Source: an optimization exercise on an open RTL-to-GDS flow (aim: small area, a short achievable clock period and few clock cycles). Production flows keep margins and buffers that such runs may drop.
RTL that was checked went through simulation tests only; none was proved equivalent to the original.
The series may have gaps, and a smaller design here may also do less where the tests do not look.
No functional check of the RTL was part of runs 2, 3, 5, 12 and 13.

[flow/design.v]
module xoodoo_rc(
    state_in,
    state_out,
    rc
);
    input  [5:0] state_in;
    output [5:0] state_out;
    output [31:0] rc;
    wire [2:0] si;
    wire [3:0] temp_new_si;
    wire [2:0] new_si;
    wire [2:0] qi;
    wire [2:0] new_qi;
    wire [3:0] qi_plus_t3;
    assign si = state_in[2:0];
    assign temp_new_si = {1'b0, si} + {si[1:0], si[2]};
    assign new_si = temp_new_si[2:0] + {2'b0, temp_new_si[3]};
    assign state_out[2:0] = new_si;
    assign qi = state_in[5:3];
    assign new_qi[0] = qi[2];
    assign new_qi[1] = qi[0] ^ qi[2];
    assign new_qi[2] = qi[1];
    assign state_out[5:3] = new_qi;
    assign qi_plus_t3 = {1'b1, qi};
    assign rc[31:10] = 22'h0;
    assign rc[9:0] = (si == 3'b001) ? {5'b0, qi_plus_t3[3], qi_plus_t3[2], qi_plus_t3[1], qi_plus_t3[0], 1'b0} :
                     (si == 3'b010) ? {4'b0, qi_plus_t3[3], qi_plus_t3[2], qi_plus_t3[1], qi_plus_t3[0], 2'b0} :
                     (si == 3'b011) ? {3'b0, qi_plus_t3[3], qi_plus_t3[2], qi_plus_t3[1], qi_plus_t3[0], 3'b0} :
                     (si == 3'b100) ? {2'b0, qi_plus_t3[3], qi_plus_t3[2], qi_plus_t3[1], qi_plus_t3[0], 4'b0} :
                     (si == 3'b101) ? {1'b0, qi_plus_t3[3], qi_plus_t3[2], qi_plus_t3[1], qi_plus_t3[0], 5'b0} :
                     (si == 3'b110) ? {qi_plus_t3[3], qi_plus_t3[2], qi_plus_t3[1], qi_plus_t3[0], 6'b0} :
                     10'b0;
endmodule
module xoodoo_round(
    state_in,
    rc,
    state_out
);
    input  [383:0] state_in;
    input  [31:0]  rc;
    output [383:0] state_out;
    reg  [31:0] state_array [0:2][0:3];
    reg  [31:0] theta_out [0:2][0:3];
    reg  [31:0] rho_w_out [0:2][0:3];
    reg  [31:0] iota_out [0:2][0:3];
    reg  [31:0] chi_out [0:2][0:3];
    reg  [31:0] rho_e_out [0:2][0:3];
    reg  [31:0] P [0:3];
    reg  [31:0] E [0:3];
    integer x, y;
    always @(*) begin
        for (y = 0; y < 3; y = y + 1)
            for (x = 0; x < 4; x = x + 1)
                state_array[y][x] = state_in[128*y + 32*x +: 32];
    end
    always @(*) begin
        for (x = 0; x < 4; x = x + 1)
            P[x] = state_array[0][x] ^ state_array[1][x] ^ state_array[2][x];
    end
    function [31:0] rotl32;
        input [31:0] val;
        input [4:0]  shift;
        begin
            rotl32 = (val << shift) | (val >> (32 - shift));
        end
    endfunction
    always @(*) begin
        for (x = 0; x < 4; x = x + 1) begin
            E[x] = rotl32(P[(x+3) % 4], 5) ^ rotl32(P[(x+3) % 4], 14);
        end
    end
    always @(*) begin
            for (y = 0; y < 3; y = y + 1)
            for (x = 0; x < 4; x = x + 1)
                theta_out[y][x] = state_array[y][x] ^ E[x];
    end
    always @(*) begin
            for (x = 0; x < 4; x = x + 1) begin
            rho_w_out[0][x] = theta_out[0][x];
            rho_w_out[1][x] = theta_out[1][(x+3) % 4];
            rho_w_out[2][x] = rotl32(theta_out[2][x], 11);
        end
    end
    always @(*) begin
        for (y = 0; y < 3; y = y + 1)
            for (x = 0; x < 4; x = x + 1)
                if (y == 0 && x == 0)
                    iota_out[y][x] = rho_w_out[y][x] ^ rc;
                else
                    iota_out[y][x] = rho_w_out[y][x];
    end
    reg [31:0] B0, B1, B2;
    always @(*) begin
        for (x = 0; x < 4; x = x + 1) begin
            B0 = (~iota_out[1][x]) & iota_out[2][x];
            B1 = (~iota_out[2][x]) & iota_out[0][x];
            B2 = (~iota_out[0][x]) & iota_out[1][x];
            chi_out[0][x] = iota_out[0][x] ^ B0;
            chi_out[1][x] = iota_out[1][x] ^ B1;
            chi_out[2][x] = iota_out[2][x] ^ B2;
        end
    end
    always @(*) begin
        for (x = 0; x < 4; x = x + 1) begin
            rho_e_out[0][x] = chi_out[0][x];
            rho_e_out[1][x] = rotl32(chi_out[1][x], 1);
            rho_e_out[2][x] = rotl32(chi_out[2][(x+2) % 4], 8);
        end
    end
    reg [383:0] state_out_reg;
    always @(*) begin
        for (y = 0; y < 3; y = y + 1)
            for (x = 0; x < 4; x = x + 1)
                state_out_reg[128*y + 32*x +: 32] = rho_e_out[y][x];
    end
    assign state_out = state_out_reg;
endmodule
module xoodoo_n_rounds(
    state_in,
    state_out,
    rc_state_in,
    rc_state_out
);
    parameter roundPerCycle = 2;
    input  [383:0] state_in;
    output [383:0] state_out;
    input  [5:0]   rc_state_in;
    output [5:0]   rc_state_out;
    wire [383:0] round_outputs [0:roundPerCycle-1];
    wire [31:0]  round_rc_values [0:roundPerCycle-1];
    wire [5:0]   round_rc_outputs [0:roundPerCycle-1];
    genvar r;
    generate
        for (r = 0; r < roundPerCycle; r = r + 1) begin : gen_rounds
            xoodoo_rc rc_inst(
                .state_in(r == 0 ? rc_state_in : round_rc_outputs[r-1]),
                .state_out(round_rc_outputs[r]),
                .rc(round_rc_values[r])
            );
            xoodoo_round round_inst(
                .state_in(r == 0 ? state_in : round_outputs[r-1]),
                .rc(round_rc_values[r]),
                .state_out(round_outputs[r])
            );
        end
    endgenerate
    assign state_out = round_outputs[roundPerCycle-1];
    assign rc_state_out = round_rc_outputs[roundPerCycle-1];
endmodule
module xoodoo(
    clk_i,
    rst_i,
    start_i,
    state_valid_o,
    init_reg,
    word_in,
    word_index_in,
    word_enable_in,
    domain_i,
    domain_enable_i,
    word_out
);
    input               clk_i;
    input               rst_i;
    input               start_i;
    output              state_valid_o;
    input               init_reg;
    input      [31:0]   word_in;
    input      [3:0]    word_index_in;   
    input               word_enable_in;
    input      [31:0]   domain_i;
    input               domain_enable_i;
    output     [31:0]   word_out;
    parameter roundPerCycle = 2;
    parameter active_rst = 1'b1;
    reg  [383:0] reg_value;
    wire [383:0] round_in_state;
    wire [383:0] round_out_state;
    reg  [5:0]  rc_state_in;
    wire [5:0]  rc_state_out;
    reg         done;
    reg         running;
    xoodoo_n_rounds #(.roundPerCycle(roundPerCycle)) rounds_inst(
        .state_in(reg_value),
        .state_out(round_out_state),
        .rc_state_in(rc_state_in),
        .rc_state_out(rc_state_out)
    );
    always @(posedge clk_i) begin
        if (rst_i == active_rst) begin
            reg_value <= 384'h0;
        end else begin
            if (init_reg == 1'b1) begin
                reg_value <= 384'h0;
            end else if (running == 1'b1 || start_i == 1'b1) begin
                reg_value <= round_out_state;
            end else begin
                if (domain_enable_i == 1'b1) begin
                    reg_value[383:352] <= reg_value[383:352] ^ domain_i;
                end
                if (word_enable_in == 1'b1) begin
                    reg_value[word_index_in*32 +: 32] <= 
                        reg_value[word_index_in*32 +: 32] ^ word_in;
                end
            end
        end
    end
    assign word_out = (word_index_in < 4'd12) ? reg_value[word_index_in*32 +: 32] : 32'h0;
    always @(posedge clk_i) begin
        if (rst_i == active_rst) begin
            done <= 1'b0;
            running <= 1'b0;
            rc_state_in <= 6'b011011;   
        end else begin
            if (start_i == 1'b1) begin
                done <= 1'b0;
                running <= 1'b1;
                rc_state_in <= rc_state_out;
            end else if (running == 1'b1) begin
                done <= 1'b0;
                running <= 1'b1;
                rc_state_in <= rc_state_out;
            end
            if (rc_state_out == 6'b010011) begin
                done <= 1'b1;
                running <= 1'b0;
                rc_state_in <= 6'b011011;   
            end
        end
    end
    assign state_valid_o = done;
endmodule
[flow/run.sh]
#!/bin/bash
# synth_recipe.tcl (not shown) runs the flow's synth.tcl, then flattens the netlist and writes it again
# the make line also repeats each setting of config.mk as NAME=value (left out here)
make -C /OpenROAD-flow-scripts/flow DESIGN_CONFIG=/design/flow/config.mk WORK_HOME=/design/flow/orfs CLKGATE_MAP_FILE= SYNTH_SCRIPT=/design/flow/synth_recipe.tcl finish
[flow/config.mk]
export PLATFORM = sky130hd
export DESIGN_NAME = xoodoo
export DESIGN_NICKNAME = xoodoo
export VERILOG_FILES = /design/flow/design.v
export SDC_FILE = /design/flow/constraint.sdc
export NUM_CORES = 4
export LEC_CHECK = 0
export CAP_MARGIN = 20
export CORE_MARGIN = 2
export CORE_UTILIZATION = 35
export SLEW_MARGIN = 20
[flow/constraint.sdc]
create_clock -name core_clock -period 6.5 [get_ports {clk_i}]
set_input_delay 1.3000 -clock core_clock [delete_from_list [all_inputs] [get_ports {clk_i}]]
set_output_delay 1.3000 -clock core_clock [all_outputs]
set_load 0.01 [all_outputs]
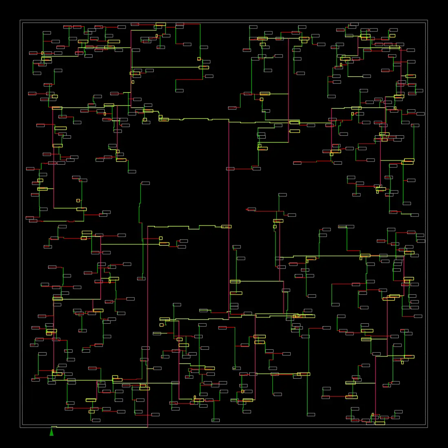
Fig. 1. The clock network (run 1).
clk latency of the worst-skew pair: 0.75 ns
clock skew: 0.0493 ns
clk_buf instances: 84

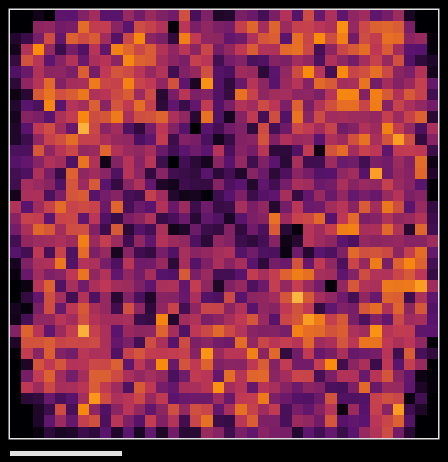
Fig. 2. Cell density map (run 1).
Scale bar: 100 um. 38 x 38 tiles, from black (low) to pale yellow (high), 0 to 100% covered.
1.0% of the tiles are over 75% full. The mean over all tiles is 38%. The emptiest ninth of the die: center. The fullest tile reaches 84%. 2.9% of the tiles are nearly empty.

==> flow_summary.json, run 1 <==
{
  "reg.largest.list": "reg_value (384), rc_state_in (6)",
  "seq_share": 0.135,
  "layout_commonest_cell": "xnor2_1",
  "nNonClkBuffers": 498,
  "relSlewSlack": 0.101,
  "multi_input_cells": 4329,
  "fin_cells": 7256,
  "dp_slack_ns": 0.667,
  "dr_total_vias": 45900,
  "fin_hold_ws_ns": 0.501,
  "status": "no timing/DRC/antenna violations",
  "endpoint": "word_out[25]",
  "grtUsageTotal": 0.499,
  "clock_tree.buffer_depth": 3,
  "final_util": 0.407,
  "post_cts_buffers": 0,
  "drc": 0,
  "clock_cell_area_share": 0.0365,
  "routed.top_layer": "met5",
  "crit_chain": "clkdlybuf4s50_1 -> inv_2 -> buf_4 -> mux2i_1 -> o21ai_0 -> buf_4 -> clkdlybuf4s50_1",
  "overflow": 0,
  "finalHoldViolCount": 0,
  "cpMaxStageDelayCell": "o21ai_0",
  "wl_met2_mm": 143,
  "timing.fmax_ghz": 0.165,
  "cap_viol_max_count": 0,
  "io_pins": 107,
  "min_from": "done",
  "hold_depth": 2,
  "die_h_um": 383,
  "fillCellCount": 14200,
  "cts_inserted_buffers": 60,
  "met3_length_mm": 52.6,
  "synthArstFlopShare": 0,
  "multi_input_area_sq_um": 41800,
  "port_buffers": 106,
  "ctsHoldBuffers": 0,
  "cts_tree": "done",
  "synth-simple-area-share": 0.111,
  "grt_pass1_wl_mm": 463,
  "grt_start_max_net_pins": 137,
  "crit_fanout": 13,
  "final.setup.tns_ns": 0,
  "r2r-start": "reg_value[219]",
  "rows": 139,
  "antenna_left": 0,
  "multi_input_area_share": 0.716,
  "worst_slack_ns": 0.431,
  "synth.most_common_cell": "xnor2_1",
  "numSequentialCells": 392
}
Testbench counts for the RTL of run 1, summed over its fixed seeds: cycles 15,110.
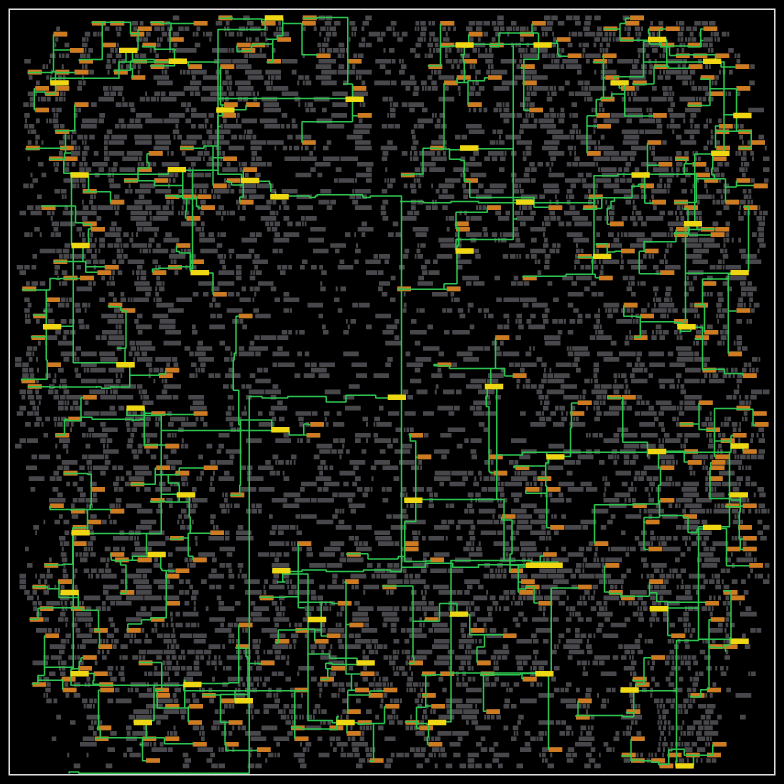
Fig. 3. Clock distribution (run 1).
Key: clock-net drivers = yellow [count 60]; flip-flops = orange [count 392]; clock wires = green [length 9380 um]
There are 61 routed clock nets.

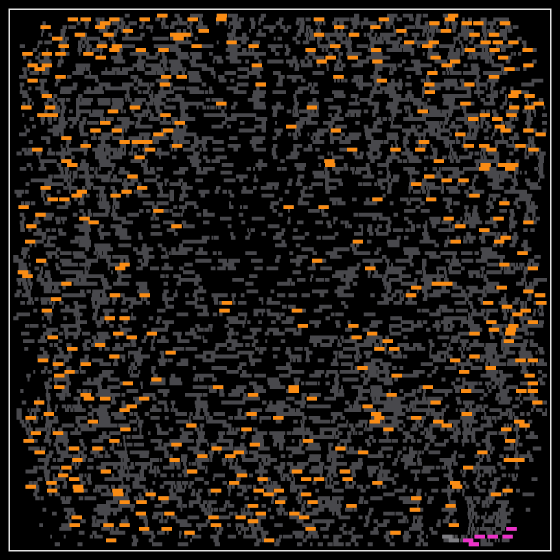
Fig. 4. Where the registers sit (run 1).
Key: reg_value = orange [sequential cells 384, where widely spread]; rc_state_in = magenta [sequential cells 6, where lower right]

Fig. 5: run 1, I/O pins on the die edge
Pins as bars across the die edge, other pins in gray.
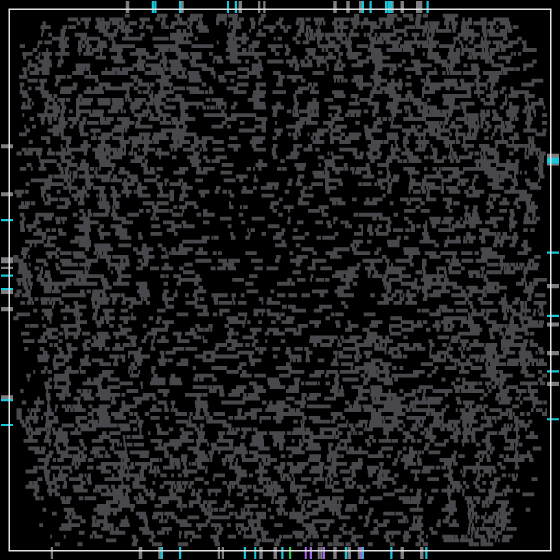

## Run 2: files that changed since run 1, shown whole
==> flow/design.v <==
module xoodoo_rc(
    round_i,
    rc
);
    input  [3:0] round_i;
    output reg [9:0] rc;
    always @(*) begin
        case (round_i)
            4'd0:  rc = 10'h058;
            4'd1:  rc = 10'h038;
            4'd2:  rc = 10'h3C0;
            4'd3:  rc = 10'h0D0;
            4'd4:  rc = 10'h120;
            4'd5:  rc = 10'h014;
            4'd6:  rc = 10'h060;
            4'd7:  rc = 10'h02C;
            4'd8:  rc = 10'h380;
            4'd9:  rc = 10'h0F0;
            4'd10: rc = 10'h1A0;
            4'd11: rc = 10'h012;
            default: rc = 10'h000;
        endcase
    end
endmodule
module xoodoo_xor2(a, b, y);
    input a, b;
    output y;
    assign y = a ^ b;
endmodule
module xoodoo_xnor2(a, b, y);
    input a, b;
    output y;
    assign y = ~(a ^ b);
endmodule
module xoodoo_ornb(a, b, y);
    input a, b;
    output y;
    assign y = a | ~b;
endmodule
module xoodoo_chi(b0, b1, b2, y);
    input b0, b1, b2;
    output y;
    wire n;
    xoodoo_ornb u_n(.a(b1), .b(b2), .y(n));
    xoodoo_xnor2 u_x(.a(b0), .b(n), .y(y));
endmodule
module xoodoo_round(
    state_in,
    rc,
    state_out
);
    parameter [9:0] RC_MASK = 10'h3FF;
    input  [383:0] state_in;
    input  [9:0]   rc;
    output [383:0] state_out;
    function integer rot;    
        input integer z;
        input integer n;
        begin
            rot = (z + 32 - n) % 32;
        end
    endfunction
    wire [31:0] a  [0:2][0:3];
    wire [31:0] p1 [0:3];
    wire [31:0] p  [0:3];
    wire [31:0] e  [0:3];
    wire [31:0] t  [0:2][0:3];
    wire [31:0] b  [0:2][0:3];
    wire [31:0] c  [0:2][0:3];
    genvar x, y, z;
    generate
        for (y = 0; y < 3; y = y + 1) begin : g_unpack
            for (x = 0; x < 4; x = x + 1) begin : g_x
                assign a[y][x] = state_in[128*y + 32*x +: 32];
            end
        end
        for (x = 0; x < 4; x = x + 1) begin : g_theta
            for (z = 0; z < 32; z = z + 1) begin : g_z
                xoodoo_xor2 u_p1(.a(a[0][x][z]), .b(a[1][x][z]), .y(p1[x][z]));
                xoodoo_xor2 u_p (.a(p1[x][z]),   .b(a[2][x][z]), .y(p[x][z]));
                xoodoo_xor2 u_e (.a(p[(x+3)%4][rot(z,5)]), .b(p[(x+3)%4][rot(z,14)]), .y(e[x][z]));
                xoodoo_xor2 u_t0(.a(a[0][x][z]), .b(e[x][z]), .y(t[0][x][z]));
                xoodoo_xor2 u_t1(.a(a[1][x][z]), .b(e[x][z]), .y(t[1][x][z]));
                xoodoo_xor2 u_t2(.a(a[2][x][z]), .b(e[x][z]), .y(t[2][x][z]));
            end
        end
        for (x = 0; x < 4; x = x + 1) begin : g_rhow
            for (z = 0; z < 32; z = z + 1) begin : g_z
                if (x == 0 && z < 10 && RC_MASK[z]) begin : g_iota
                    xoodoo_xor2 u_i(.a(t[0][0][z]), .b(rc[z]), .y(b[0][0][z]));
                end else begin : g_noiota
                    assign b[0][x][z] = t[0][x][z];
                end
                assign b[1][x][z] = t[1][(x+3)%4][z];
                assign b[2][x][z] = t[2][x][rot(z,11)];
            end
        end
        for (x = 0; x < 4; x = x + 1) begin : g_chi
            for (z = 0; z < 32; z = z + 1) begin : g_z
                xoodoo_chi u_c0(.b0(b[0][x][z]), .b1(b[1][x][z]), .b2(b[2][x][z]), .y(c[0][x][z]));
                xoodoo_chi u_c1(.b0(b[1][x][z]), .b1(b[2][x][z]), .b2(b[0][x][z]), .y(c[1][x][z]));
                xoodoo_chi u_c2(.b0(b[2][x][z]), .b1(b[0][x][z]), .b2(b[1][x][z]), .y(c[2][x][z]));
            end
        end
        for (x = 0; x < 4; x = x + 1) begin : g_rhoe
            for (z = 0; z < 32; z = z + 1) begin : g_z
                assign state_out[  0 + 32*x + z] = c[0][x][z];
                assign state_out[128 + 32*x + z] = c[1][x][rot(z,1)];
                assign state_out[256 + 32*x + z] = c[2][(x+2)%4][rot(z,8)];
            end
        end
    endgenerate
endmodule
module xoodoo_n_rounds(
    state_in,
    state_out,
    step_i
);
    parameter roundPerCycle = 1;
    input  [383:0] state_in;
    output [383:0] state_out;
    input  [3:0]   step_i;
    function [9:0] rc_mask;
        input integer slot;
        integer k;
        reg [9:0] m;
        begin
            m = 10'h0;
            for (k = slot; k < 12; k = k + roundPerCycle)
                case (k)
                    0: m = m | 10'h058;  1: m = m | 10'h038;  2: m = m | 10'h3C0;
                    3: m = m | 10'h0D0;  4: m = m | 10'h120;  5: m = m | 10'h014;
                    6: m = m | 10'h060;  7: m = m | 10'h02C;  8: m = m | 10'h380;
                    9: m = m | 10'h0F0; 10: m = m | 10'h1A0; 11: m = m | 10'h012;
                    default: m = m;
                endcase
            rc_mask = m;
        end
    endfunction
    wire [383:0] st [0:roundPerCycle];
    assign st[0] = state_in;
    genvar r;
    generate
        for (r = 0; r < roundPerCycle; r = r + 1) begin : gen_rounds
            wire [9:0] rc;
            wire [3:0] idx = step_i * roundPerCycle + r;
            xoodoo_rc rc_inst(
                .round_i(idx),
                .rc(rc)
            );
            xoodoo_round #(.RC_MASK(rc_mask(r))) round_inst(
                .state_in(st[r]),
                .rc(rc),
                .state_out(st[r+1])
            );
        end
    endgenerate
    assign state_out = st[roundPerCycle];
endmodule
module xoodoo_aoi222(a1, a2, b1, b2, c1, c2, y);
    input a1, a2, b1, b2, c1, c2;
    output y;
    assign y = ~((a1 & a2) | (b1 & b2) | (c1 & c2));
endmodule
module xoodoo_nand4(a, b, c, d, y);
    input a, b, c, d;
    output y;
    assign y = ~(a & b & c & d);
endmodule
module xoodoo_rd(sel, v, y);
    input [11:0] sel;
    input [11:0] v;
    output y;
    wire [3:0] g;
    genvar j;
    generate
        for (j = 0; j < 4; j = j + 1) begin : g_g
            xoodoo_aoi222 u_g(.a1(sel[3*j]),   .a2(v[3*j]),
                              .b1(sel[3*j+1]), .b2(v[3*j+1]),
                              .c1(sel[3*j+2]), .c2(v[3*j+2]), .y(g[j]));
        end
    endgenerate
    xoodoo_nand4 u_o(.a(g[0]), .b(g[1]), .c(g[2]), .d(g[3]), .y(y));
endmodule
module xoodoo(
    clk_i,
    rst_i,
    start_i,
    state_valid_o,
    init_reg,
    word_in,
    word_index_in,
    word_enable_in,
    domain_i,
    domain_enable_i,
    word_out
);
    input               clk_i;
    input               rst_i;
    input               start_i;
    output              state_valid_o;
    input               init_reg;
    input      [31:0]   word_in;
    input      [3:0]    word_index_in;   
    input               word_enable_in;
    input      [31:0]   domain_i;
    input               domain_enable_i;
    output     [31:0]   word_out;
    parameter roundPerCycle = 1;
    localparam STEPS = 12 / roundPerCycle;
    reg  [383:0] state_n;        
    wire [383:0] state = ~state_n;
    wire [383:0] round_out_state;
    reg  [3:0]  step;
    reg         running;
    reg         done;
    wire        perm = running | start_i;
    wire        clr  = rst_i | init_reg;
    xoodoo_n_rounds #(.roundPerCycle(roundPerCycle)) rounds_inst(
        .state_in(state),
        .state_out(round_out_state),
        .step_i(running ? step : 4'd0)
    );
    wire [11:0] sel;
    wire [11:0] ps, pn;
    wire        pr = perm & ~clr;
    genvar i, k;
    generate
        for (i = 0; i < 12; i = i + 1) begin : g_sel
            assign sel[i] = (word_index_in == i);
            assign pn[i]  = ~perm & ~clr & word_enable_in & sel[i];
            assign ps[i]  = ~perm & ~clr & ~(word_enable_in & sel[i]);
        end
    endgenerate
    wire [31:0] new_word = word_out ^ word_in;
    wire [31:0] dom = domain_enable_i ? domain_i : 32'h0;
    generate
        for (k = 0; k < 32; k = k + 1) begin : g_rd
            wire [11:0] v;
            for (i = 0; i < 12; i = i + 1) begin : g_v
                assign v[i] = state[32*i + k];
            end
            xoodoo_rd u_rd(.sel(sel), .v(v), .y(word_out[k]));
        end
    endgenerate
    wire [383:0] d;
    generate
        for (i = 0; i < 12; i = i + 1) begin : g_w
            for (k = 0; k < 32; k = k + 1) begin : g_b
                wire nv, hv;
                if (i == 11) begin : g_dom
                    assign nv = new_word[k] ^ dom[k];
                    assign hv = state[32*i + k] ^ dom[k];
                end else begin : g_plain
                    assign nv = new_word[k];
                    assign hv = state[32*i + k];
                end
                xoodoo_aoi222 u_upd(.a1(pr), .a2(round_out_state[32*i + k]),
                                    .b1(pn[i]), .b2(nv), .c1(ps[i]), .c2(hv),
                                    .y(d[32*i + k]));
            end
        end
    endgenerate
    always @(posedge clk_i)
        state_n <= d;
    wire last = running ? (step == STEPS - 1) : (STEPS == 1);
    always @(posedge clk_i) begin
        if (rst_i) begin
            done    <= 1'b0;
            running <= 1'b0;
            step    <= 4'd0;
        end else if (perm) begin
            if (last) begin
                done    <= 1'b1;
                running <= 1'b0;
                step    <= 4'd0;
            end else begin
                done    <= 1'b0;
                running <= 1'b1;
                step    <= (running ? step : 4'd0) + 4'd1;
            end
        end
    end
    assign state_valid_o = done;
endmodule
==> flow/config.mk <==
export PLATFORM = sky130hd
export DESIGN_NAME = xoodoo
export DESIGN_NICKNAME = xoodoo
export VERILOG_FILES = /design/flow/design.v
export SDC_FILE = /design/flow/constraint.sdc
export NUM_CORES = 4
export LEC_CHECK = 0
export CAP_MARGIN = 20
export CORE_MARGIN = 2
export CORE_UTILIZATION = 35
export SETUP_SLACK_MARGIN = 2.5
export SLEW_MARGIN = 20
export SYNTH_HIERARCHICAL = 1
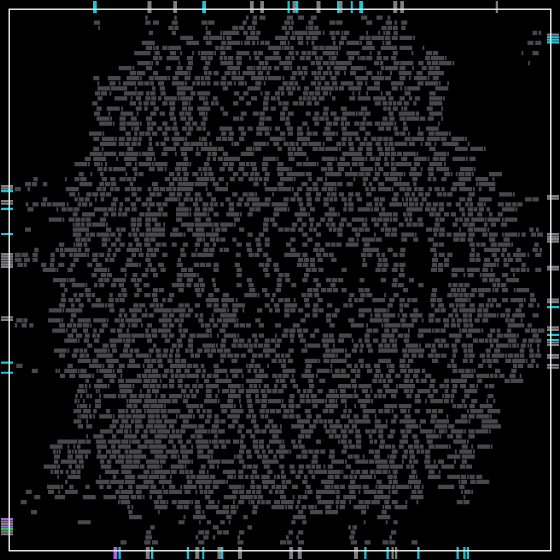
Fig. 6. I/O pins on the die edge (run 2).
Pins as bars across the die edge, other pins in gray.
Key: word_enable_in = green [pins 1, direction input, edge left]; word_index_in = purple [pins 4, direction input, edge 2 left, 2 bottom]; domain_i = cyan [pins 32, direction input, edge 11 bottom, 10 top, 6 right, 5 left]
All pins by edge: 29 top, 29 bottom, 25 right, 24 left.
Die H: 291 um
Die W: 291 um
Port Buffer Count: 106

==> run 2 against run 1 <==
Net effect:
- flip-flop and latch count shrank 2
- cell area shrank 40%
- non-clock buffer count down 241
- highest routed layer unchanged
==> flow_summary.json, run 2 <==
{
  "grt_use_met2": 0.507,
  "setup_viol": 0,
  "worst_path_most_repeated_cell": "buf_12",
  "cts_tree": "done",
  "cpMaxStageDelayCell": "a222oi_1",
  "placed_cells": 4370,
  "crit_fanout": 8,
  "dr_total_vias": 28900,
  "clk_latency_ns": 0.63,
  "worst-r2r-cell-count": 8,
  "final.setup.tns_ns": 0,
  "antennaDiodeCount": 1,
  "skew_ns": 0.0211,
  "clock_tree.buffer_depth": 3,
  "crit_chain": "buf_12 -> or2_4 -> nor3_4 -> buf_12 -> buf_16 -> a222oi_1 -> nand4_1 -> buf_2",
  "r2r_setup_slack_ns": 2.68,
  "hpwl_mm": 113,
  "clock_cell_area_share": 0.0497,
  "syn_to_final_growth_pct": 21.1,
  "layout_commonest_cell": "xor2_1",
  "worst_slack_ns": 2.32,
  "cp.depth": 8,
  "n_all_inverters": 391,
  "routed.top_layer": "met5",
  "yosys_warnings": 10,
  "cts_inserted_buffers": 50,
  "multi_input_area_sq_um": 19900,
  "placed_area_sq_um": 32300,
  "largestClassByArea": "multi-input combinational cells",
  "wl_met2_mm": 63.3,
  "detail_route.wl_per_cell_um": 34.6,
  "grtUsageTotal": 0.351,
  "hp-class": "register to register",
  "relSlewSlack": 0.186,
  "min_from": "done",
  "met3_length_mm": 21.9,
  "antenna_left": 0,
  "multi_input_cells": 2329,
  "initial_core_util": 0.352,
  "numSequentialCells": 390,
  "dp_slack_ns": 0.654,
  "grtUsageMet3": 0.0914,
  "finalHoldViolCount": 0,
  "reg.largest.list": "state_n (384), step (4)",
  "place.gp.congestion": 1.07,
  "buffer_area_frac": 0.0764,
  "nClkBuffers": 72,
  "r2r-start": "state_n[94]",
  "final_cell_mix": "810 x xor2_1, 512 x a222oi_1, 448 x xnor2_1, 391 x inv_1, 390 x dfxtp_1",
  "multi_input_area_share": 0.570,
  "slowest_delay_ns": 0.36,
  "rows": 105,
  "io_pins": 107,
  "nNonClkBuffers": 257,
  "cts_resized": 232,
  "fillCellCount": 8139,
  "dieArea_sq_um": 84700,
  "hold_depth": 2,
  "final_util": 0.427,
  "post_cts_buffers": 52,
  "endpoint": "word_out[21]",
  "fin_hold_ws_ns": 0.475,
  "overflow": 0,
  "fin_cells": 4529,
  "ctsHoldBuffers": 0,
  "path_buf_inv": 4,
  "grt_start_max_net_pins": 189,
  "drive_gt1_frac": 0.0920,
  "timing.fmax_ghz": 0.239,
  "drc": 0,
  "critPathArrivalTime_ns": 2.88,
  "status": "no timing/DRC/antenna violations",
  "grt_pass1_wl_mm": 211,
  "cap_viol_max_count": 0
}
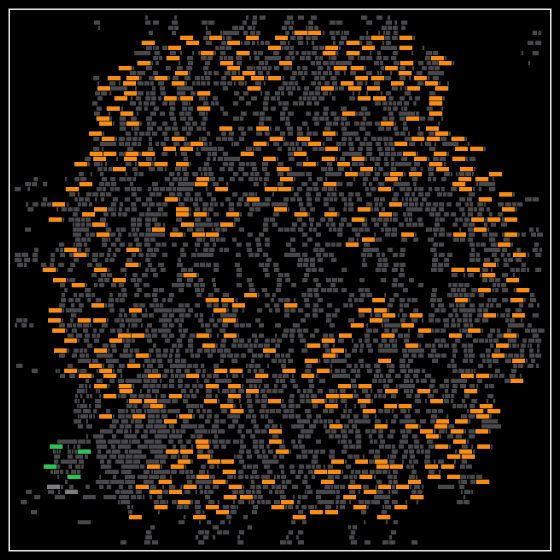
Fig. 7. Where the registers sit (run 2).
Seq area share: 0.223
FF/Latch Area: 7810 sq um

Fig. 8: run 2, clock distribution
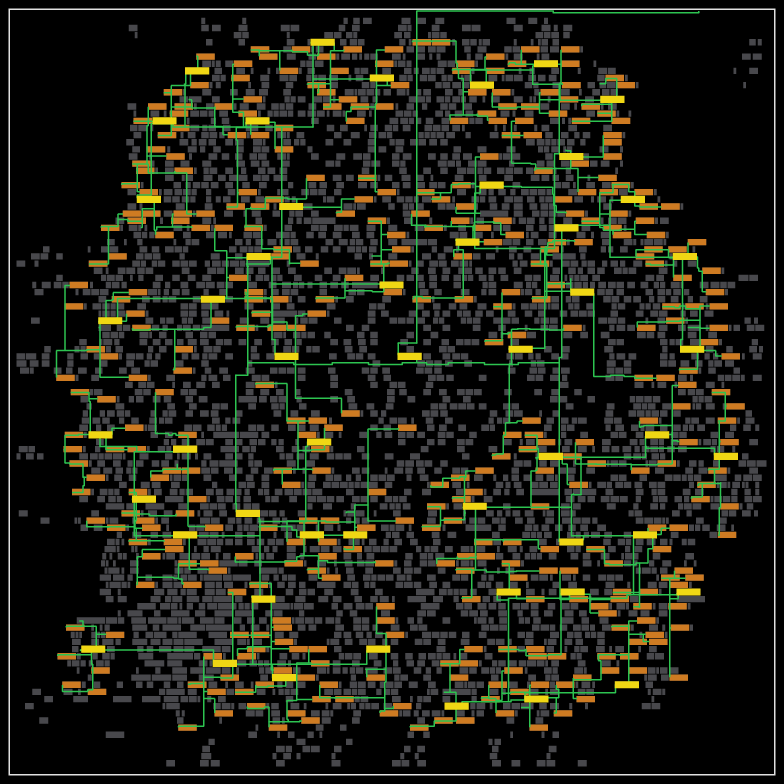

==> run 3, diff against run 2 <==
--- a/flow/config.mk
+++ b/flow/config.mk
@@ -9,3 +9,4 @@
 export CORE_MARGIN = 2
-export CORE_UTILIZATION = 35
+export CORE_UTILIZATION = 50
+export GPL_TIMING_DRIVEN = 0
 export SETUP_SLACK_MARGIN = 2.5
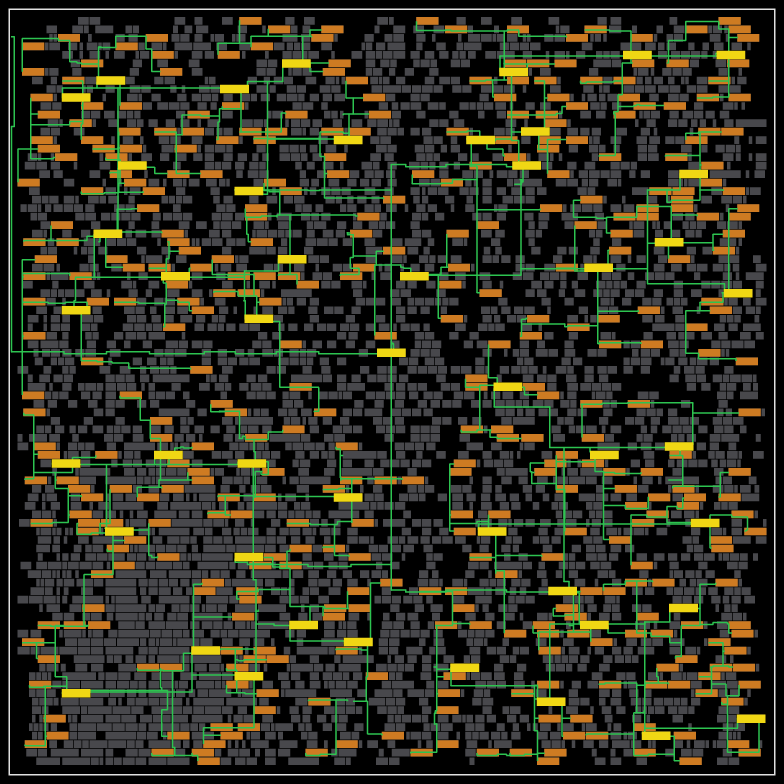
Fig. 9. Clock distribution (run 3).
clk latency of the worst-skew pair: 0.62 ns

==> run 3 against run 2 <==
Net effect:
- hold slack got worse by 0.014 ns
- register-to-register slack got worse by 0.15 ns
- flip-flop and latch count did not move
- via count rose by 5.4%
- synthesized cell count did not move
- critical endpoint is now word_out[2]
==> flow_summary.json, run 3 <==
{
  "critPathTopFamily": "buffers and inverters",
  "seq_area_sq_um": 7810,
  "rsz0062_at_grt": "yes",
  "placed_cells": 4101,
  "clock_cell_area_share": 0.0426,
  "relSlewSlack": 0.162,
  "seq_share": 0.215,
  "fin_cells": 4297,
  "syn_to_final_growth_pct": 26.1,
  "path_buf_inv": 6,
  "setup.worst_path.start_class": "input port",
  "die_h_um": 244,
  "slowest_delay_ns": 0.34,
  "grtUsageMet3": 0.197,
  "multi_input_area_share": 0.553,
  "place.gp.congestion": 1.06,
  "dieArea_sq_um": 59600,
  "largest_reg_flops": 384,
  "cpMaxStageDelayCell": "nand4_1",
  "fillCellCount": 4809,
  "clock_tree.buffer_depth": 3,
  "worst_path_most_repeated_cell": "clkbuf_16",
  "yosys_warnings": 10,
  "synth_cells": 3121,
  "numSequentialCells": 390,
  "largestClassByArea": "multi-input combinational cells",
  "crit_chain": "clkbuf_16 -> or2_4 -> clkbuf_16 -> nor3_4 -> buf_16 -> buf_12 -> buf_8 -> a222oi_1 -> nand4_1 -> buf_2",
  "grtUsageTotal": 0.523,
  "worst_slack_ns": 2.07,
  "worstSetupStartpoint": "word_index_in[0]",
  "setup_viol": 0,
  "grt_start_max_net_pins": 22,
  "timing.fmax_ghz": 0.226,
  "drc": 0,
  "skew_ns": 0.0281,
  "coreArea_sq_um": 57400,
  "cts_tree": "done",
  "fin_nets": 3580,
  "grt_pass1_vias": 28500,
  "endpoint": "word_out[2]",
  "cap_viol_max_count": 0,
  "buffer_area_frac": 0.123,
  "final_util": 0.634,
  "crit_fanout": 6,
  "rows": 88,
  "status": "no timing/DRC/antenna violations",
  "hold_depth": 2,
  "initial_core_util": 0.503,
  "reg.largest.list": "state_n (384), step (4)",
  "port_buffers": 103,
  "cp.depth": 10,
  "met3_length_mm": 26.6,
  "worst-r2r-cell-count": 8,
  "multi_input_area_sq_um": 20100,
  "die_x_um": 244,
  "hp-class": "register to register",
  "ctsHoldBuffers": 0,
  "final.setup.tns_ns": 0,
  "layout_commonest_cell": "xor2_1",
  "overflow": 0,
  "syn_area_sq_um": 28900,
  "routed.top_layer": "met5",
  "wl_met2_mm": 64.4,
  "min_from": "done",
  "detail_route.wl_per_cell_um": 37.9,
  "io_pins": 107,
  "drive_gt1_frac": 0.119,
  "dp_slack_ns": 0.660,
  "finalHoldViolCount": 0,
  "multi_input_cells": 2328,
  "post_cts_buffers": 89,
  "r2r-start": "state_n[172]",
  "antenna_left": 0,
  "antennaDiodeCount": 2,
  "hpwl_mm": 122,
  "fin_hold_ws_ns": 0.461,
  "final_cell_mix": "782 x xor2_1, 512 x a222oi_1, 447 x xnor2_1, 391 x inv_1, 390 x dfxtp_1",
  "nNonClkBuffers": 340,
  "n_all_inverters": 391,
  "largest-register": "state_n",
  "hold_end": "done",
  "critPathArrivalTime_ns": 3.13,
  "dr_total_vias": 30500,
  "r2r_setup_slack_ns": 2.53,
  "grt_use_met2": 0.743,
  "cts_resized": 184,
  "placed_area_sq_um": 33700,
  "grt_pass1_wl_mm": 219
}
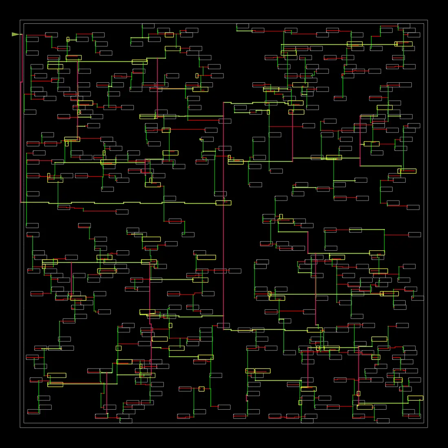
Fig. 10. The clock network (run 3).
CTS Buf Count: 47
clk_buf instances: 64

Fig. 11: run 3, cell density map
Scale bar: 50 um. 24 x 24 tiles, from black (low) to pale yellow (high), 0 to 100% covered.
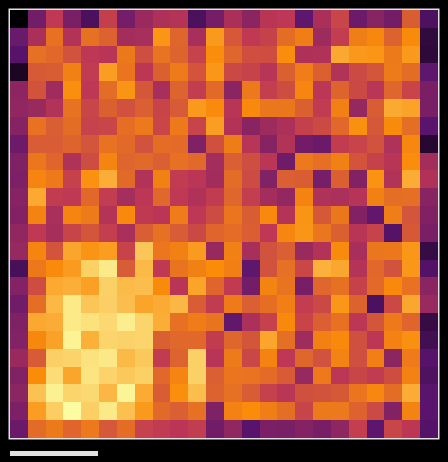

==> run 4, diff against run 3 <==
--- a/flow/design.v
+++ b/flow/design.v
@@ -118,3 +118,3 @@
 );
-    parameter roundPerCycle = 1;
+    parameter roundPerCycle = 2;
     input  [383:0] state_in;
@@ -208,3 +208,3 @@
     output     [31:0]   word_out;
-    parameter roundPerCycle = 1;
+    parameter roundPerCycle = 2;
     localparam STEPS = 12 / roundPerCycle;
--- a/flow/config.mk
+++ b/flow/config.mk
@@ -9,5 +9,3 @@
 export CORE_MARGIN = 2
-export CORE_UTILIZATION = 50
-export GPL_TIMING_DRIVEN = 0
-export SETUP_SLACK_MARGIN = 2.5
+export CORE_UTILIZATION = 35
 export SLEW_MARGIN = 20
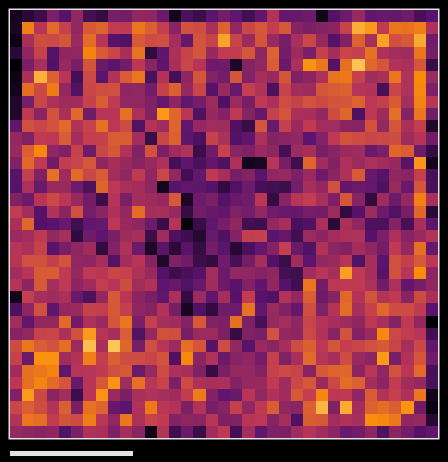
Fig. 12. Cell density map (run 4).
Scale bar: 100 um. 35 x 35 tiles, from black (low) to pale yellow (high), 0 to 100% covered.
0.20% of the tiles are nearly empty. The fullest tile reaches 87%. The emptiest ninth of the die: center.

==> run 4 against run 3 <==
Net effect:
- still clean
- via count rose by 46%
- global-route usage fell by 1.4 points
- cell count rose by 69%
- cell area rose by 46%
- critical path type unchanged
- critical endpoint is now word_out[27]
- largest cell class unchanged
==> flow_summary.json, run 4 <==
{
  "setup_viol": 0,
  "drive_gt1_frac": 0.168,
  "io_pins": 107,
  "worst-r2r-cell-count": 19,
  "final.setup.tns_ns": 0,
  "n_tap_cell": 1536,
  "placed_area_sq_um": 51300,
  "slew_viol_final": 0,
  "drc": 0,
  "cts_sinks": 390,
  "detail_route.wl_per_cell_um": 44.2,
  "grt_use_met2": 0.723,
  "grtUsageTotal": 0.509,
  "cts_tree": "done",
  "rsz0062_at_grt": "no",
  "slowest_delay_ns": 0.78,
  "worstMarginPinSlew_ns": 1.19,
  "min_from": "step[3]",
  "r2r_setup_slack_ns": 0.63,
  "dp_slack_ns": 0.648,
  "multi_input_area_share": 0.612,
  "yosys_warnings": 11,
  "post_cts_buffers": 0,
  "skew_ns": 0.0269,
  "clock_cell_area_share": 0.0375,
  "cts_inserted_buffers": 54,
  "largest-register": "state_n",
  "overflow": 0,
  "clk_latency_ns": 0.68,
  "grt_pass1_vias": 40600,
  "clock_tree.buffer_depth": 3,
  "fin_hold_ws_ns": 0.494,
  "dr_total_vias": 44400,
  "seq_share": 0.147,
  "cpMaxStageDelayCell": "a222oi_1",
  "buffer_area_frac": 0.140,
  "cp.depth": 7,
  "syn_to_final_growth_pct": 28.0,
  "dieArea_sq_um": 122000,
  "place.gp.congestion": 1.13,
  "cp.required_ns": 5.20,
  "numSequentialCells": 390,
  "largest_reg_flops": 384,
  "wl_met2_mm": 127,
  "rows": 126,
  "nClkBuffers": 75,
  "ctsHoldBuffers": 0,
  "finalHoldViolCount": 0,
  "n_all_inverters": 398,
  "relSlewSlack": 0.209,
  "worst_path_most_repeated_cell": "clkdlybuf4s50_1",
  "final_cell_mix": "1581 x xor2_1, 832 x xnor2_1, 806 x buf_4, 773 x nand2b_1, 512 x a222oi_1",
  "placed_cells": 7153,
  "hold_end": "step[3]",
  "crit_fanout": 32,
  "synth_cells": 4692,
  "fillCellCount": 12000,
  "cap_viol_max_count": 0,
  "antenna_left": 0,
  "r2r-start": "state_n[41]",
  "initial_core_util": 0.353,
  "nNonClkBuffers": 929,
  "layout_commonest_cell": "xor2_1",
  "fin_cells": 7256,
  "coreArea_sq_um": 118000,
  "endpoint": "word_out[27]",
  "grt_start_max_net_pins": 174,
  "critPathArrivalTime_ns": 4.67,
  "largestClassByArea": "multi-input combinational cells",
  "setup.worst_path.start_class": "input port",
  "hp-class": "register to register",
  "grtUsageMet3": 0.144,
  "seq_area_sq_um": 7810,
  "final_util": 0.452,
  "synth_area_per_cell_sq_um": 8.86,
  "met3_length_mm": 41.0,
  "fin_nets": 5762,
  "worstSetupStartpoint": "word_index_in[1]",
  "critPathTopFamily": "buffers and inverters",
  "period_share": 0.919,
  "status": "no timing/DRC/antenna violations",
  "crit_chain": "clkdlybuf4s50_1 -> nand2b_1 -> nor2_4 -> buf_12 -> a222oi_1 -> nand4_1 -> clkdlybuf4s50_1",
  "antennaDiodeCount": 2,
  "hold_depth": 2,
  "multi_input_cells": 3900,
  "hpwl_mm": 262,
  "path_buf_inv": 3,
  "multi_input_area_sq_um": 32600,
  "port_buffers": 106
}
Testbench counts for the RTL of run 4, summed over its fixed seeds: cycles 15,110.
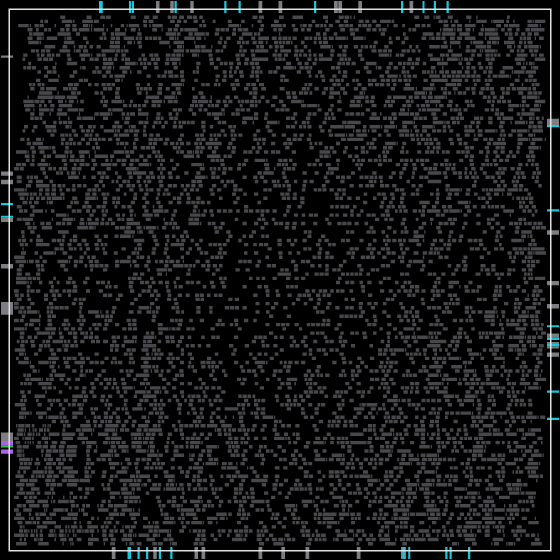
Fig. 13. I/O pins on the die edge (run 4).
Pins as bars across the die edge, other pins in gray.
Die W: 349 um
Die H: 349 um

Fig. 14: run 4, the clock network
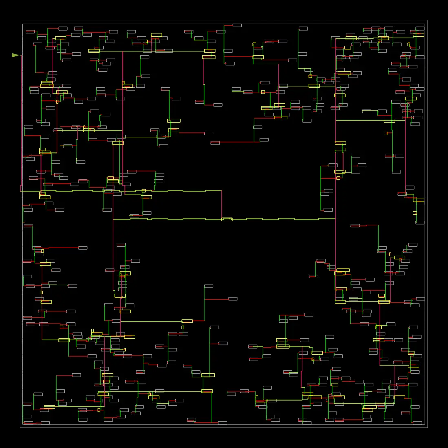

==> run 5, diff against run 4 <==
--- a/flow/design.v
+++ b/flow/design.v
@@ -118,3 +118,3 @@
 );
-    parameter roundPerCycle = 2;
+    parameter roundPerCycle = 1;
     input  [383:0] state_in;
@@ -208,3 +208,3 @@
     output     [31:0]   word_out;
-    parameter roundPerCycle = 2;
+    parameter roundPerCycle = 1;
     localparam STEPS = 12 / roundPerCycle;
@@ -251,3 +251,3 @@
                 if (i == 11) begin : g_dom
-                    assign nv = new_word[k] ^ dom[k];
+                    assign nv = new_word[k];
                     assign hv = state[32*i + k] ^ dom[k];
==> flow/flow/run.sh (new file) <==
#!/bin/bash
# Standard ORFS layout (standard.sh) with plain buffers on the ports
# instead of the delay cells buffer_ports picks by default.
set -euo pipefail
export BUFFER_PORTS_ARGS="-buffer_cell sky130_fd_sc_hd__buf_1"
bash standard.sh > orfs_flow.log 2>&1
==> flow/standard.sh (new file) <==
#!/bin/bash
# synth_recipe.tcl (not shown) runs the flow's synth.tcl, then flattens the netlist and writes it again
# the make line also repeats each setting of config.mk as NAME=value (left out here)
make -C /OpenROAD-flow-scripts/flow DESIGN_CONFIG=/design/flow/config.mk WORK_HOME=/design/flow/orfs CLKGATE_MAP_FILE= SYNTH_SCRIPT=/design/flow/synth_recipe.tcl "${@:-finish}"
--- a/flow/config.mk
+++ b/flow/config.mk
@@ -10,2 +10,4 @@
 export CORE_UTILIZATION = 35
+export CTS_BUF_LIST = sky130_fd_sc_hd__clkbuf_4 sky130_fd_sc_hd__clkbuf_8
+export SETUP_SLACK_MARGIN = 2.5
 export SLEW_MARGIN = 20
removed: flow/run.sh
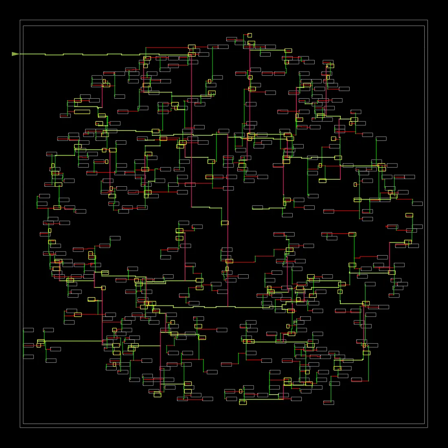
Fig. 15. The clock network (run 5).
CTS Buf Count: 76
clk_buf instances: 115

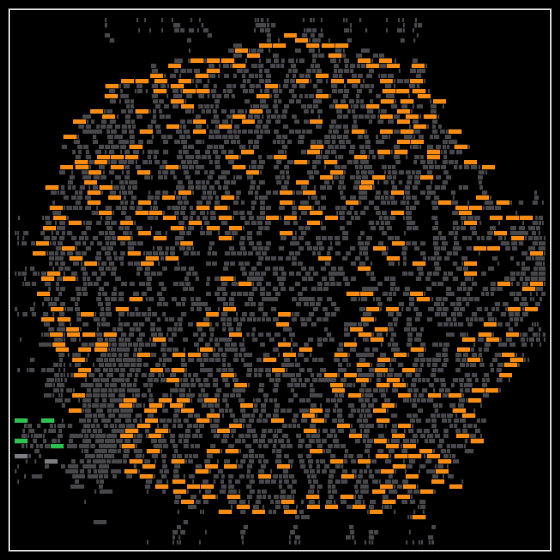
Fig. 16. Where the registers sit (run 5).
Key: state_n = orange [sequential cells 384, where widely spread]; step = green [sequential cells 4, where lower left]
Another 2 sequential cells are not colored.

==> run 5 against run 4 <==
Net effect:
- synthesized area is 31% lower
- first-iteration DRC count is 26% lower
- non-clock buffer count is 659 lower
- die area is 31% lower
==> flow_summary.json, run 5 <==
{
  "die_x_um": 290,
  "worst_slack_ns": 2.26,
  "placed_area_sq_um": 31300,
  "wl_met2_mm": 63.8,
  "fillCellCount": 8154,
  "fin_nets": 3508,
  "numSequentialCells": 390,
  "fin_hold_ws_ns": 0.462,
  "grt_pass1_wl_mm": 211,
  "drive_gt1_frac": 0.109,
  "post_cts_buffers": 63,
  "grt_pass1_vias": 26700,
  "ctsHoldBuffers": 0,
  "cpMaxStageDelayCell": "nor2_4",
  "timing.fmax_ghz": 0.236,
  "final.setup.tns_ns": 0,
  "slowest_delay_ns": 0.33,
  "setup.worst_path.start_class": "input port",
  "largest-register": "state_n",
  "grtUsageTotal": 0.358,
  "io_pins": 107,
  "final_util": 0.424,
  "critPathTopFamily": "buffers and inverters",
  "crit_fanout": 16,
  "met3_length_mm": 23.9,
  "status": "no timing/DRC/antenna violations",
  "largest_reg_flops": 384,
  "clock_cell_area_share": 0.0477,
  "grtUsageMet3": 0.109,
  "layout_commonest_cell": "xor2_1",
  "worstMarginPinSlew_ns": 1.40,
  "hp-class": "register to register",
  "reg.largest.list": "state_n (384), step (4)",
  "coreArea_sq_um": 80700,
  "fin_cells": 4552,
  "port_buffers": 106,
  "critPathArrivalTime_ns": 2.94,
  "cp.depth": 9,
  "n_tap_cell": 1060,
  "hpwl_mm": 111,
  "worst_path_most_repeated_cell": "buf_4",
  "clock_tree.buffer_depth": 3,
  "slew_viol_final": 0,
  "worst-r2r-cell-count": 8,
  "dieArea_sq_um": 83900,
  "cts_tree": "done",
  "hold_end": "done",
  "relSlewSlack": 0.0607,
  "routed.top_layer": "met4",
  "cts_sinks": 390,
  "place.gp.congestion": 1.07,
  "grt_use_met2": 0.524,
  "min_from": "done",
  "rows": 104,
  "period_share": 0.653,
  "syn_area_sq_um": 28600,
  "endpoint": "word_out[12]",
  "cts_resized": 69,
  "synth_cells": 3089,
  "r2r-start": "state_n[247]",
  "cap_viol_max_count": 0,
  "final_cell_mix": "807 x xor2_1, 512 x a222oi_1, 416 x xnor2_1, 391 x inv_1, 390 x dfxtp_1",
  "antenna_left": 0,
  "largestClassByArea": "multi-input combinational cells",
  "seq_share": 0.228,
  "hold_depth": 2,
  "setup_viol": 0,
  "nNonClkBuffers": 270,
  "dp_slack_ns": 1.22,
  "overflow": 0,
  "drc": 0,
  "r2r_setup_slack_ns": 2.42,
  "cp.required_ns": 5.20
}
Fig. 17: run 5, I/O pins on the die edge
Pins as bars across the die edge, other pins in gray.
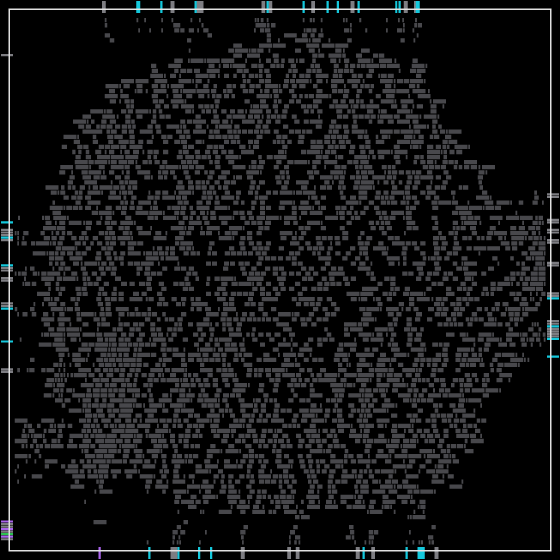

==> run 6, diff against run 5 <==
--- a/flow/design.v
+++ b/flow/design.v
@@ -164,21 +164,26 @@
 endmodule
-module xoodoo_nand4(a, b, c, d, y);
-    input a, b, c, d;
-    output y;
-    assign y = ~(a & b & c & d);
-endmodule
-module xoodoo_rd(sel, v, y);
-    input [11:0] sel;
+module xoodoo_mux4(s, d, y);
+    input [1:0] s;
+    input [3:0] d;
+    output y;
+    assign y = d[s];
+endmodule
+module xoodoo_sel3(s, a, b, c, y);
+    input [1:0] s;
+    input a, b, c;
+    output y;
+    assign y = s[1] ? (~s[0] & c) : (s[0] ? b : a);
+endmodule
+module xoodoo_rd(idx, v, y);
+    input [3:0] idx;
     input [11:0] v;
     output y;
-    wire [3:0] g;
+    wire [2:0] m;
     genvar j;
     generate
-        for (j = 0; j < 4; j = j + 1) begin : g_g
-            xoodoo_aoi222 u_g(.a1(sel[3*j]),   .a2(v[3*j]),
-                              .b1(sel[3*j+1]), .b2(v[3*j+1]),
-                              .c1(sel[3*j+2]), .c2(v[3*j+2]), .y(g[j]));
-        end
-    endgenerate
-    xoodoo_nand4 u_o(.a(g[0]), .b(g[1]), .c(g[2]), .d(g[3]), .y(y));
+        for (j = 0; j < 3; j = j + 1) begin : g_m
+            xoodoo_mux4 u_m(.s(idx[1:0]), .d(v[4*j +: 4]), .y(m[j]));
+        end
+    endgenerate
+    xoodoo_sel3 u_o(.s(idx[3:2]), .a(m[0]), .b(m[1]), .c(m[2]), .y(y));
 endmodule
@@ -242,3 +247,3 @@
             end
-            xoodoo_rd u_rd(.sel(sel), .v(v), .y(word_out[k]));
+            xoodoo_rd u_rd(.idx(word_index_in), .v(v), .y(word_out[k]));
         end
--- a/flow/config.mk
+++ b/flow/config.mk
@@ -11,3 +11,3 @@
 export CTS_BUF_LIST = sky130_fd_sc_hd__clkbuf_4 sky130_fd_sc_hd__clkbuf_8
-export SETUP_SLACK_MARGIN = 2.5
+export SETUP_SLACK_MARGIN = 2.8
 export SLEW_MARGIN = 20
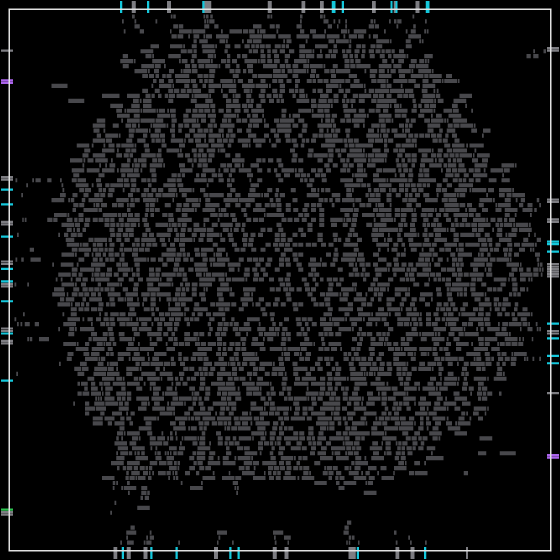
Fig. 18. I/O pins on the die edge (run 6).
Pins as bars across the die edge, other pins in gray.
Key: word_enable_in = green [pins 1, direction input, edge left]; domain_i = cyan [pins 32, direction input, edge 10 top, 8 left, 7 right, 7 bottom]; word_index_in = purple [pins 4, direction input, edge 2 left, 2 right]
Die H: 296 um
Die W: 296 um

==> run 6 against run 5 <==
Net effect:
- via count down 2.3%
- fmax up 6.0%
- first-iteration DRC count down 19%
- setup slack better by 0.24 ns
- utilization down 0.93 points
- hold slack about the same
- highest routed layer is now met5
==> flow_summary.json, run 6 <==
{
  "post_cts_buffers": 7,
  "finalHoldViolCount": 0,
  "clk_latency_ns": 0.71,
  "cap_viol_max_count": 0,
  "synth_cells": 3104,
  "grtUsageTotal": 0.334,
  "coreArea_sq_um": 84900,
  "grt_use_met2": 0.489,
  "setup_viol": 0,
  "n_all_inverters": 390,
  "dr_total_vias": 28400,
  "grt_start_max_net_pins": 213,
  "r2r-start": "state_n[224]",
  "final_util": 0.414,
  "syn_area_sq_um": 29800,
  "ctsHoldBuffers": 0,
  "crit_chain": "clkbuf_16 -> clkbuf_16 -> mux4_2 -> mux2i_1 -> o22ai_2 -> clkbuf_2",
  "nNonClkBuffers": 203,
  "synth_area_per_cell_sq_um": 9.61,
  "cts_resized": 49,
  "hold_depth": 2,
  "clock_tree.buffer_depth": 3,
  "n_tap_cell": 1144,
  "placed_area_sq_um": 32400,
  "critPathArrivalTime_ns": 2.70,
  "placed_cells": 4405,
  "port_buffers": 106,
  "fin_cells": 4588,
  "fin_nets": 3461,
  "timing.fmax_ghz": 0.250,
  "worst_slack_ns": 2.50,
  "met3_length_mm": 21.8,
  "hpwl_mm": 108,
  "initial_core_util": 0.351,
  "status": "no timing/DRC/antenna violations",
  "dieArea_sq_um": 87600,
  "antennaDiodeCount": 3,
  "cp.depth": 6,
  "wl_met2_mm": 62.3,
  "grt_pass1_wl_mm": 204,
  "buffer_area_frac": 0.0492,
  "drive_gt1_frac": 0.126,
  "setup.worst_path.start_class": "input port",
  "detail_route.wl_per_cell_um": 33.1,
  "cp.required_ns": 5.20,
  "antenna_left": 0,
  "clock_cell_area_share": 0.0490,
  "place.gp.congestion": 1.06,
  "path_buf_inv": 3,
  "seq_area_sq_um": 7810,
  "rsz0062_at_grt": "yes",
  "routed.top_layer": "met5",
  "r2r_setup_slack_ns": 2.83,
  "rows": 107,
  "cpMaxStageDelayCell": "mux4_2",
  "grtUsageMet3": 0.0880,
  "largest_reg_flops": 384,
  "relSlewSlack": 0.160,
  "fillCellCount": 8555,
  "worst_path_most_repeated_cell": "clkbuf_16"
}
Testbench counts for the RTL of run 6, summed over its fixed seeds: cycles 22,310.
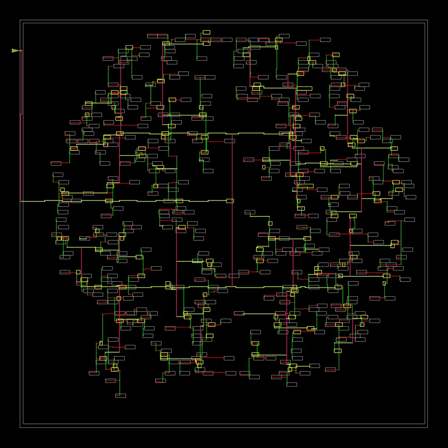
Fig. 19. The clock network (run 6).
clk sinks: 390
clock skew: 0.0302 ns
FFs & Latches: 390
clk_buf instances: 125

Fig. 20: run 6, where the registers sit
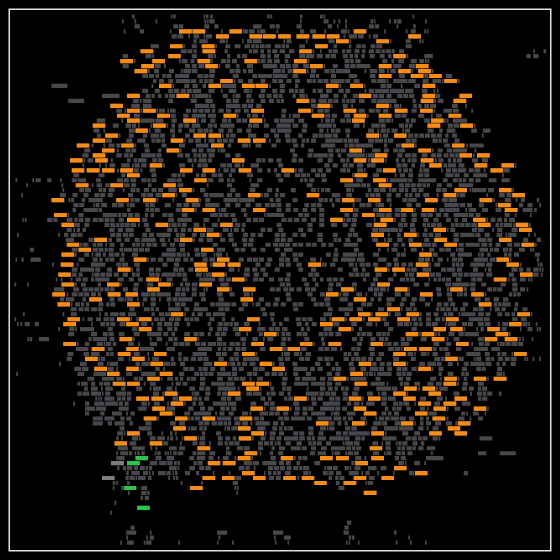

==> run 7, diff against run 6 <==
--- a/flow/config.mk
+++ b/flow/config.mk
@@ -11,3 +11,3 @@
 export CTS_BUF_LIST = sky130_fd_sc_hd__clkbuf_4 sky130_fd_sc_hd__clkbuf_8
-export SETUP_SLACK_MARGIN = 2.8
+export SETUP_SLACK_MARGIN = 2.5
 export SLEW_MARGIN = 20
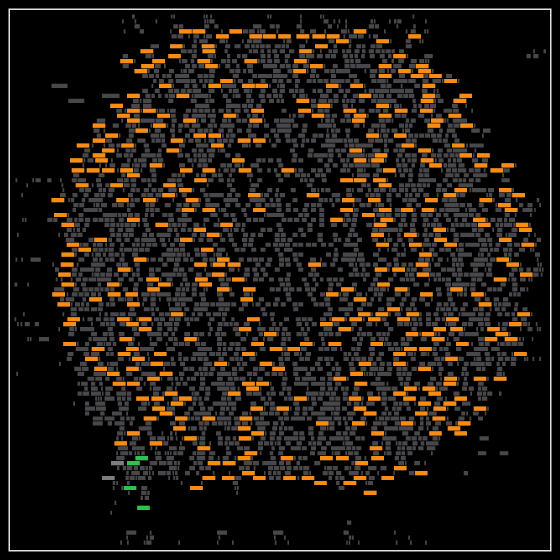
Fig. 21. Where the registers sit (run 7).
final core occ: 0.410
Seq area share: 0.224

==> run 7 against run 6 <==
Net effect:
- cell count shrank 0.44%
- synthesized area is the same
- highest routed layer unchanged
- still clean on timing, DRC and antenna
- hold slack gained 0.00060 ns
- sequential share of layout area grew 0.23 points
- setup slack lost 0.037 ns
- flip-flop and latch count is the same
- cell area shrank 1.0%
- critical endpoint is now word_out[5]
- first-iteration DRC count grew 0.81%
==> flow_summary.json, run 7 <==
{
  "fin_cells": 4568,
  "slew_viol_final": 0,
  "antennaDiodeCount": 2,
  "hold_depth": 2,
  "coreArea_sq_um": 84900,
  "largest_reg_flops": 384,
  "crit_fanout": 30,
  "hold_end": "done",
  "drc": 0,
  "path_buf_inv": 3,
  "worst_slack_ns": 2.46,
  "setup.worst_path.start_class": "input port",
  "met3_length_mm": 22.4,
  "port_buffers": 106,
  "cp.required_ns": 5.20,
  "syn_area_sq_um": 29800,
  "antenna_left": 0,
  "clock_tree.buffer_depth": 3,
  "seq_area_sq_um": 7810,
  "hp-class": "register to register",
  "n_tap_cell": 1144,
  "grt_use_met2": 0.485,
  "numSequentialCells": 390,
  "hpwl_mm": 108,
  "synth_cells": 3104,
  "endpoint": "word_out[5]",
  "die_h_um": 296,
  "placed_area_sq_um": 32400,
  "finalHoldViolCount": 0,
  "critPathArrivalTime_ns": 2.74,
  "largest-register": "state_n",
  "die_x_um": 296,
  "routed.top_layer": "met5",
  "post_cts_buffers": 4,
  "nNonClkBuffers": 184,
  "cts_tree": "done",
  "buffer_area_frac": 0.0404,
  "cts_resized": 40,
  "cap_viol_max_count": 0,
  "status": "no timing/DRC/antenna violations",
  "largestClassByArea": "multi-input combinational cells",
  "final.setup.tns_ns": 0,
  "period_share": 0.621,
  "multi_input_area_share": 0.602,
  "fin_hold_ws_ns": 0.462,
  "rsz0062_at_grt": "yes",
  "n_all_inverters": 390,
  "multi_input_area_sq_um": 21000,
  "grt_start_max_net_pins": 213,
  "clock_cell_area_share": 0.0495,
  "r2r_setup_slack_ns": 2.83,
  "relSlewSlack": 0.137,
  "place.gp.congestion": 1.06,
  "placed_cells": 4405,
  "cpMaxStageDelayCell": "o22ai_2",
  "dieArea_sq_um": 87600,
  "fin_nets": 3442,
  "fillCellCount": 8584,
  "detail_route.wl_per_cell_um": 32.9,
  "cp.depth": 5,
  "syn_to_final_growth_pct": 16.7,
  "ctsHoldBuffers": 0,
  "grtUsageMet3": 0.0953,
  "overflow": 0,
  "grtUsageTotal": 0.333,
  "r2r-start": "state_n[224]",
  "dr_total_vias": 28100
}
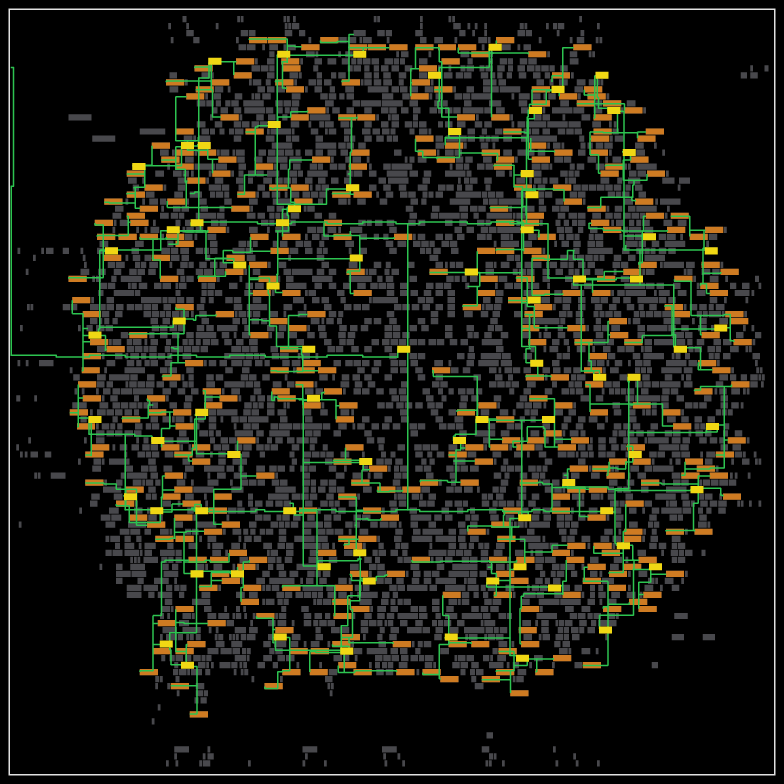
Fig. 22. Clock distribution (run 7).
Key: clock-net drivers = yellow [count 78]; flip-flops = orange [count 390]; clock wires = green [length 6760 um]
Position of the flops: widely spread.
clock skew: 0.0303 ns
clk latency of the worst-skew pair: 0.70 ns

Fig. 23: run 7, I/O pins on the die edge
Pins as bars across the die edge, other pins in gray.
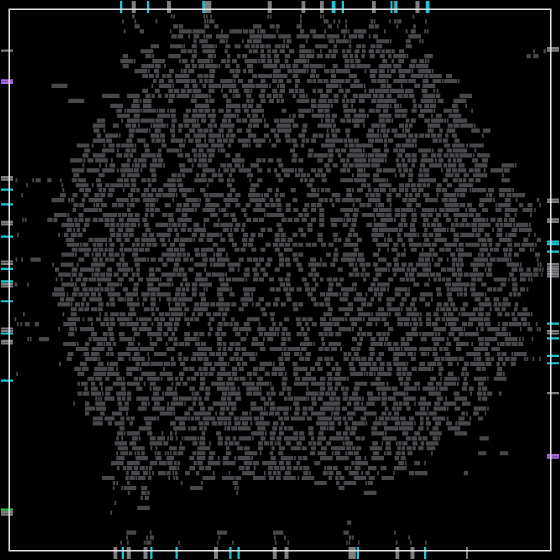

==> run 8, diff against run 7 <==
==> flow/flow/run.sh (replaced) <==
#!/bin/bash
# Standard ORFS layout (standard.sh) with two changes:
# - plain buffers on the ports instead of the delay cells buffer_ports
#   picks by default;
# - the word_index_in and word_out pins grouped on one edge (flow/io.tcl).
set -euo pipefail
export BUFFER_PORTS_ARGS="-buffer_cell sky130_fd_sc_hd__buf_1"
export IO_CONSTRAINTS="$PWD/flow/io.tcl"
bash standard.sh > orfs_flow.log 2>&1
==> flow/flow/io.tcl (new file) <==
# Keep the read path's ports together: word_out is combinational from
# word_index_in, so their pins sit side by side on one edge.
set_io_pin_constraint -group -order -region bottom:* -pin_names {word_out[0] word_out[1] word_out[2] word_out[3] word_out[4] word_out[5] word_out[6] word_out[7] word_out[8] word_out[9] word_out[10] word_out[11] word_out[12] word_out[13] word_out[14] word_out[15] word_index_in[0] word_index_in[1] word_index_in[2] word_index_in[3] word_out[16] word_out[17] word_out[18] word_out[19] word_out[20] word_out[21] word_out[22] word_out[23] word_out[24] word_out[25] word_out[26] word_out[27] word_out[28] word_out[29] word_out[30] word_out[31]}
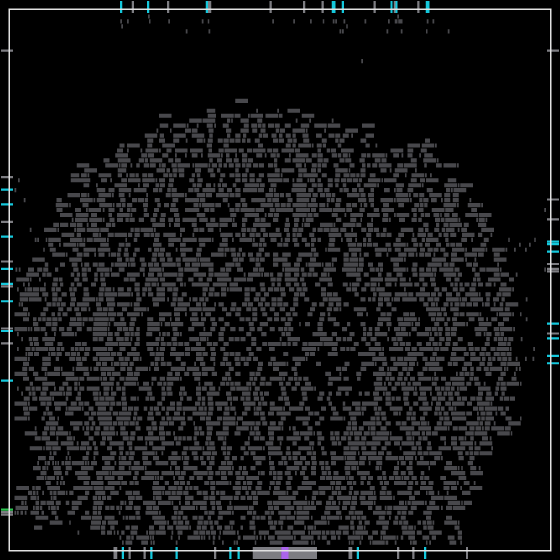
Fig. 24. I/O pins on the die edge (run 8).
Pins as bars across the die edge, other pins in gray.
Key: word_index_in = purple [pins 4, direction input, edge bottom]; domain_i = cyan [pins 32, direction input, edge 10 top, 8 left, 7 right, 7 bottom]; word_enable_in = green [pins 1, direction input, edge left]

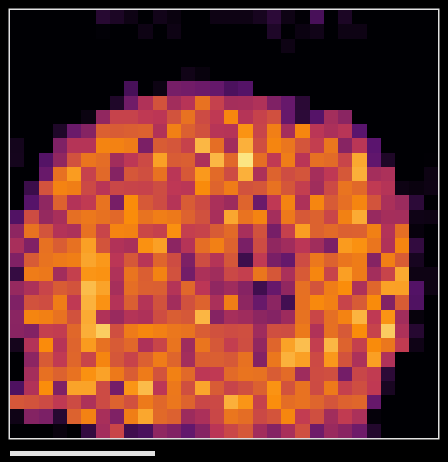
Fig. 25. Cell density map (run 8).
Scale bar: 100 um. 30 x 30 tiles, from black (low) to pale yellow (high), 0 to 100% covered.
The emptiest ninth of the die: upper right. The mean over all tiles is 38%. 26% of the tiles are nearly empty.

==> run 8 against run 7 <==
Net effect:
- via count grew 1.7%
- hold slack about the same
- clock skew up 0.0051 ns
- critical endpoint is now word_out[3]
- largest cell class unchanged
==> flow_summary.json, run 8 <==
{
  "layout_commonest_cell": "xor2_1",
  "period_share": 0.633,
  "hold_depth": 2,
  "ctsHoldBuffers": 0,
  "status": "no timing/DRC/antenna violations",
  "critPathArrivalTime_ns": 2.82,
  "grtUsageTotal": 0.342,
  "critPathTopFamily": "multiplexers",
  "nClkBuffers": 121,
  "grtUsageMet3": 0.105,
  "placed_cells": 4403,
  "seq_area_sq_um": 7810,
  "antenna_left": 0,
  "seq_share": 0.222,
  "multi_input_area_sq_um": 21100,
  "clock_tree.buffer_depth": 3,
  "largest_reg_flops": 384,
  "die_x_um": 296,
  "min_from": "done",
  "grt_pass1_wl_mm": 207,
  "initial_core_util": 0.351,
  "cpMaxStageDelayCell": "mux4_2",
  "dp_slack_ns": 1.65,
  "setup_viol": 0,
  "dieArea_sq_um": 87600,
  "clk_latency_ns": 0.70,
  "setup.worst_path.start_class": "input port",
  "cp.depth": 7,
  "synth_cells": 3104,
  "clock_cell_area_share": 0.0489,
  "placed_area_sq_um": 32400,
  "reg.largest.list": "state_n (384), step (4)",
  "drive_gt1_frac": 0.124,
  "fin_nets": 3456,
  "grt_pass1_vias": 25600,
  "final_util": 0.414,
  "coreArea_sq_um": 84900,
  "cp.required_ns": 5.20,
  "largestClassByArea": "multi-input combinational cells",
  "worst_slack_ns": 2.38,
  "dr_total_vias": 28500,
  "cts_inserted_buffers": 76,
  "crit_chain": "clkbuf_16 -> buf_12 -> buf_12 -> mux4_2 -> mux2i_2 -> o22ai_4 -> buf_1",
  "grt_start_max_net_pins": 209,
  "worstMarginPinSlew_ns": 1.25,
  "r2r-start": "state_n[201]",
  "drc": 0,
  "worstSetupStartpoint": "word_index_in[0]",
  "post_cts_buffers": 12
}
Fig. 26: run 8, the clock network
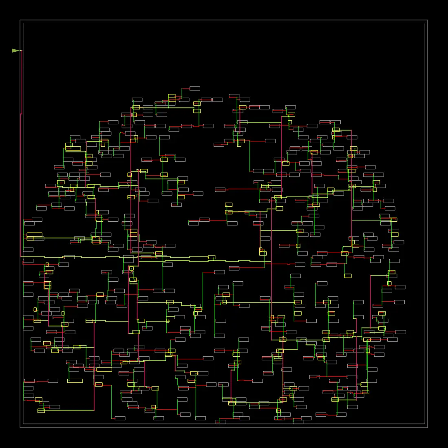

==> run 9, diff against run 8 <==
--- a/flow/design.v
+++ b/flow/design.v
@@ -47,3 +47,3 @@
 module xoodoo_round(
-    state_in,
+    state_n_in,
     rc,
@@ -52,3 +52,3 @@
     parameter [9:0] RC_MASK = 10'h3FF;
-    input  [383:0] state_in;
+    input  [383:0] state_n_in;
     input  [9:0]   rc;
@@ -62,5 +62,6 @@
     endfunction
-    wire [31:0] a  [0:2][0:3];
+    wire [31:0] an [0:2][0:3];    
+    wire [31:0] ai [0:2][0:3];    
     wire [31:0] p1 [0:3];
-    wire [31:0] p  [0:3];
+    wire [31:0] p  [0:3];         
     wire [31:0] e  [0:3];
@@ -73,3 +74,10 @@
             for (x = 0; x < 4; x = x + 1) begin : g_x
-                assign a[y][x] = state_in[128*y + 32*x +: 32];
+                assign an[y][x] = state_n_in[128*y + 32*x +: 32];
+                for (z = 0; z < 32; z = z + 1) begin : g_z
+                    if (y == 0 && x == 0 && z < 10 && RC_MASK[z]) begin : g_iota
+                        xoodoo_xor2 u_i(.a(an[0][0][z]), .b(rc[z]), .y(ai[0][0][z]));
+                    end else begin : g_noiota
+                        assign ai[y][x][z] = an[y][x][z];
+                    end
+                end
             end
@@ -78,8 +86,8 @@
             for (z = 0; z < 32; z = z + 1) begin : g_z
-                xoodoo_xor2 u_p1(.a(a[0][x][z]), .b(a[1][x][z]), .y(p1[x][z]));
-                xoodoo_xor2 u_p (.a(p1[x][z]),   .b(a[2][x][z]), .y(p[x][z]));
+                xoodoo_xor2 u_p1(.a(an[0][x][z]), .b(an[1][x][z]), .y(p1[x][z]));
+                xoodoo_xor2 u_p (.a(p1[x][z]),    .b(an[2][x][z]), .y(p[x][z]));
                 xoodoo_xor2 u_e (.a(p[(x+3)%4][rot(z,5)]), .b(p[(x+3)%4][rot(z,14)]), .y(e[x][z]));
-                xoodoo_xor2 u_t0(.a(a[0][x][z]), .b(e[x][z]), .y(t[0][x][z]));
-                xoodoo_xor2 u_t1(.a(a[1][x][z]), .b(e[x][z]), .y(t[1][x][z]));
-                xoodoo_xor2 u_t2(.a(a[2][x][z]), .b(e[x][z]), .y(t[2][x][z]));
+                xoodoo_xnor2 u_t0(.a(ai[0][x][z]), .b(e[x][z]), .y(t[0][x][z]));
+                xoodoo_xnor2 u_t1(.a(ai[1][x][z]), .b(e[x][z]), .y(t[1][x][z]));
+                xoodoo_xnor2 u_t2(.a(ai[2][x][z]), .b(e[x][z]), .y(t[2][x][z]));
             end
@@ -88,7 +96,3 @@
             for (z = 0; z < 32; z = z + 1) begin : g_z
-                if (x == 0 && z < 10 && RC_MASK[z]) begin : g_iota
-                    xoodoo_xor2 u_i(.a(t[0][0][z]), .b(rc[z]), .y(b[0][0][z]));
-                end else begin : g_noiota
-                    assign b[0][x][z] = t[0][x][z];
-                end
+                assign b[0][x][z] = t[0][x][z];
                 assign b[1][x][z] = t[1][(x+3)%4][z];
@@ -114,3 +118,3 @@
 module xoodoo_n_rounds(
-    state_in,
+    state_n_in,
     state_out,
@@ -119,3 +123,3 @@
     parameter roundPerCycle = 1;
-    input  [383:0] state_in;
+    input  [383:0] state_n_in;     
     output [383:0] state_out;
@@ -140,3 +144,3 @@
     wire [383:0] st [0:roundPerCycle];
-    assign st[0] = state_in;
+    assign st[0] = ~state_n_in;
     genvar r;
@@ -151,3 +155,3 @@
             xoodoo_round #(.RC_MASK(rc_mask(r))) round_inst(
-                .state_in(st[r]),
+                .state_n_in(r == 0 ? state_n_in : ~st[r]),
                 .rc(rc),
@@ -224,3 +228,3 @@
     xoodoo_n_rounds #(.roundPerCycle(roundPerCycle)) rounds_inst(
-        .state_in(state),
+        .state_n_in(state_n),
         .state_out(round_out_state),
==> flow/flow/run.sh (replaced) <==
#!/bin/bash
# Standard ORFS layout (standard.sh) with two changes:
# - plain buffers on the ports instead of the delay cells buffer_ports
#   picks by default;
# - clock tree: larger sink clusters and no dummy load cells.
set -euo pipefail
export BUFFER_PORTS_ARGS="-buffer_cell sky130_fd_sc_hd__buf_1"
export CTS_ARGS="-sink_clustering_enable -repair_clock_nets -dont_use_dummy_load -sink_clustering_size 24 -sink_clustering_max_diameter 80 -buf_list {sky130_fd_sc_hd__clkbuf_8 sky130_fd_sc_hd__clkbuf_16}"
bash standard.sh > orfs_flow.log 2>&1
--- a/flow/config.mk
+++ b/flow/config.mk
@@ -7,8 +7,7 @@
 export LEC_CHECK = 0
-export CAP_MARGIN = 20
+export CAP_MARGIN = 5
 export CORE_MARGIN = 2
 export CORE_UTILIZATION = 35
-export CTS_BUF_LIST = sky130_fd_sc_hd__clkbuf_4 sky130_fd_sc_hd__clkbuf_8
 export SETUP_SLACK_MARGIN = 2.5
-export SLEW_MARGIN = 20
+export SLEW_MARGIN = 5
 export SYNTH_HIERARCHICAL = 1
removed: flow/flow/io.tcl
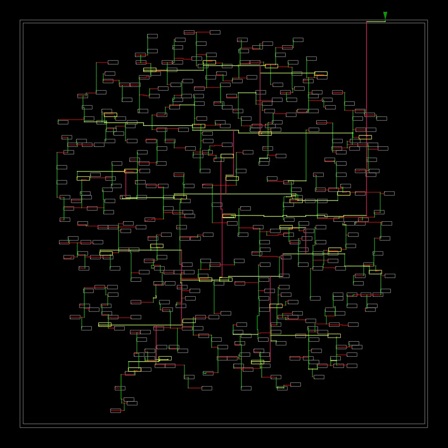
Fig. 27. The clock network (run 9).
clk_buf instances: 30
clock skew: 0.0841 ns
CTS Buf Count: 30

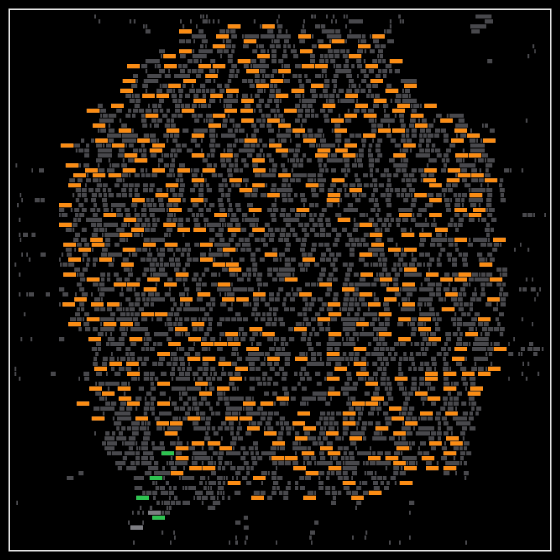
Fig. 28. Where the registers sit (run 9).
final core occ: 0.396
Seq area share: 0.232

==> run 9 against run 8 <==
Net effect:
- largest cell class unchanged
- sequential share of layout area up 1.0 points
- synthesized area is the same
- utilization down 1.8 points
- still clean on timing, DRC and antenna
- first-iteration DRC count shrank 20%
- flip-flop and latch count unchanged
- register-to-register slack lost 0.19 ns
- global-route usage is 0.38 points lower
- cell area down 4.3%
- wire length down 2.1%
- die area unchanged
- synthesized cell count stayed put
==> flow_summary.json, run 9 <==
{
  "worst-r2r-cell-count": 7,
  "multi_input_cells": 2316,
  "met3_length_mm": 20.8,
  "buffer_area_frac": 0.0377,
  "synth_cells": 3104,
  "grt_use_met2": 0.500,
  "die_h_um": 296,
  "status": "no timing/DRC/antenna violations",
  "grt_pass1_wl_mm": 207,
  "dr_total_vias": 27900,
  "place.gp.congestion": 1.06,
  "final.setup.tns_ns": 0,
  "fin_cells": 4445,
  "routed.top_layer": "met5",
  "reg.largest.list": "state_n (384), step (4)",
  "path_buf_inv": 4,
  "clock_tree.buffer_depth": 3,
  "timing.fmax_ghz": 0.244,
  "setup.worst_path.start_class": "input port",
  "drive_gt1_frac": 0.0785,
  "syn_area_sq_um": 29800,
  "r2r_setup_slack_ns": 2.66,
  "fillCellCount": 8725,
  "largestClassByArea": "multi-input combinational cells",
  "cp.required_ns": 5.20,
  "slowest_delay_ns": 0.51,
  "final_cell_mix": "800 x xnor2_1, 426 x xor2_1, 390 x inv_1, 390 x dfxtp_1, 385 x nand2b_1",
  "cp.depth": 7,
  "finalHoldViolCount": 0,
  "hpwl_mm": 111,
  "ctsHoldBuffers": 0,
  "seq_area_sq_um": 7810,
  "setup_viol": 0,
  "dieArea_sq_um": 87600,
  "cts_sinks": 390,
  "cpMaxStageDelayCell": "mux4_2",
  "hold_end": "done",
  "numSequentialCells": 390,
  "overflow": 0,
  "nNonClkBuffers": 172,
  "period_share": 0.632,
  "clk_latency_ns": 0.68,
  "synth_area_per_cell_sq_um": 9.61,
  "clock_cell_area_share": 0.0223,
  "fin_hold_ws_ns": 0.470,
  "cts_resized": 52,
  "coreArea_sq_um": 84900,
  "hold_depth": 2,
  "relSlewSlack": 0.120,
  "dp_slack_ns": 1.45,
  "grt_pass1_vias": 25800,
  "layout_commonest_cell": "xnor2_1",
  "n_all_inverters": 390,
  "crit_chain": "clkbuf_16 -> buf_12 -> buf_16 -> mux4_2 -> mux2i_2 -> o22ai_2 -> buf_1",
  "slew_viol_final": 0,
  "grt_start_max_net_pins": 162,
  "critPathArrivalTime_ns": 2.81,
  "cap_viol_max_count": 0,
  "worst_slack_ns": 2.39,
  "rows": 107,
  "fin_nets": 3382,
  "placed_area_sq_um": 32300,
  "crit_fanout": 8
}
Testbench counts for the RTL of run 9, summed over its fixed seeds: cycles 22,310.
Fig. 29: run 9, I/O pins on the die edge
Pins as bars across the die edge, other pins in gray.
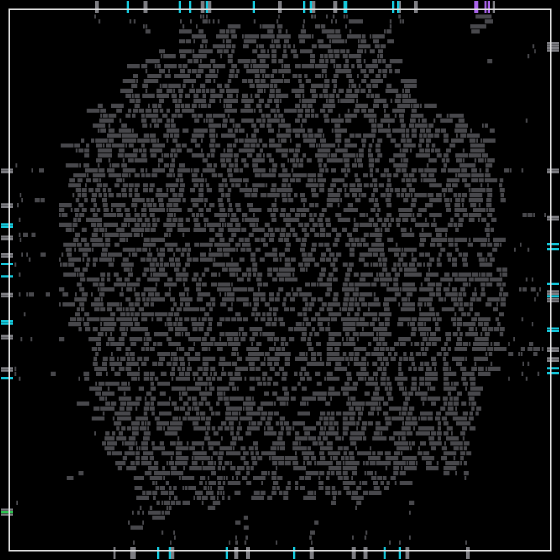

==> run 10, diff against run 9 <==
--- a/flow/config.mk
+++ b/flow/config.mk
@@ -10,2 +10,3 @@
 export CORE_UTILIZATION = 35
+export PLACE_DENSITY = 0.75
 export SETUP_SLACK_MARGIN = 2.5
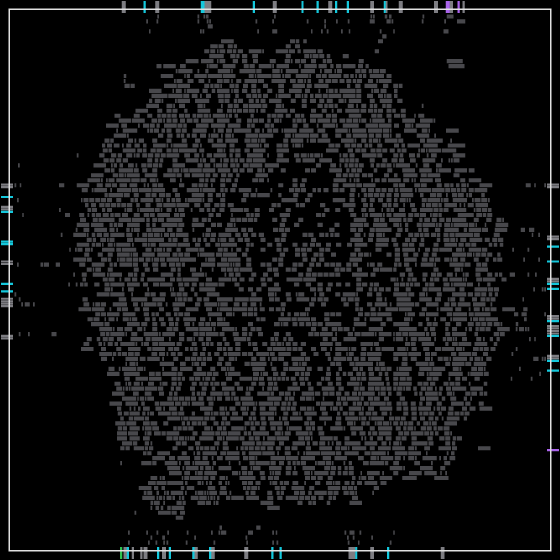
Fig. 30. I/O pins on the die edge (run 10).
Pins as bars across the die edge, other pins in gray.
Key: word_index_in = purple [pins 4, direction input, edge 3 top, 1 right]; domain_i = cyan [pins 32, direction input, edge 9 top, 9 bottom, 8 right, 6 left]; word_enable_in = green [pins 1, direction input, edge bottom]
All pins by edge: 34 top, 32 bottom, 23 right, 18 left.

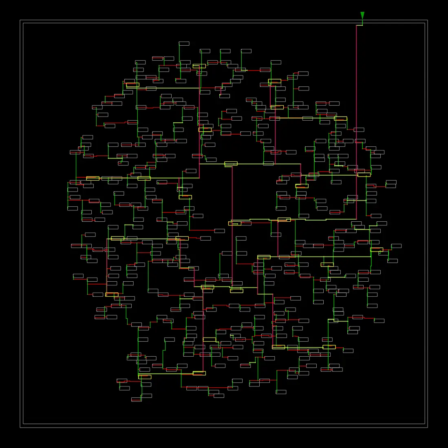
Fig. 31. The clock network (run 10).
CTS Buf Count: 27
clk latency of the worst-skew pair: 0.64 ns

==> run 10 against run 9 <==
Net effect:
- still clean on timing, DRC and antenna
- via count is 1.7% higher
- sequential share of layout area decreased by 0.076 points
- global-route usage is 1.3 points lower
- synthesized cell count unchanged
- critical path type unchanged
- critical endpoint is now word_out[26]
- largest cell class unchanged
==> flow_summary.json, run 10 <==
{
  "seq_share": 0.232,
  "slew_viol_final": 0,
  "seq_area_sq_um": 7810,
  "drive_gt1_frac": 0.0798,
  "layout_commonest_cell": "xnor2_1",
  "cap_viol_max_count": 0,
  "hold_depth": 2,
  "clock_tree.buffer_depth": 3,
  "cts_sinks": 390,
  "grtUsageMet3": 0.0908,
  "final.setup.tns_ns": 0,
  "dp_slack_ns": 1.87,
  "min_from": "done",
  "io_pins": 107,
  "status": "no timing/DRC/antenna violations",
  "overflow": 0,
  "final_util": 0.397,
  "dieArea_sq_um": 87600,
  "syn_area_sq_um": 29800,
  "period_share": 0.627,
  "largestClassByArea": "multi-input combinational cells",
  "worst_slack_ns": 2.42,
  "met3_length_mm": 23.5,
  "skew_ns": 0.0713,
  "nNonClkBuffers": 174,
  "critPathArrivalTime_ns": 2.78,
  "reg.largest.list": "state_n (384), step (4)",
  "endpoint": "word_out[26]",
  "initial_core_util": 0.351,
  "fillCellCount": 8493,
  "syn_to_final_growth_pct": 13.0,
  "cp.depth": 6,
  "slowest_delay_ns": 0.50,
  "hpwl_mm": 109,
  "antennaDiodeCount": 2,
  "synth_cells": 3104,
  "fin_cells": 4443,
  "grt_start_max_net_pins": 207,
  "cts_resized": 33,
  "hp-class": "register to register",
  "r2r_setup_slack_ns": 2.65,
  "crit_fanout": 6,
  "detail_route.wl_per_cell_um": 33.6,
  "cpMaxStageDelayCell": "mux4_2",
  "relSlewSlack": 0.125,
  "port_buffers": 106,
  "dr_total_vias": 28300,
  "post_cts_buffers": 3,
  "multi_input_cells": 2316,
  "grt_pass1_vias": 26100
}
Fig. 32: run 10, where the registers sit
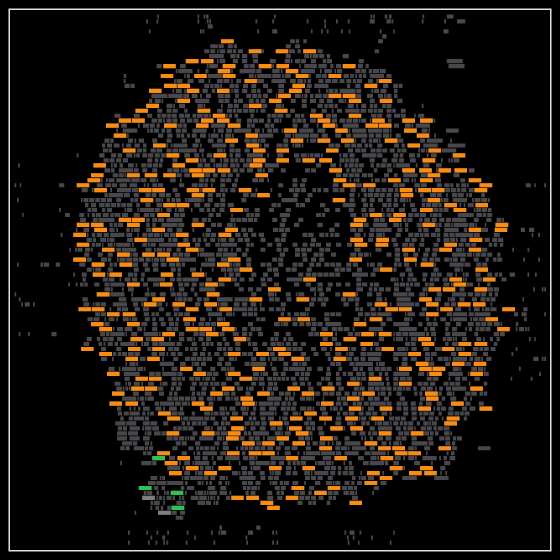

==> run 11, diff against run 10 <==
--- a/flow/config.mk
+++ b/flow/config.mk
@@ -7,8 +7,7 @@
 export LEC_CHECK = 0
-export CAP_MARGIN = 5
+export CAP_MARGIN = 20
 export CORE_MARGIN = 2
 export CORE_UTILIZATION = 35
-export PLACE_DENSITY = 0.75
 export SETUP_SLACK_MARGIN = 2.5
-export SLEW_MARGIN = 5
+export SLEW_MARGIN = 20
 export SYNTH_HIERARCHICAL = 1
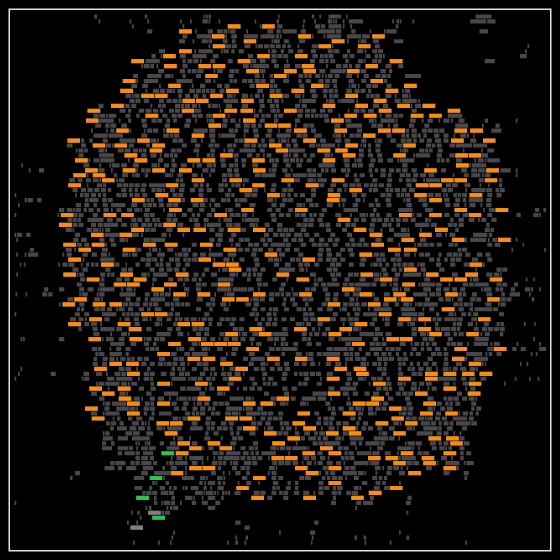
Fig. 33. Where the registers sit (run 11).
Key: state_n = orange [sequential cells 384, where widely spread]; step = green [sequential cells 4, where lower left]
Another 2 sequential cells are not colored.

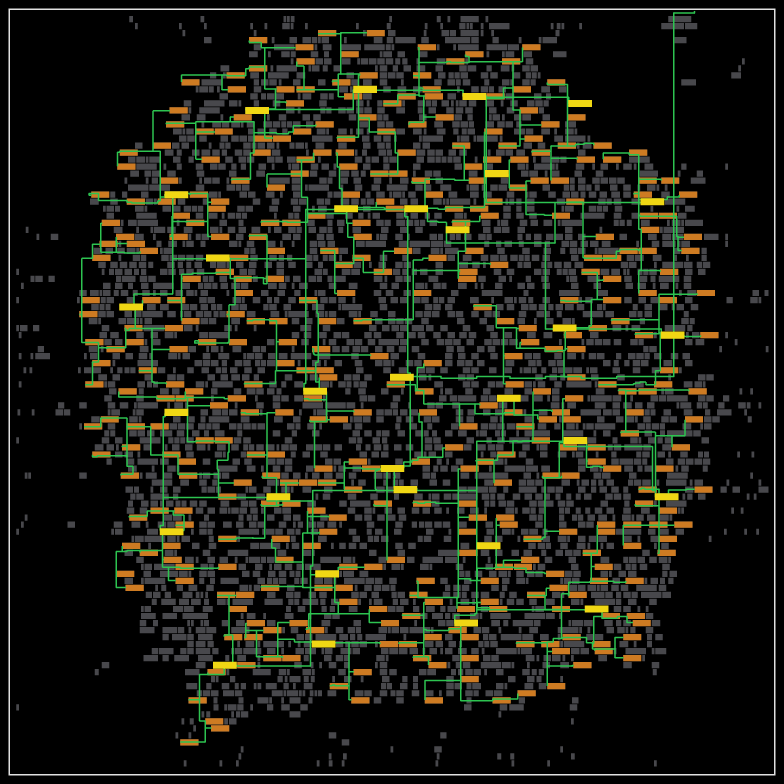
Fig. 34. Clock distribution (run 11).
Key: clock wires = green [length 5920 um]; clock-net drivers = yellow [count 30]; flip-flops = orange [count 390]
Position of the flops: widely spread.

==> run 11 against run 10 <==
Net effect:
- die area did not move
- register-to-register slack improved by 0.06 ns
- flip-flop and latch count did not move
- via count fell by 0.99%
==> flow_summary.json, run 11 <==
{
  "place.gp.congestion": 1.06,
  "largest_reg_flops": 384,
  "hpwl_mm": 112,
  "grtUsageTotal": 0.339,
  "crit_fanout": 5,
  "cap_viol_max_count": 0,
  "fin_cells": 4462,
  "n_all_inverters": 390,
  "dieArea_sq_um": 87600,
  "largest-register": "state_n",
  "antenna_left": 0,
  "grt_pass1_wl_mm": 207,
  "worstMarginPinSlew_ns": 1.29,
  "endpoint": "word_out[9]",
  "placed_area_sq_um": 32400,
  "fin_nets": 3399,
  "crit_chain": "clkbuf_16 -> buf_12 -> bufbuf_16 -> mux4_2 -> nand2_1 -> o22ai_2 -> buf_2",
  "skew_ns": 0.0590,
  "port_buffers": 106,
  "critPathTopFamily": "buffers and inverters",
  "placed_cells": 4398,
  "timing.fmax_ghz": 0.245,
  "n_tap_cell": 1144,
  "hold_depth": 2,
  "nNonClkBuffers": 189,
  "largestClassByArea": "multi-input combinational cells",
  "min_from": "done",
  "cpMaxStageDelayCell": "mux4_2",
  "routed.top_layer": "met5",
  "critPathArrivalTime_ns": 2.79,
  "r2r-start": "state_n[192]",
  "synth_area_per_cell_sq_um": 9.61,
  "grt_pass1_vias": 25600,
  "status": "no timing/DRC/antenna violations",
  "relSlewSlack": 0.140,
  "finalHoldViolCount": 0,
  "post_cts_buffers": 15,
  "initial_core_util": 0.351,
  "detail_route.wl_per_cell_um": 34.4,
  "die_x_um": 296,
  "drc": 0,
  "cts_tree": "done",
  "rsz0062_at_grt": "yes",
  "overflow": 0,
  "cts_sinks": 390,
  "antennaDiodeCount": 3,
  "slew_viol_final": 0,
  "buffer_area_frac": 0.0445,
  "grt_start_max_net_pins": 162,
  "dr_total_vias": 28100,
  "syn_to_final_growth_pct": 13.8,
  "synth_cells": 3104,
  "syn_area_sq_um": 29800,
  "ctsHoldBuffers": 0,
  "grtUsageMet3": 0.0854,
  "rows": 107,
  "grt_use_met2": 0.501,
  "path_buf_inv": 4,
  "final_util": 0.400,
  "seq_share": 0.230,
  "cp.required_ns": 5.20,
  "setup.worst_path.start_class": "input port",
  "multi_input_cells": 2316,
  "coreArea_sq_um": 84900,
  "multi_input_area_sq_um": 21000,
  "cp.depth": 7,
  "setup_viol": 0,
  "nClkBuffers": 30,
  "reg.largest.list": "state_n (384), step (4)",
  "slowest_delay_ns": 0.53,
  "hold_end": "done",
  "dp_slack_ns": 1.46,
  "drive_gt1_frac": 0.0911,
  "clock_tree.buffer_depth": 3,
  "die_h_um": 296,
  "final.setup.tns_ns": 0,
  "cts_inserted_buffers": 30,
  "worst-r2r-cell-count": 7,
  "hp-class": "register to register",
  "fillCellCount": 8657,
  "wl_met2_mm": 63.1,
  "yosys_warnings": 10,
  "worstSetupStartpoint": "word_index_in[0]",
  "io_pins": 107
}
Fig. 35: run 11, I/O pins on the die edge
Pins as bars across the die edge, other pins in gray.
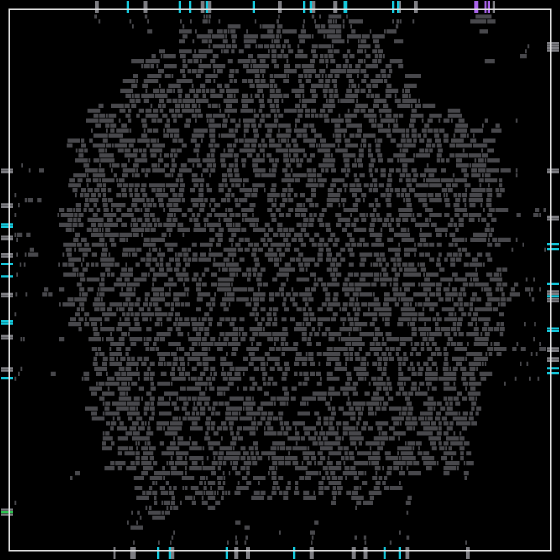

==> run 12, diff against run 11 <==
--- a/flow/design.v
+++ b/flow/design.v
@@ -168,19 +168,23 @@
 endmodule
-module xoodoo_mux4(s, d, y);
-    input [1:0] s;
-    input [3:0] d;
+module xoodoo_nand4(a, b, c, d, y);
+    input a, b, c, d;
     output y;
-    assign y = d[s];
+    assign y = ~(a & b & c & d);
 endmodule
-module xoodoo_sel3(s, a, b, c, y);
-    input [1:0] s;
+module xoodoo_nand2(a, b, y);
+    input a, b;
+    output y;
+    assign y = ~(a & b);
+endmodule
+module xoodoo_nand3(a, b, c, y);
     input a, b, c;
     output y;
-    assign y = s[1] ? (~s[0] & c) : (s[0] ? b : a);
+    assign y = ~(a & b & c);
 endmodule
-module xoodoo_rd(idx, v, y);
-    input [3:0] idx;
+module xoodoo_rd(lo, hi, v, y);
+    input [3:0] lo;
+    input [2:0] hi;
     input [11:0] v;
     output y;
-    wire [2:0] m;
+    wire [2:0] z;
     genvar j;
@@ -188,6 +192,13 @@
         for (j = 0; j < 3; j = j + 1) begin : g_m
-            xoodoo_mux4 u_m(.s(idx[1:0]), .d(v[4*j +: 4]), .y(m[j]));
+            wire [3:0] g;
+            wire m;
+            genvar k;
+            for (k = 0; k < 4; k = k + 1) begin : g_g
+                xoodoo_nand2 u_g(.a(lo[k]), .b(v[4*j+k]), .y(g[k]));
+            end
+            xoodoo_nand4 u_m(.a(g[0]), .b(g[1]), .c(g[2]), .d(g[3]), .y(m));
+            xoodoo_nand2 u_z(.a(hi[j]), .b(m), .y(z[j]));
         end
     endgenerate
-    xoodoo_sel3 u_o(.s(idx[3:2]), .a(m[0]), .b(m[1]), .c(m[2]), .y(y));
+    xoodoo_nand3 u_o(.a(z[0]), .b(z[1]), .c(z[2]), .y(y));
 endmodule
@@ -232,2 +243,4 @@
     );
+    wire [3:0]  lo;
+    wire [2:0]  hi;
     wire [11:0] sel;
@@ -237,4 +250,10 @@
     generate
+        for (i = 0; i < 4; i = i + 1) begin : g_lo
+            assign lo[i] = (word_index_in[1:0] == i);
+        end
+        for (i = 0; i < 3; i = i + 1) begin : g_hi
+            assign hi[i] = (word_index_in[3:2] == i);
+        end
         for (i = 0; i < 12; i = i + 1) begin : g_sel
-            assign sel[i] = (word_index_in == i);
+            assign sel[i] = hi[i/4] & lo[i%4];
             assign pn[i]  = ~perm & ~clr & word_enable_in & sel[i];
@@ -251,3 +270,3 @@
             end
-            xoodoo_rd u_rd(.idx(word_index_in), .v(v), .y(word_out[k]));
+            xoodoo_rd u_rd(.lo(lo), .hi(hi), .v(v), .y(word_out[k]));
         end
--- a/flow/config.mk
+++ b/flow/config.mk
@@ -7,3 +7,3 @@
 export LEC_CHECK = 0
-export CAP_MARGIN = 20
+export CAP_MARGIN = 5
 export CORE_MARGIN = 2
@@ -11,3 +11,3 @@
 export SETUP_SLACK_MARGIN = 2.5
-export SLEW_MARGIN = 20
+export SLEW_MARGIN = 5
 export SYNTH_HIERARCHICAL = 1
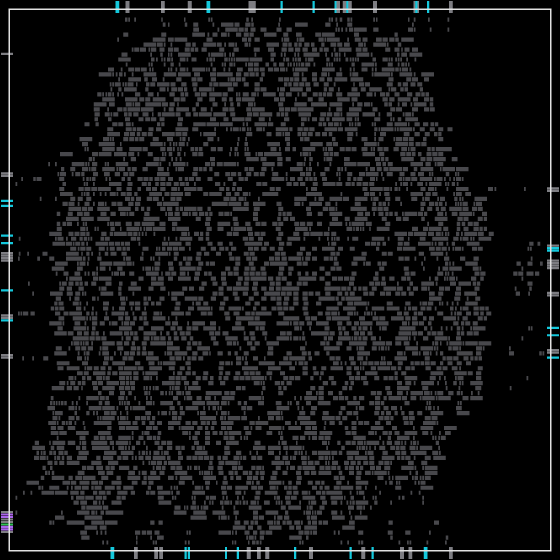
Fig. 36. I/O pins on the die edge (run 12).
Pins as bars across the die edge, other pins in gray.
Key: word_enable_in = green [pins 1, direction input, edge left]; word_index_in = purple [pins 4, direction input, edge left]; domain_i = cyan [pins 32, direction input, edge 11 bottom, 10 top, 6 left, 5 right]
All pins by edge: 33 bottom, 32 top, 26 left, 16 right.

==> run 12 against run 11 <==
Net effect:
- setup slack worse by 0.0099 ns
- hold slack better by 0.0073 ns
- cell area hardly changed
- critical path depth is 3 higher
- utilization is 0.56 points higher
- via count is 8.5% higher
- cell count is 9.5% higher
- critical endpoint is now word_out[7]
==> flow_summary.json, run 12 <==
{
  "reg.largest.list": "state_n (384), step (4)",
  "synth_cells": 3530,
  "fin_nets": 3830,
  "setup_viol": 0,
  "dp_slack_ns": 1.63,
  "cts_inserted_buffers": 29,
  "n_tap_cell": 1134,
  "met3_length_mm": 24.9,
  "setup.worst_path.start_class": "input port",
  "drc": 0,
  "critPathArrivalTime_ns": 2.80,
  "seq_share": 0.230,
  "path_buf_inv": 5,
  "hp-class": "register to register",
  "status": "no timing/DRC/antenna violations",
  "worst_slack_ns": 2.40,
  "routed.top_layer": "met5",
  "numSequentialCells": 390,
  "n_all_inverters": 390,
  "largestClassByArea": "multi-input combinational cells",
  "nNonClkBuffers": 196,
  "cp.required_ns": 5.20,
  "finalHoldViolCount": 0,
  "hpwl_mm": 114,
  "grt_start_max_net_pins": 156,
  "rsz0062_at_grt": "yes",
  "antennaDiodeCount": 4,
  "detail_route.wl_per_cell_um": 34.6,
  "grtUsageMet3": 0.100,
  "placed_cells": 4810,
  "multi_input_area_sq_um": 20700,
  "buffer_area_frac": 0.0531,
  "syn_area_sq_um": 29600,
  "slew_viol_final": 0,
  "r2r-start": "state_n[226]",
  "fin_hold_ws_ns": 0.480,
  "die_x_um": 295,
  "die_h_um": 295,
  "worst-r2r-cell-count": 6,
  "cap_viol_max_count": 0,
  "worstSetupStartpoint": "word_index_in[0]",
  "hold_end": "done",
  "cpMaxStageDelayCell": "nand4_1",
  "post_cts_buffers": 6,
  "largest_reg_flops": 384,
  "hold_depth": 2,
  "skew_ns": 0.0467,
  "crit_fanout": 6,
  "cts_resized": 43,
  "crit_chain": "buf_16 -> nor2b_4 -> buf_6 -> clkbuf_16 -> buf_16 -> nand2_2 -> nand4_1 -> nand2_1 -> nand3_2 -> buf_6",
  "clock_tree.buffer_depth": 3,
  "grt_pass1_wl_mm": 222,
  "seq_area_sq_um": 7810,
  "cp.depth": 10,
  "fillCellCount": 8715,
  "clk_latency_ns": 0.64,
  "dr_total_vias": 30400,
  "grt_pass1_vias": 27800,
  "io_pins": 107,
  "port_buffers": 106
}
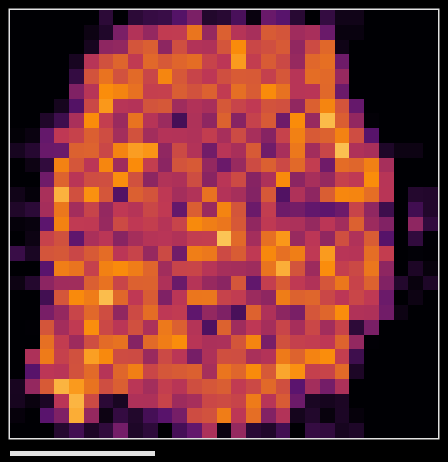
Fig. 37. Cell density map (run 12).
Scale bar: 100 um. 29 x 29 tiles, from black (low) to pale yellow (high), 0 to 100% covered.
The mean over all tiles is 37%. 21% of the tiles are nearly empty. 3.3% of the tiles are over 75% full.

Fig. 38: run 12, the clock network
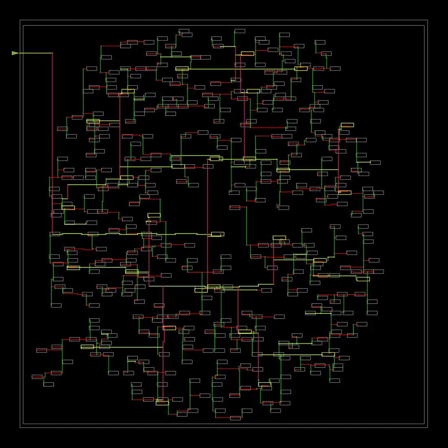

==> run 13, diff against run 12 <==
--- a/flow/design.v
+++ b/flow/design.v
@@ -189,3 +189,3 @@
     wire [2:0] z;
-    genvar j;
+    genvar j, k;
     generate
@@ -194,3 +194,2 @@
             wire m;
-            genvar k;
             for (k = 0; k < 4; k = k + 1) begin : g_g
@@ -204,2 +203,21 @@
 endmodule
+module xoodoo_rd8(idx, v, y);
+    input  [3:0]  idx;
+    input  [95:0] v;      
+    output [7:0]  y;
+    wire [3:0] lo;
+    wire [2:0] hi;
+    genvar i, b;
+    generate
+        for (i = 0; i < 4; i = i + 1) begin : g_lo
+            assign lo[i] = (idx[1:0] == i);
+        end
+        for (i = 0; i < 3; i = i + 1) begin : g_hi
+            assign hi[i] = (idx[3:2] == i);
+        end
+        for (b = 0; b < 8; b = b + 1) begin : g_b
+            xoodoo_rd u_rd(.lo(lo), .hi(hi), .v(v[12*b +: 12]), .y(y[b]));
+        end
+    endgenerate
+endmodule
 module xoodoo(
@@ -265,8 +283,11 @@
     generate
-        for (k = 0; k < 32; k = k + 1) begin : g_rd
-            wire [11:0] v;
-            for (i = 0; i < 12; i = i + 1) begin : g_v
-                assign v[i] = state[32*i + k];
+        for (k = 0; k < 4; k = k + 1) begin : g_rd
+            wire [95:0] v;
+            genvar b;
+            for (b = 0; b < 8; b = b + 1) begin : g_v
+                for (i = 0; i < 12; i = i + 1) begin : g_w
+                    assign v[12*b + i] = state[32*i + 8*k + b];
+                end
             end
-            xoodoo_rd u_rd(.lo(lo), .hi(hi), .v(v), .y(word_out[k]));
+            xoodoo_rd8 u_rd8(.idx(word_index_in), .v(v), .y(word_out[8*k +: 8]));
         end
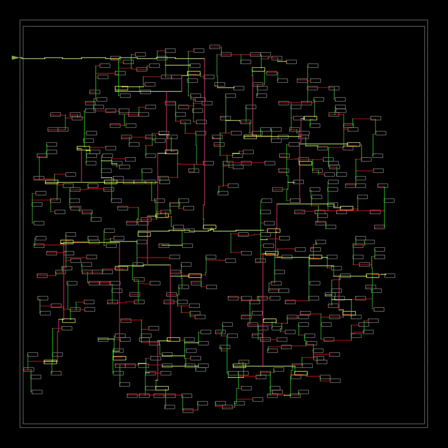
Fig. 39. The clock network (run 13).
CTS Buf Count: 31
clock skew: 0.0951 ns

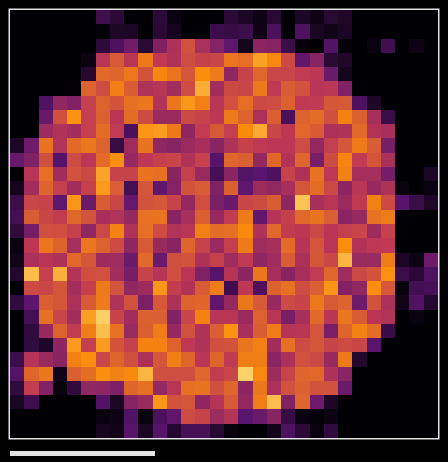
Fig. 40. Cell density map (run 13).
Scale bar: 100 um. 30 x 30 tiles, from black (low) to pale yellow (high), 0 to 100% covered.
21% of the tiles are nearly empty. The mean over all tiles is 37%. The fullest tile reaches 90%. 3.7% of the tiles are over 75% full.

==> run 13 against run 12 <==
Net effect:
- synthesized cell count increased by 0.48%
- still clean
- non-clock buffer count increased by 12
- first-iteration DRC count increased by 5.3%
- via count increased by 1.3%
==> flow_summary.json, run 13 <==
{
  "n_tap_cell": 1134,
  "antenna_left": 0,
  "buffer_area_frac": 0.0480,
  "cts_resized": 62,
  "relSlewSlack": 0.0866,
  "drive_gt1_frac": 0.0563,
  "grt_start_max_net_pins": 192,
  "rsz0062_at_grt": "no",
  "setup_viol": 0,
  "status": "no timing/DRC/antenna violations",
  "largest_reg_flops": 384,
  "grt_use_met2": 0.523,
  "multi_input_cells": 2765,
  "grtUsageMet3": 0.109,
  "crit_fanout": 3,
  "numSequentialCells": 390,
  "worst-r2r-cell-count": 7,
  "hp-class": "register to register",
  "cts_sinks": 390,
  "dieArea_sq_um": 87400,
  "wl_met2_mm": 65.5,
  "final.setup.tns_ns": 0,
  "reg.largest.list": "state_n (384), step (4)",
  "seq_area_sq_um": 7810,
  "clk_latency_ns": 0.68,
  "placed_cells": 4850,
  "fin_hold_ws_ns": 0.469,
  "n_all_inverters": 390,
  "dp_slack_ns": 1.65,
  "drt-met1-wl_mm": 60.5,
  "final_util": 0.405,
  "place.gp.congestion": 1.09,
  "nClkBuffers": 31,
  "path_buf_inv": 0,
  "slowest_delay_ns": 1.00,
  "synth_area_per_cell_sq_um": 8.39,
  "critPathArrivalTime_ns": 4.49,
  "cts_tree": "done",
  "fin_nets": 3868,
  "cpMaxStageDelayCell": "xor2_1",
  "coreArea_sq_um": 84000,
  "final_cell_mix": "800 x xnor2_1, 523 x nand2_1, 424 x xor2_1, 390 x inv_1, 390 x dfxtp_1",
  "overflow": 0,
  "io_pins": 107,
  "post_cts_buffers": 16,
  "cap_viol_max_count": 0,
  "port_buffers": 106,
  "drc": 0,
  "worstSetupStartpoint": "state_n[213]",
  "fin_cells": 4923,
  "die_x_um": 296,
  "ctsHoldBuffers": 0,
  "syn_to_final_growth_pct": 14.2,
  "rows": 106,
  "endpoint": "state_n[299]",
  "seq_share": 0.230,
  "multi_input_area_sq_um": 20900,
  "min_from": "done",
  "r2r-start": "state_n[213]",
  "timing.fmax_ghz": 0.246,
  "hold_depth": 2,
  "syn_area_sq_um": 29800,
  "grtUsageTotal": 0.368,
  "r2r_setup_slack_ns": 2.43,
  "clock_tree.buffer_depth": 3,
  "die_h_um": 296,
  "met3_length_mm": 25.2,
  "cp.required_ns": 6.92,
  "worstMarginPinSlew_ns": 1.37,
  "grt_pass1_wl_mm": 223,
  "dr_total_vias": 30800,
  "layout_commonest_cell": "xnor2_1",
  "worst_slack_ns": 2.43,
  "largest-register": "state_n",
  "synth_cells": 3547,
  "crit_chain": "xor2_1 -> xor2_1 -> xor2_1 -> xnor2_1 -> nand2b_1 -> xnor2_1 -> a222oi_1",
  "placed_area_sq_um": 32400,
  "drt-initial-drc-count": 6851,
  "grt_pass1_vias": 28100,
  "multi_input_area_share": 0.614,
  "critPathTopFamily": "XOR/XNOR gates",
  "largestClassByArea": "multi-input combinational cells",
  "hold_end": "done",
  "antennaDiodeCount": 5,
  "hpwl_mm": 123,
  "finalHoldViolCount": 0,
  "worst_path_most_repeated_cell": "xor2_1",
  "clock_cell_area_share": 0.0228,
  "initial_core_util": 0.354
}
Fig. 41: run 13, where the registers sit
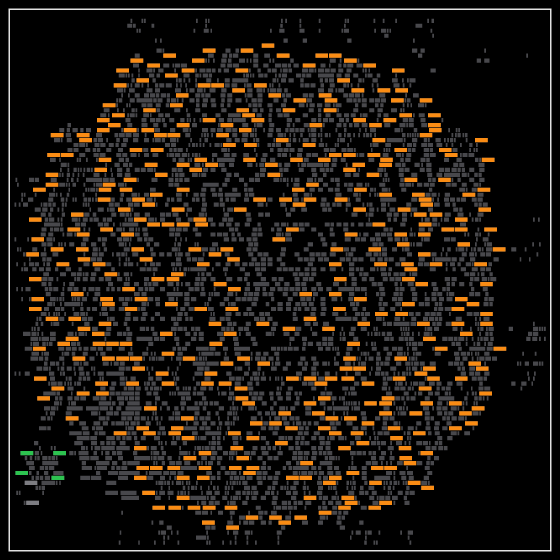

==> run 14, diff against run 13 <==
--- a/flow/design.v
+++ b/flow/design.v
@@ -203,6 +203,6 @@
 endmodule
-module xoodoo_rd8(idx, v, y);
+module xoodoo_rd4(idx, v, y);
     input  [3:0]  idx;
-    input  [95:0] v;      
-    output [7:0]  y;
+    input  [47:0] v;      
+    output [3:0]  y;
     wire [3:0] lo;
@@ -217,3 +217,3 @@
         end
-        for (b = 0; b < 8; b = b + 1) begin : g_b
+        for (b = 0; b < 4; b = b + 1) begin : g_b
             xoodoo_rd u_rd(.lo(lo), .hi(hi), .v(v[12*b +: 12]), .y(y[b]));
@@ -283,11 +283,11 @@
     generate
-        for (k = 0; k < 4; k = k + 1) begin : g_rd
-            wire [95:0] v;
+        for (k = 0; k < 8; k = k + 1) begin : g_rd
+            wire [47:0] v;
             genvar b;
-            for (b = 0; b < 8; b = b + 1) begin : g_v
+            for (b = 0; b < 4; b = b + 1) begin : g_v
                 for (i = 0; i < 12; i = i + 1) begin : g_w
-                    assign v[12*b + i] = state[32*i + 8*k + b];
+                    assign v[12*b + i] = state[32*i + 4*k + b];
                 end
             end
-            xoodoo_rd8 u_rd8(.idx(word_index_in), .v(v), .y(word_out[8*k +: 8]));
+            xoodoo_rd4 u_rd4(.idx(word_index_in), .v(v), .y(word_out[4*k +: 4]));
         end
--- a/flow/config.mk
+++ b/flow/config.mk
@@ -10,3 +10,3 @@
 export CORE_UTILIZATION = 35
-export SETUP_SLACK_MARGIN = 2.5
+export SETUP_SLACK_MARGIN = 2.9
 export SLEW_MARGIN = 5
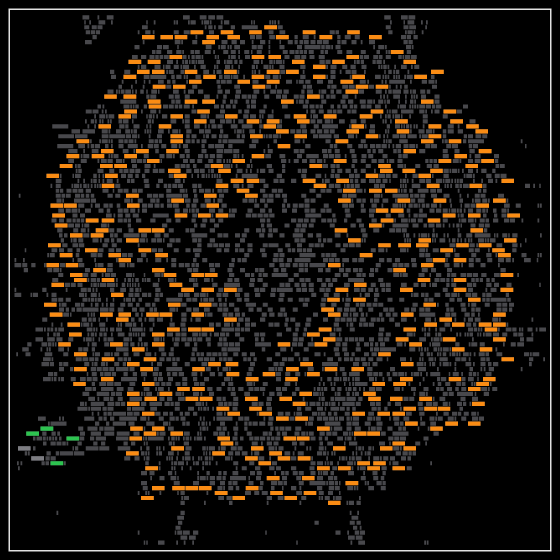
Fig. 42. Where the registers sit (run 14).
Key: state_n = orange [sequential cells 384, where widely spread]; step = green [sequential cells 4, where lower left]
Another 2 sequential cells are not colored.

==> run 14 against run 13 <==
Net effect:
- still clean
- wire length decreased by 2.7%
- clock skew down 0.043 ns
- critical path depth up 1
- count of clock-buffer cells in the layout up 3
- cell area is 3.8% higher
- utilization is 1.0 points higher
- first-iteration DRC count is 1.6% higher
- non-clock buffer count up 32
- setup slack improved by 0.33 ns
- register-to-register slack better by 0.46 ns
- sequential share of layout area fell by 0.85 points
- critical path type is now input port to output pin
- largest cell class unchanged
==> flow_summary.json, run 14 <==
{
  "worst_path_most_repeated_cell": "nand2_1",
  "cpMaxStageDelayCell": "and2b_2",
  "largest_reg_flops": 384,
  "worst_slack_ns": 2.76,
  "drive_gt1_frac": 0.0957,
  "cp.required_ns": 5.20,
  "setup.worst_path.start_class": "input port",
  "yosys_warnings": 10,
  "slew_viol_final": 0,
  "place.gp.congestion": 1.10,
  "rows": 107,
  "critPathTopFamily": "simple AND/OR/NAND/NOR gates",
  "path_buf_inv": 3,
  "die_h_um": 296,
  "syn_to_final_growth_pct": 17.9,
  "fin_nets": 3939,
  "cap_viol_max_count": 0,
  "wl_met2_mm": 66.4,
  "grt_use_met2": 0.523,
  "antenna_left": 0,
  "cts_tree": "done",
  "placed_area_sq_um": 32400,
  "fillCellCount": 8653,
  "period_share": 0.575,
  "nNonClkBuffers": 240,
  "skew_ns": 0.0518,
  "initial_core_util": 0.352,
  "port_buffers": 106,
  "endpoint": "word_out[0]",
  "drc": 0,
  "io_pins": 107,
  "seq_area_sq_um": 7810,
  "clk_latency_ns": 0.61,
  "overflow": 0,
  "crit_chain": "clkbuf_16 -> buf_12 -> and2b_2 -> nand2_1 -> nand4_1 -> nand2_1 -> nand3_4 -> buf_6",
  "rsz0062_at_grt": "yes",
  "synth_cells": 3575,
  "grtUsageTotal": 0.360,
  "clock_tree.buffer_depth": 3,
  "worst-r2r-cell-count": 7,
  "reg.largest.list": "state_n (384), step (4)",
  "cp.depth": 8,
  "routed.top_layer": "met5",
  "fin_cells": 5003,
  "n_all_inverters": 390,
  "hp-class": "register to register",
  "dieArea_sq_um": 87900,
  "clock_cell_area_share": 0.0241,
  "drt-met1-wl_mm": 60.2,
  "setup_viol": 0,
  "fin_hold_ws_ns": 0.465,
  "status": "no timing/DRC/antenna violations",
  "slowest_delay_ns": 0.27,
  "busiest_layer": "met2",
  "met3_length_mm": 23.5,
  "multi_input_area_share": 0.610,
  "buffer_area_frac": 0.0624,
  "synth_area_per_cell_sq_um": 8.37,
  "nClkBuffers": 34,
  "min_from": "done",
  "cts_resized": 186,
  "layout_commonest_cell": "xnor2_1",
  "hold_end": "done",
  "r2r_setup_slack_ns": 2.89,
  "die_x_um": 296,
  "dr_total_vias": 31000,
  "largest-register": "state_n",
  "relSlewSlack": 0.122,
  "hold_depth": 2,
  "grt_pass1_vias": 28500,
  "multi_input_area_sq_um": 21500,
  "r2r-start": "state_n[113]",
  "placed_cells": 4869,
  "final_util": 0.415,
  "coreArea_sq_um": 85000,
  "grt_pass1_wl_mm": 222,
  "final_cell_mix": "798 x xnor2_1, 488 x nand2_1, 422 x xor2_1, 390 x inv_1, 390 x dfxtp_1",
  "detail_route.wl_per_cell_um": 32.7,
  "seq_share": 0.221,
  "ctsHoldBuffers": 0,
  "largestClassByArea": "multi-input combinational cells",
  "timing.fmax_ghz": 0.267,
  "crit_fanout": 8,
  "antennaDiodeCount": 4,
  "hpwl_mm": 119,
  "worstSetupStartpoint": "word_index_in[0]",
  "grtUsageMet3": 0.110,
  "drt-initial-drc-count": 6959
}
Testbench counts for the RTL of run 14, summed over its fixed seeds: cycles 22,310.
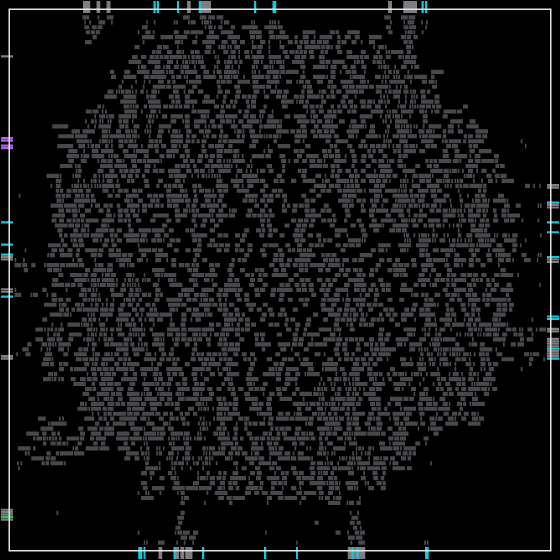
Fig. 43. I/O pins on the die edge (run 14).
Pins as bars across the die edge, other pins in gray.
Key: word_enable_in = green [pins 1, direction input, edge left]; word_index_in = purple [pins 4, direction input, edge left]; domain_i = cyan [pins 32, direction input, edge 11 bottom, 9 top, 8 right, 4 left]
All pins by edge: 35 top, 29 bottom, 23 right, 20 left.

Fig. 44: run 14, clock distribution
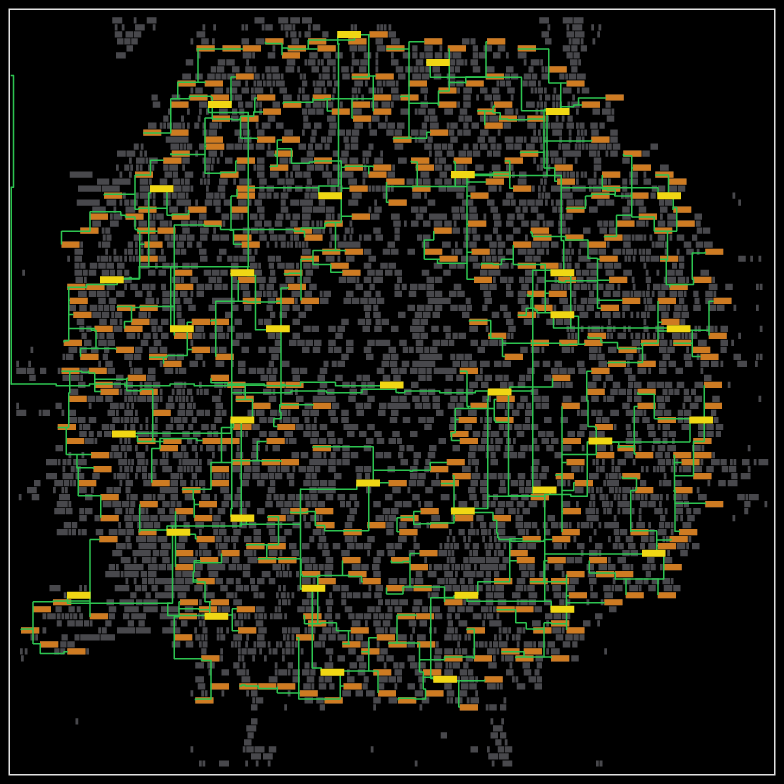

==> run 15, diff against run 14 <==
--- a/flow/config.mk
+++ b/flow/config.mk
@@ -10,3 +10,3 @@
 export CORE_UTILIZATION = 35
-export SETUP_SLACK_MARGIN = 2.9
+export SETUP_SLACK_MARGIN = 2.5
 export SLEW_MARGIN = 5
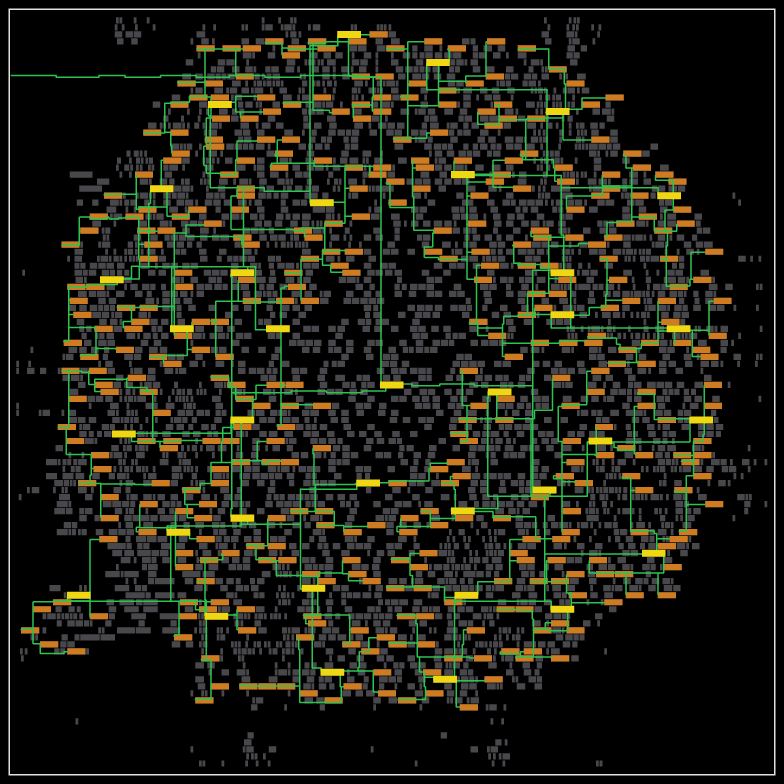
Fig. 45. Clock distribution (run 15).
Key: flip-flops = orange [count 390]; clock wires = green [length 6150 um]; clock-net drivers = yellow [count 34]
There are 35 routed clock nets. Position of the flops: widely spread.
clk latency of the worst-skew pair: 0.60 ns
clock skew: 0.0479 ns

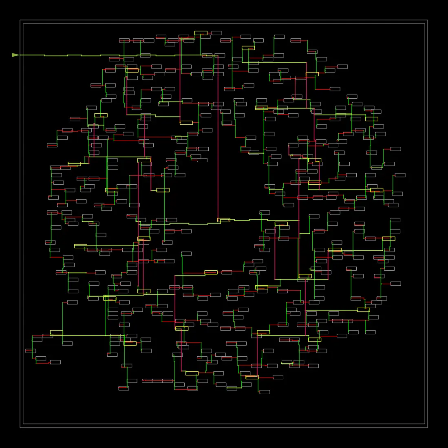
Fig. 46. The clock network (run 15).
clk_buf instances: 34
CTS Buf Count: 34

==> run 15 against run 14 <==
Net effect:
- utilization decreased by 2.1 points
- critical path depth decreased by 3
- sequential share of layout area increased by 1.2 points
- non-clock buffer count decreased by 74
- global-route usage decreased by 1.4 points
- die area unchanged
- highest routed layer unchanged
==> flow_summary.json, run 15 <==
{
  "grt_pass1_vias": 27700,
  "drive_gt1_frac": 0.0443,
  "die_h_um": 296,
  "cpMaxStageDelayCell": "clkbuf_4",
  "r2r-start": "state_n[209]",
  "final.setup.tns_ns": 0,
  "final_util": 0.394,
  "worst-r2r-cell-count": 7,
  "cts_sinks": 390,
  "rsz0062_at_grt": "yes",
  "setup_viol": 0,
  "detail_route.wl_per_cell_um": 32.0,
  "ctsHoldBuffers": 0,
  "path_buf_inv": 2,
  "met3_length_mm": 21.9,
  "status": "no timing/DRC/antenna violations",
  "slew_viol_final": 0,
  "grt_pass1_wl_mm": 213,
  "syn_to_final_growth_pct": 12.0,
  "syn_area_sq_um": 29900,
  "r2r_setup_slack_ns": 2.76,
  "drt-met1-wl_mm": 58.6,
  "clock_cell_area_share": 0.0254,
  "endpoint": "word_out[3]",
  "largest-register": "state_n",
  "relSlewSlack": 0.140,
  "critPathTopFamily": "simple AND/OR/NAND/NOR gates",
  "n_tap_cell": 1144,
  "busiest_layer": "met2",
  "hold_end": "done",
  "largest_reg_flops": 384,
  "port_buffers": 106,
  "largestClassByArea": "multi-input combinational cells",
  "buffer_area_frac": 0.0294,
  "multi_input_area_share": 0.626,
  "hp-class": "register to register",
  "placed_cells": 4869,
  "finalHoldViolCount": 0,
  "post_cts_buffers": 0,
  "timing.fmax_ghz": 0.249,
  "n_all_inverters": 390,
  "grt_start_max_net_pins": 179,
  "worst_slack_ns": 2.48,
  "worstMarginPinSlew_ns": 1.29,
  "fin_hold_ws_ns": 0.465,
  "critPathArrivalTime_ns": 2.72,
  "grtUsageTotal": 0.345,
  "clock_tree.buffer_depth": 3,
  "worstSetupStartpoint": "word_index_in[2]",
  "die_x_um": 296,
  "multi_input_cells": 2787,
  "dr_total_vias": 30100,
  "placed_area_sq_um": 32400,
  "numSequentialCells": 390,
  "cp.required_ns": 5.20,
  "hold_depth": 2,
  "nNonClkBuffers": 166,
  "grt_use_met2": 0.509,
  "period_share": 0.618,
  "min_from": "done",
  "io_pins": 107
}

port drivers added, routing unchanged:
How much do the figures lean on ideal ports? The routed layouts below were timed once more, with nothing changed but the port constraints. Step 1 assumes that a clkbuf_16 drives the clock port and a buf_2 every other input. Step 2, shift: input delay + t, output delay - t, t = (earliest + latest rising clock arrival at the registers) / 2. This alone moves slack from input paths to output paths. Three values: ideal, step 1, step 2; two values: the first two.
| run | t (ns) | setup slack, ns | hold slack, ns |
|---|---|---|---|
| run 1 | 0.811 | 0.431 / 0.409 / 0.409 | 0.501 / 0.501 / 0.501 |
| run 2 | 0.680 | 2.316 / 2.217 / 1.718 | 0.475 / 0.475 / 0.475 |
| run 3 | 0.669 | 2.073 / 2.003 / 1.884 | 0.461 / 0.461 / 0.461 |
| run 4 | 0.738 | 0.526 / 0.503 / 0.503 | 0.494 / 0.494 / 0.494 |
| run 5 | 0.772 | 2.257 / 2.192 / 1.706 | 0.462 / 0.462 / 0.462 |
| run 6 | 0.758 | 2.499 / 2.112 / 2.112 | 0.461 / 0.461 / 0.461 |
| run 7 | 0.752 | 2.461 / 2.111 / 1.854 | 0.462 / 0.462 / 0.462 |
| run 8 | 0.744 | 2.382 / 2.074 / 1.894 | 0.462 / 0.462 / 0.462 |
| run 9 | 0.705 | 2.394 / 2.107 / 1.873 | 0.470 / 0.470 / 0.470 |
| run 10 | 0.676 | 2.423 / 2.105 / 2.007 | 0.475 / 0.475 / 0.475 |
| run 11 | 0.693 | 2.415 / 2.091 / 1.833 | 0.473 / 0.473 / 0.473 |
| run 12 | 0.693 | 2.405 / 2.311 / 1.980 | 0.480 / 0.480 / 0.480 |
| run 13 | 0.699 | 2.434 / 2.399 / 1.959 | 0.469 / 0.469 / 0.469 |
| run 14 | 0.643 | 2.760 / 2.209 / 2.088 | 0.465 / 0.465 / 0.465 |
| run 15 | 0.643 | 2.482 / 2.305 / 1.924 | 0.465 / 0.465 / 0.465 |
After both steps every run listed still meets setup and hold. For run 14, which loses most, drivers alone change the setup slack by -0.551 ns; drivers and shift together by -0.672 ns.
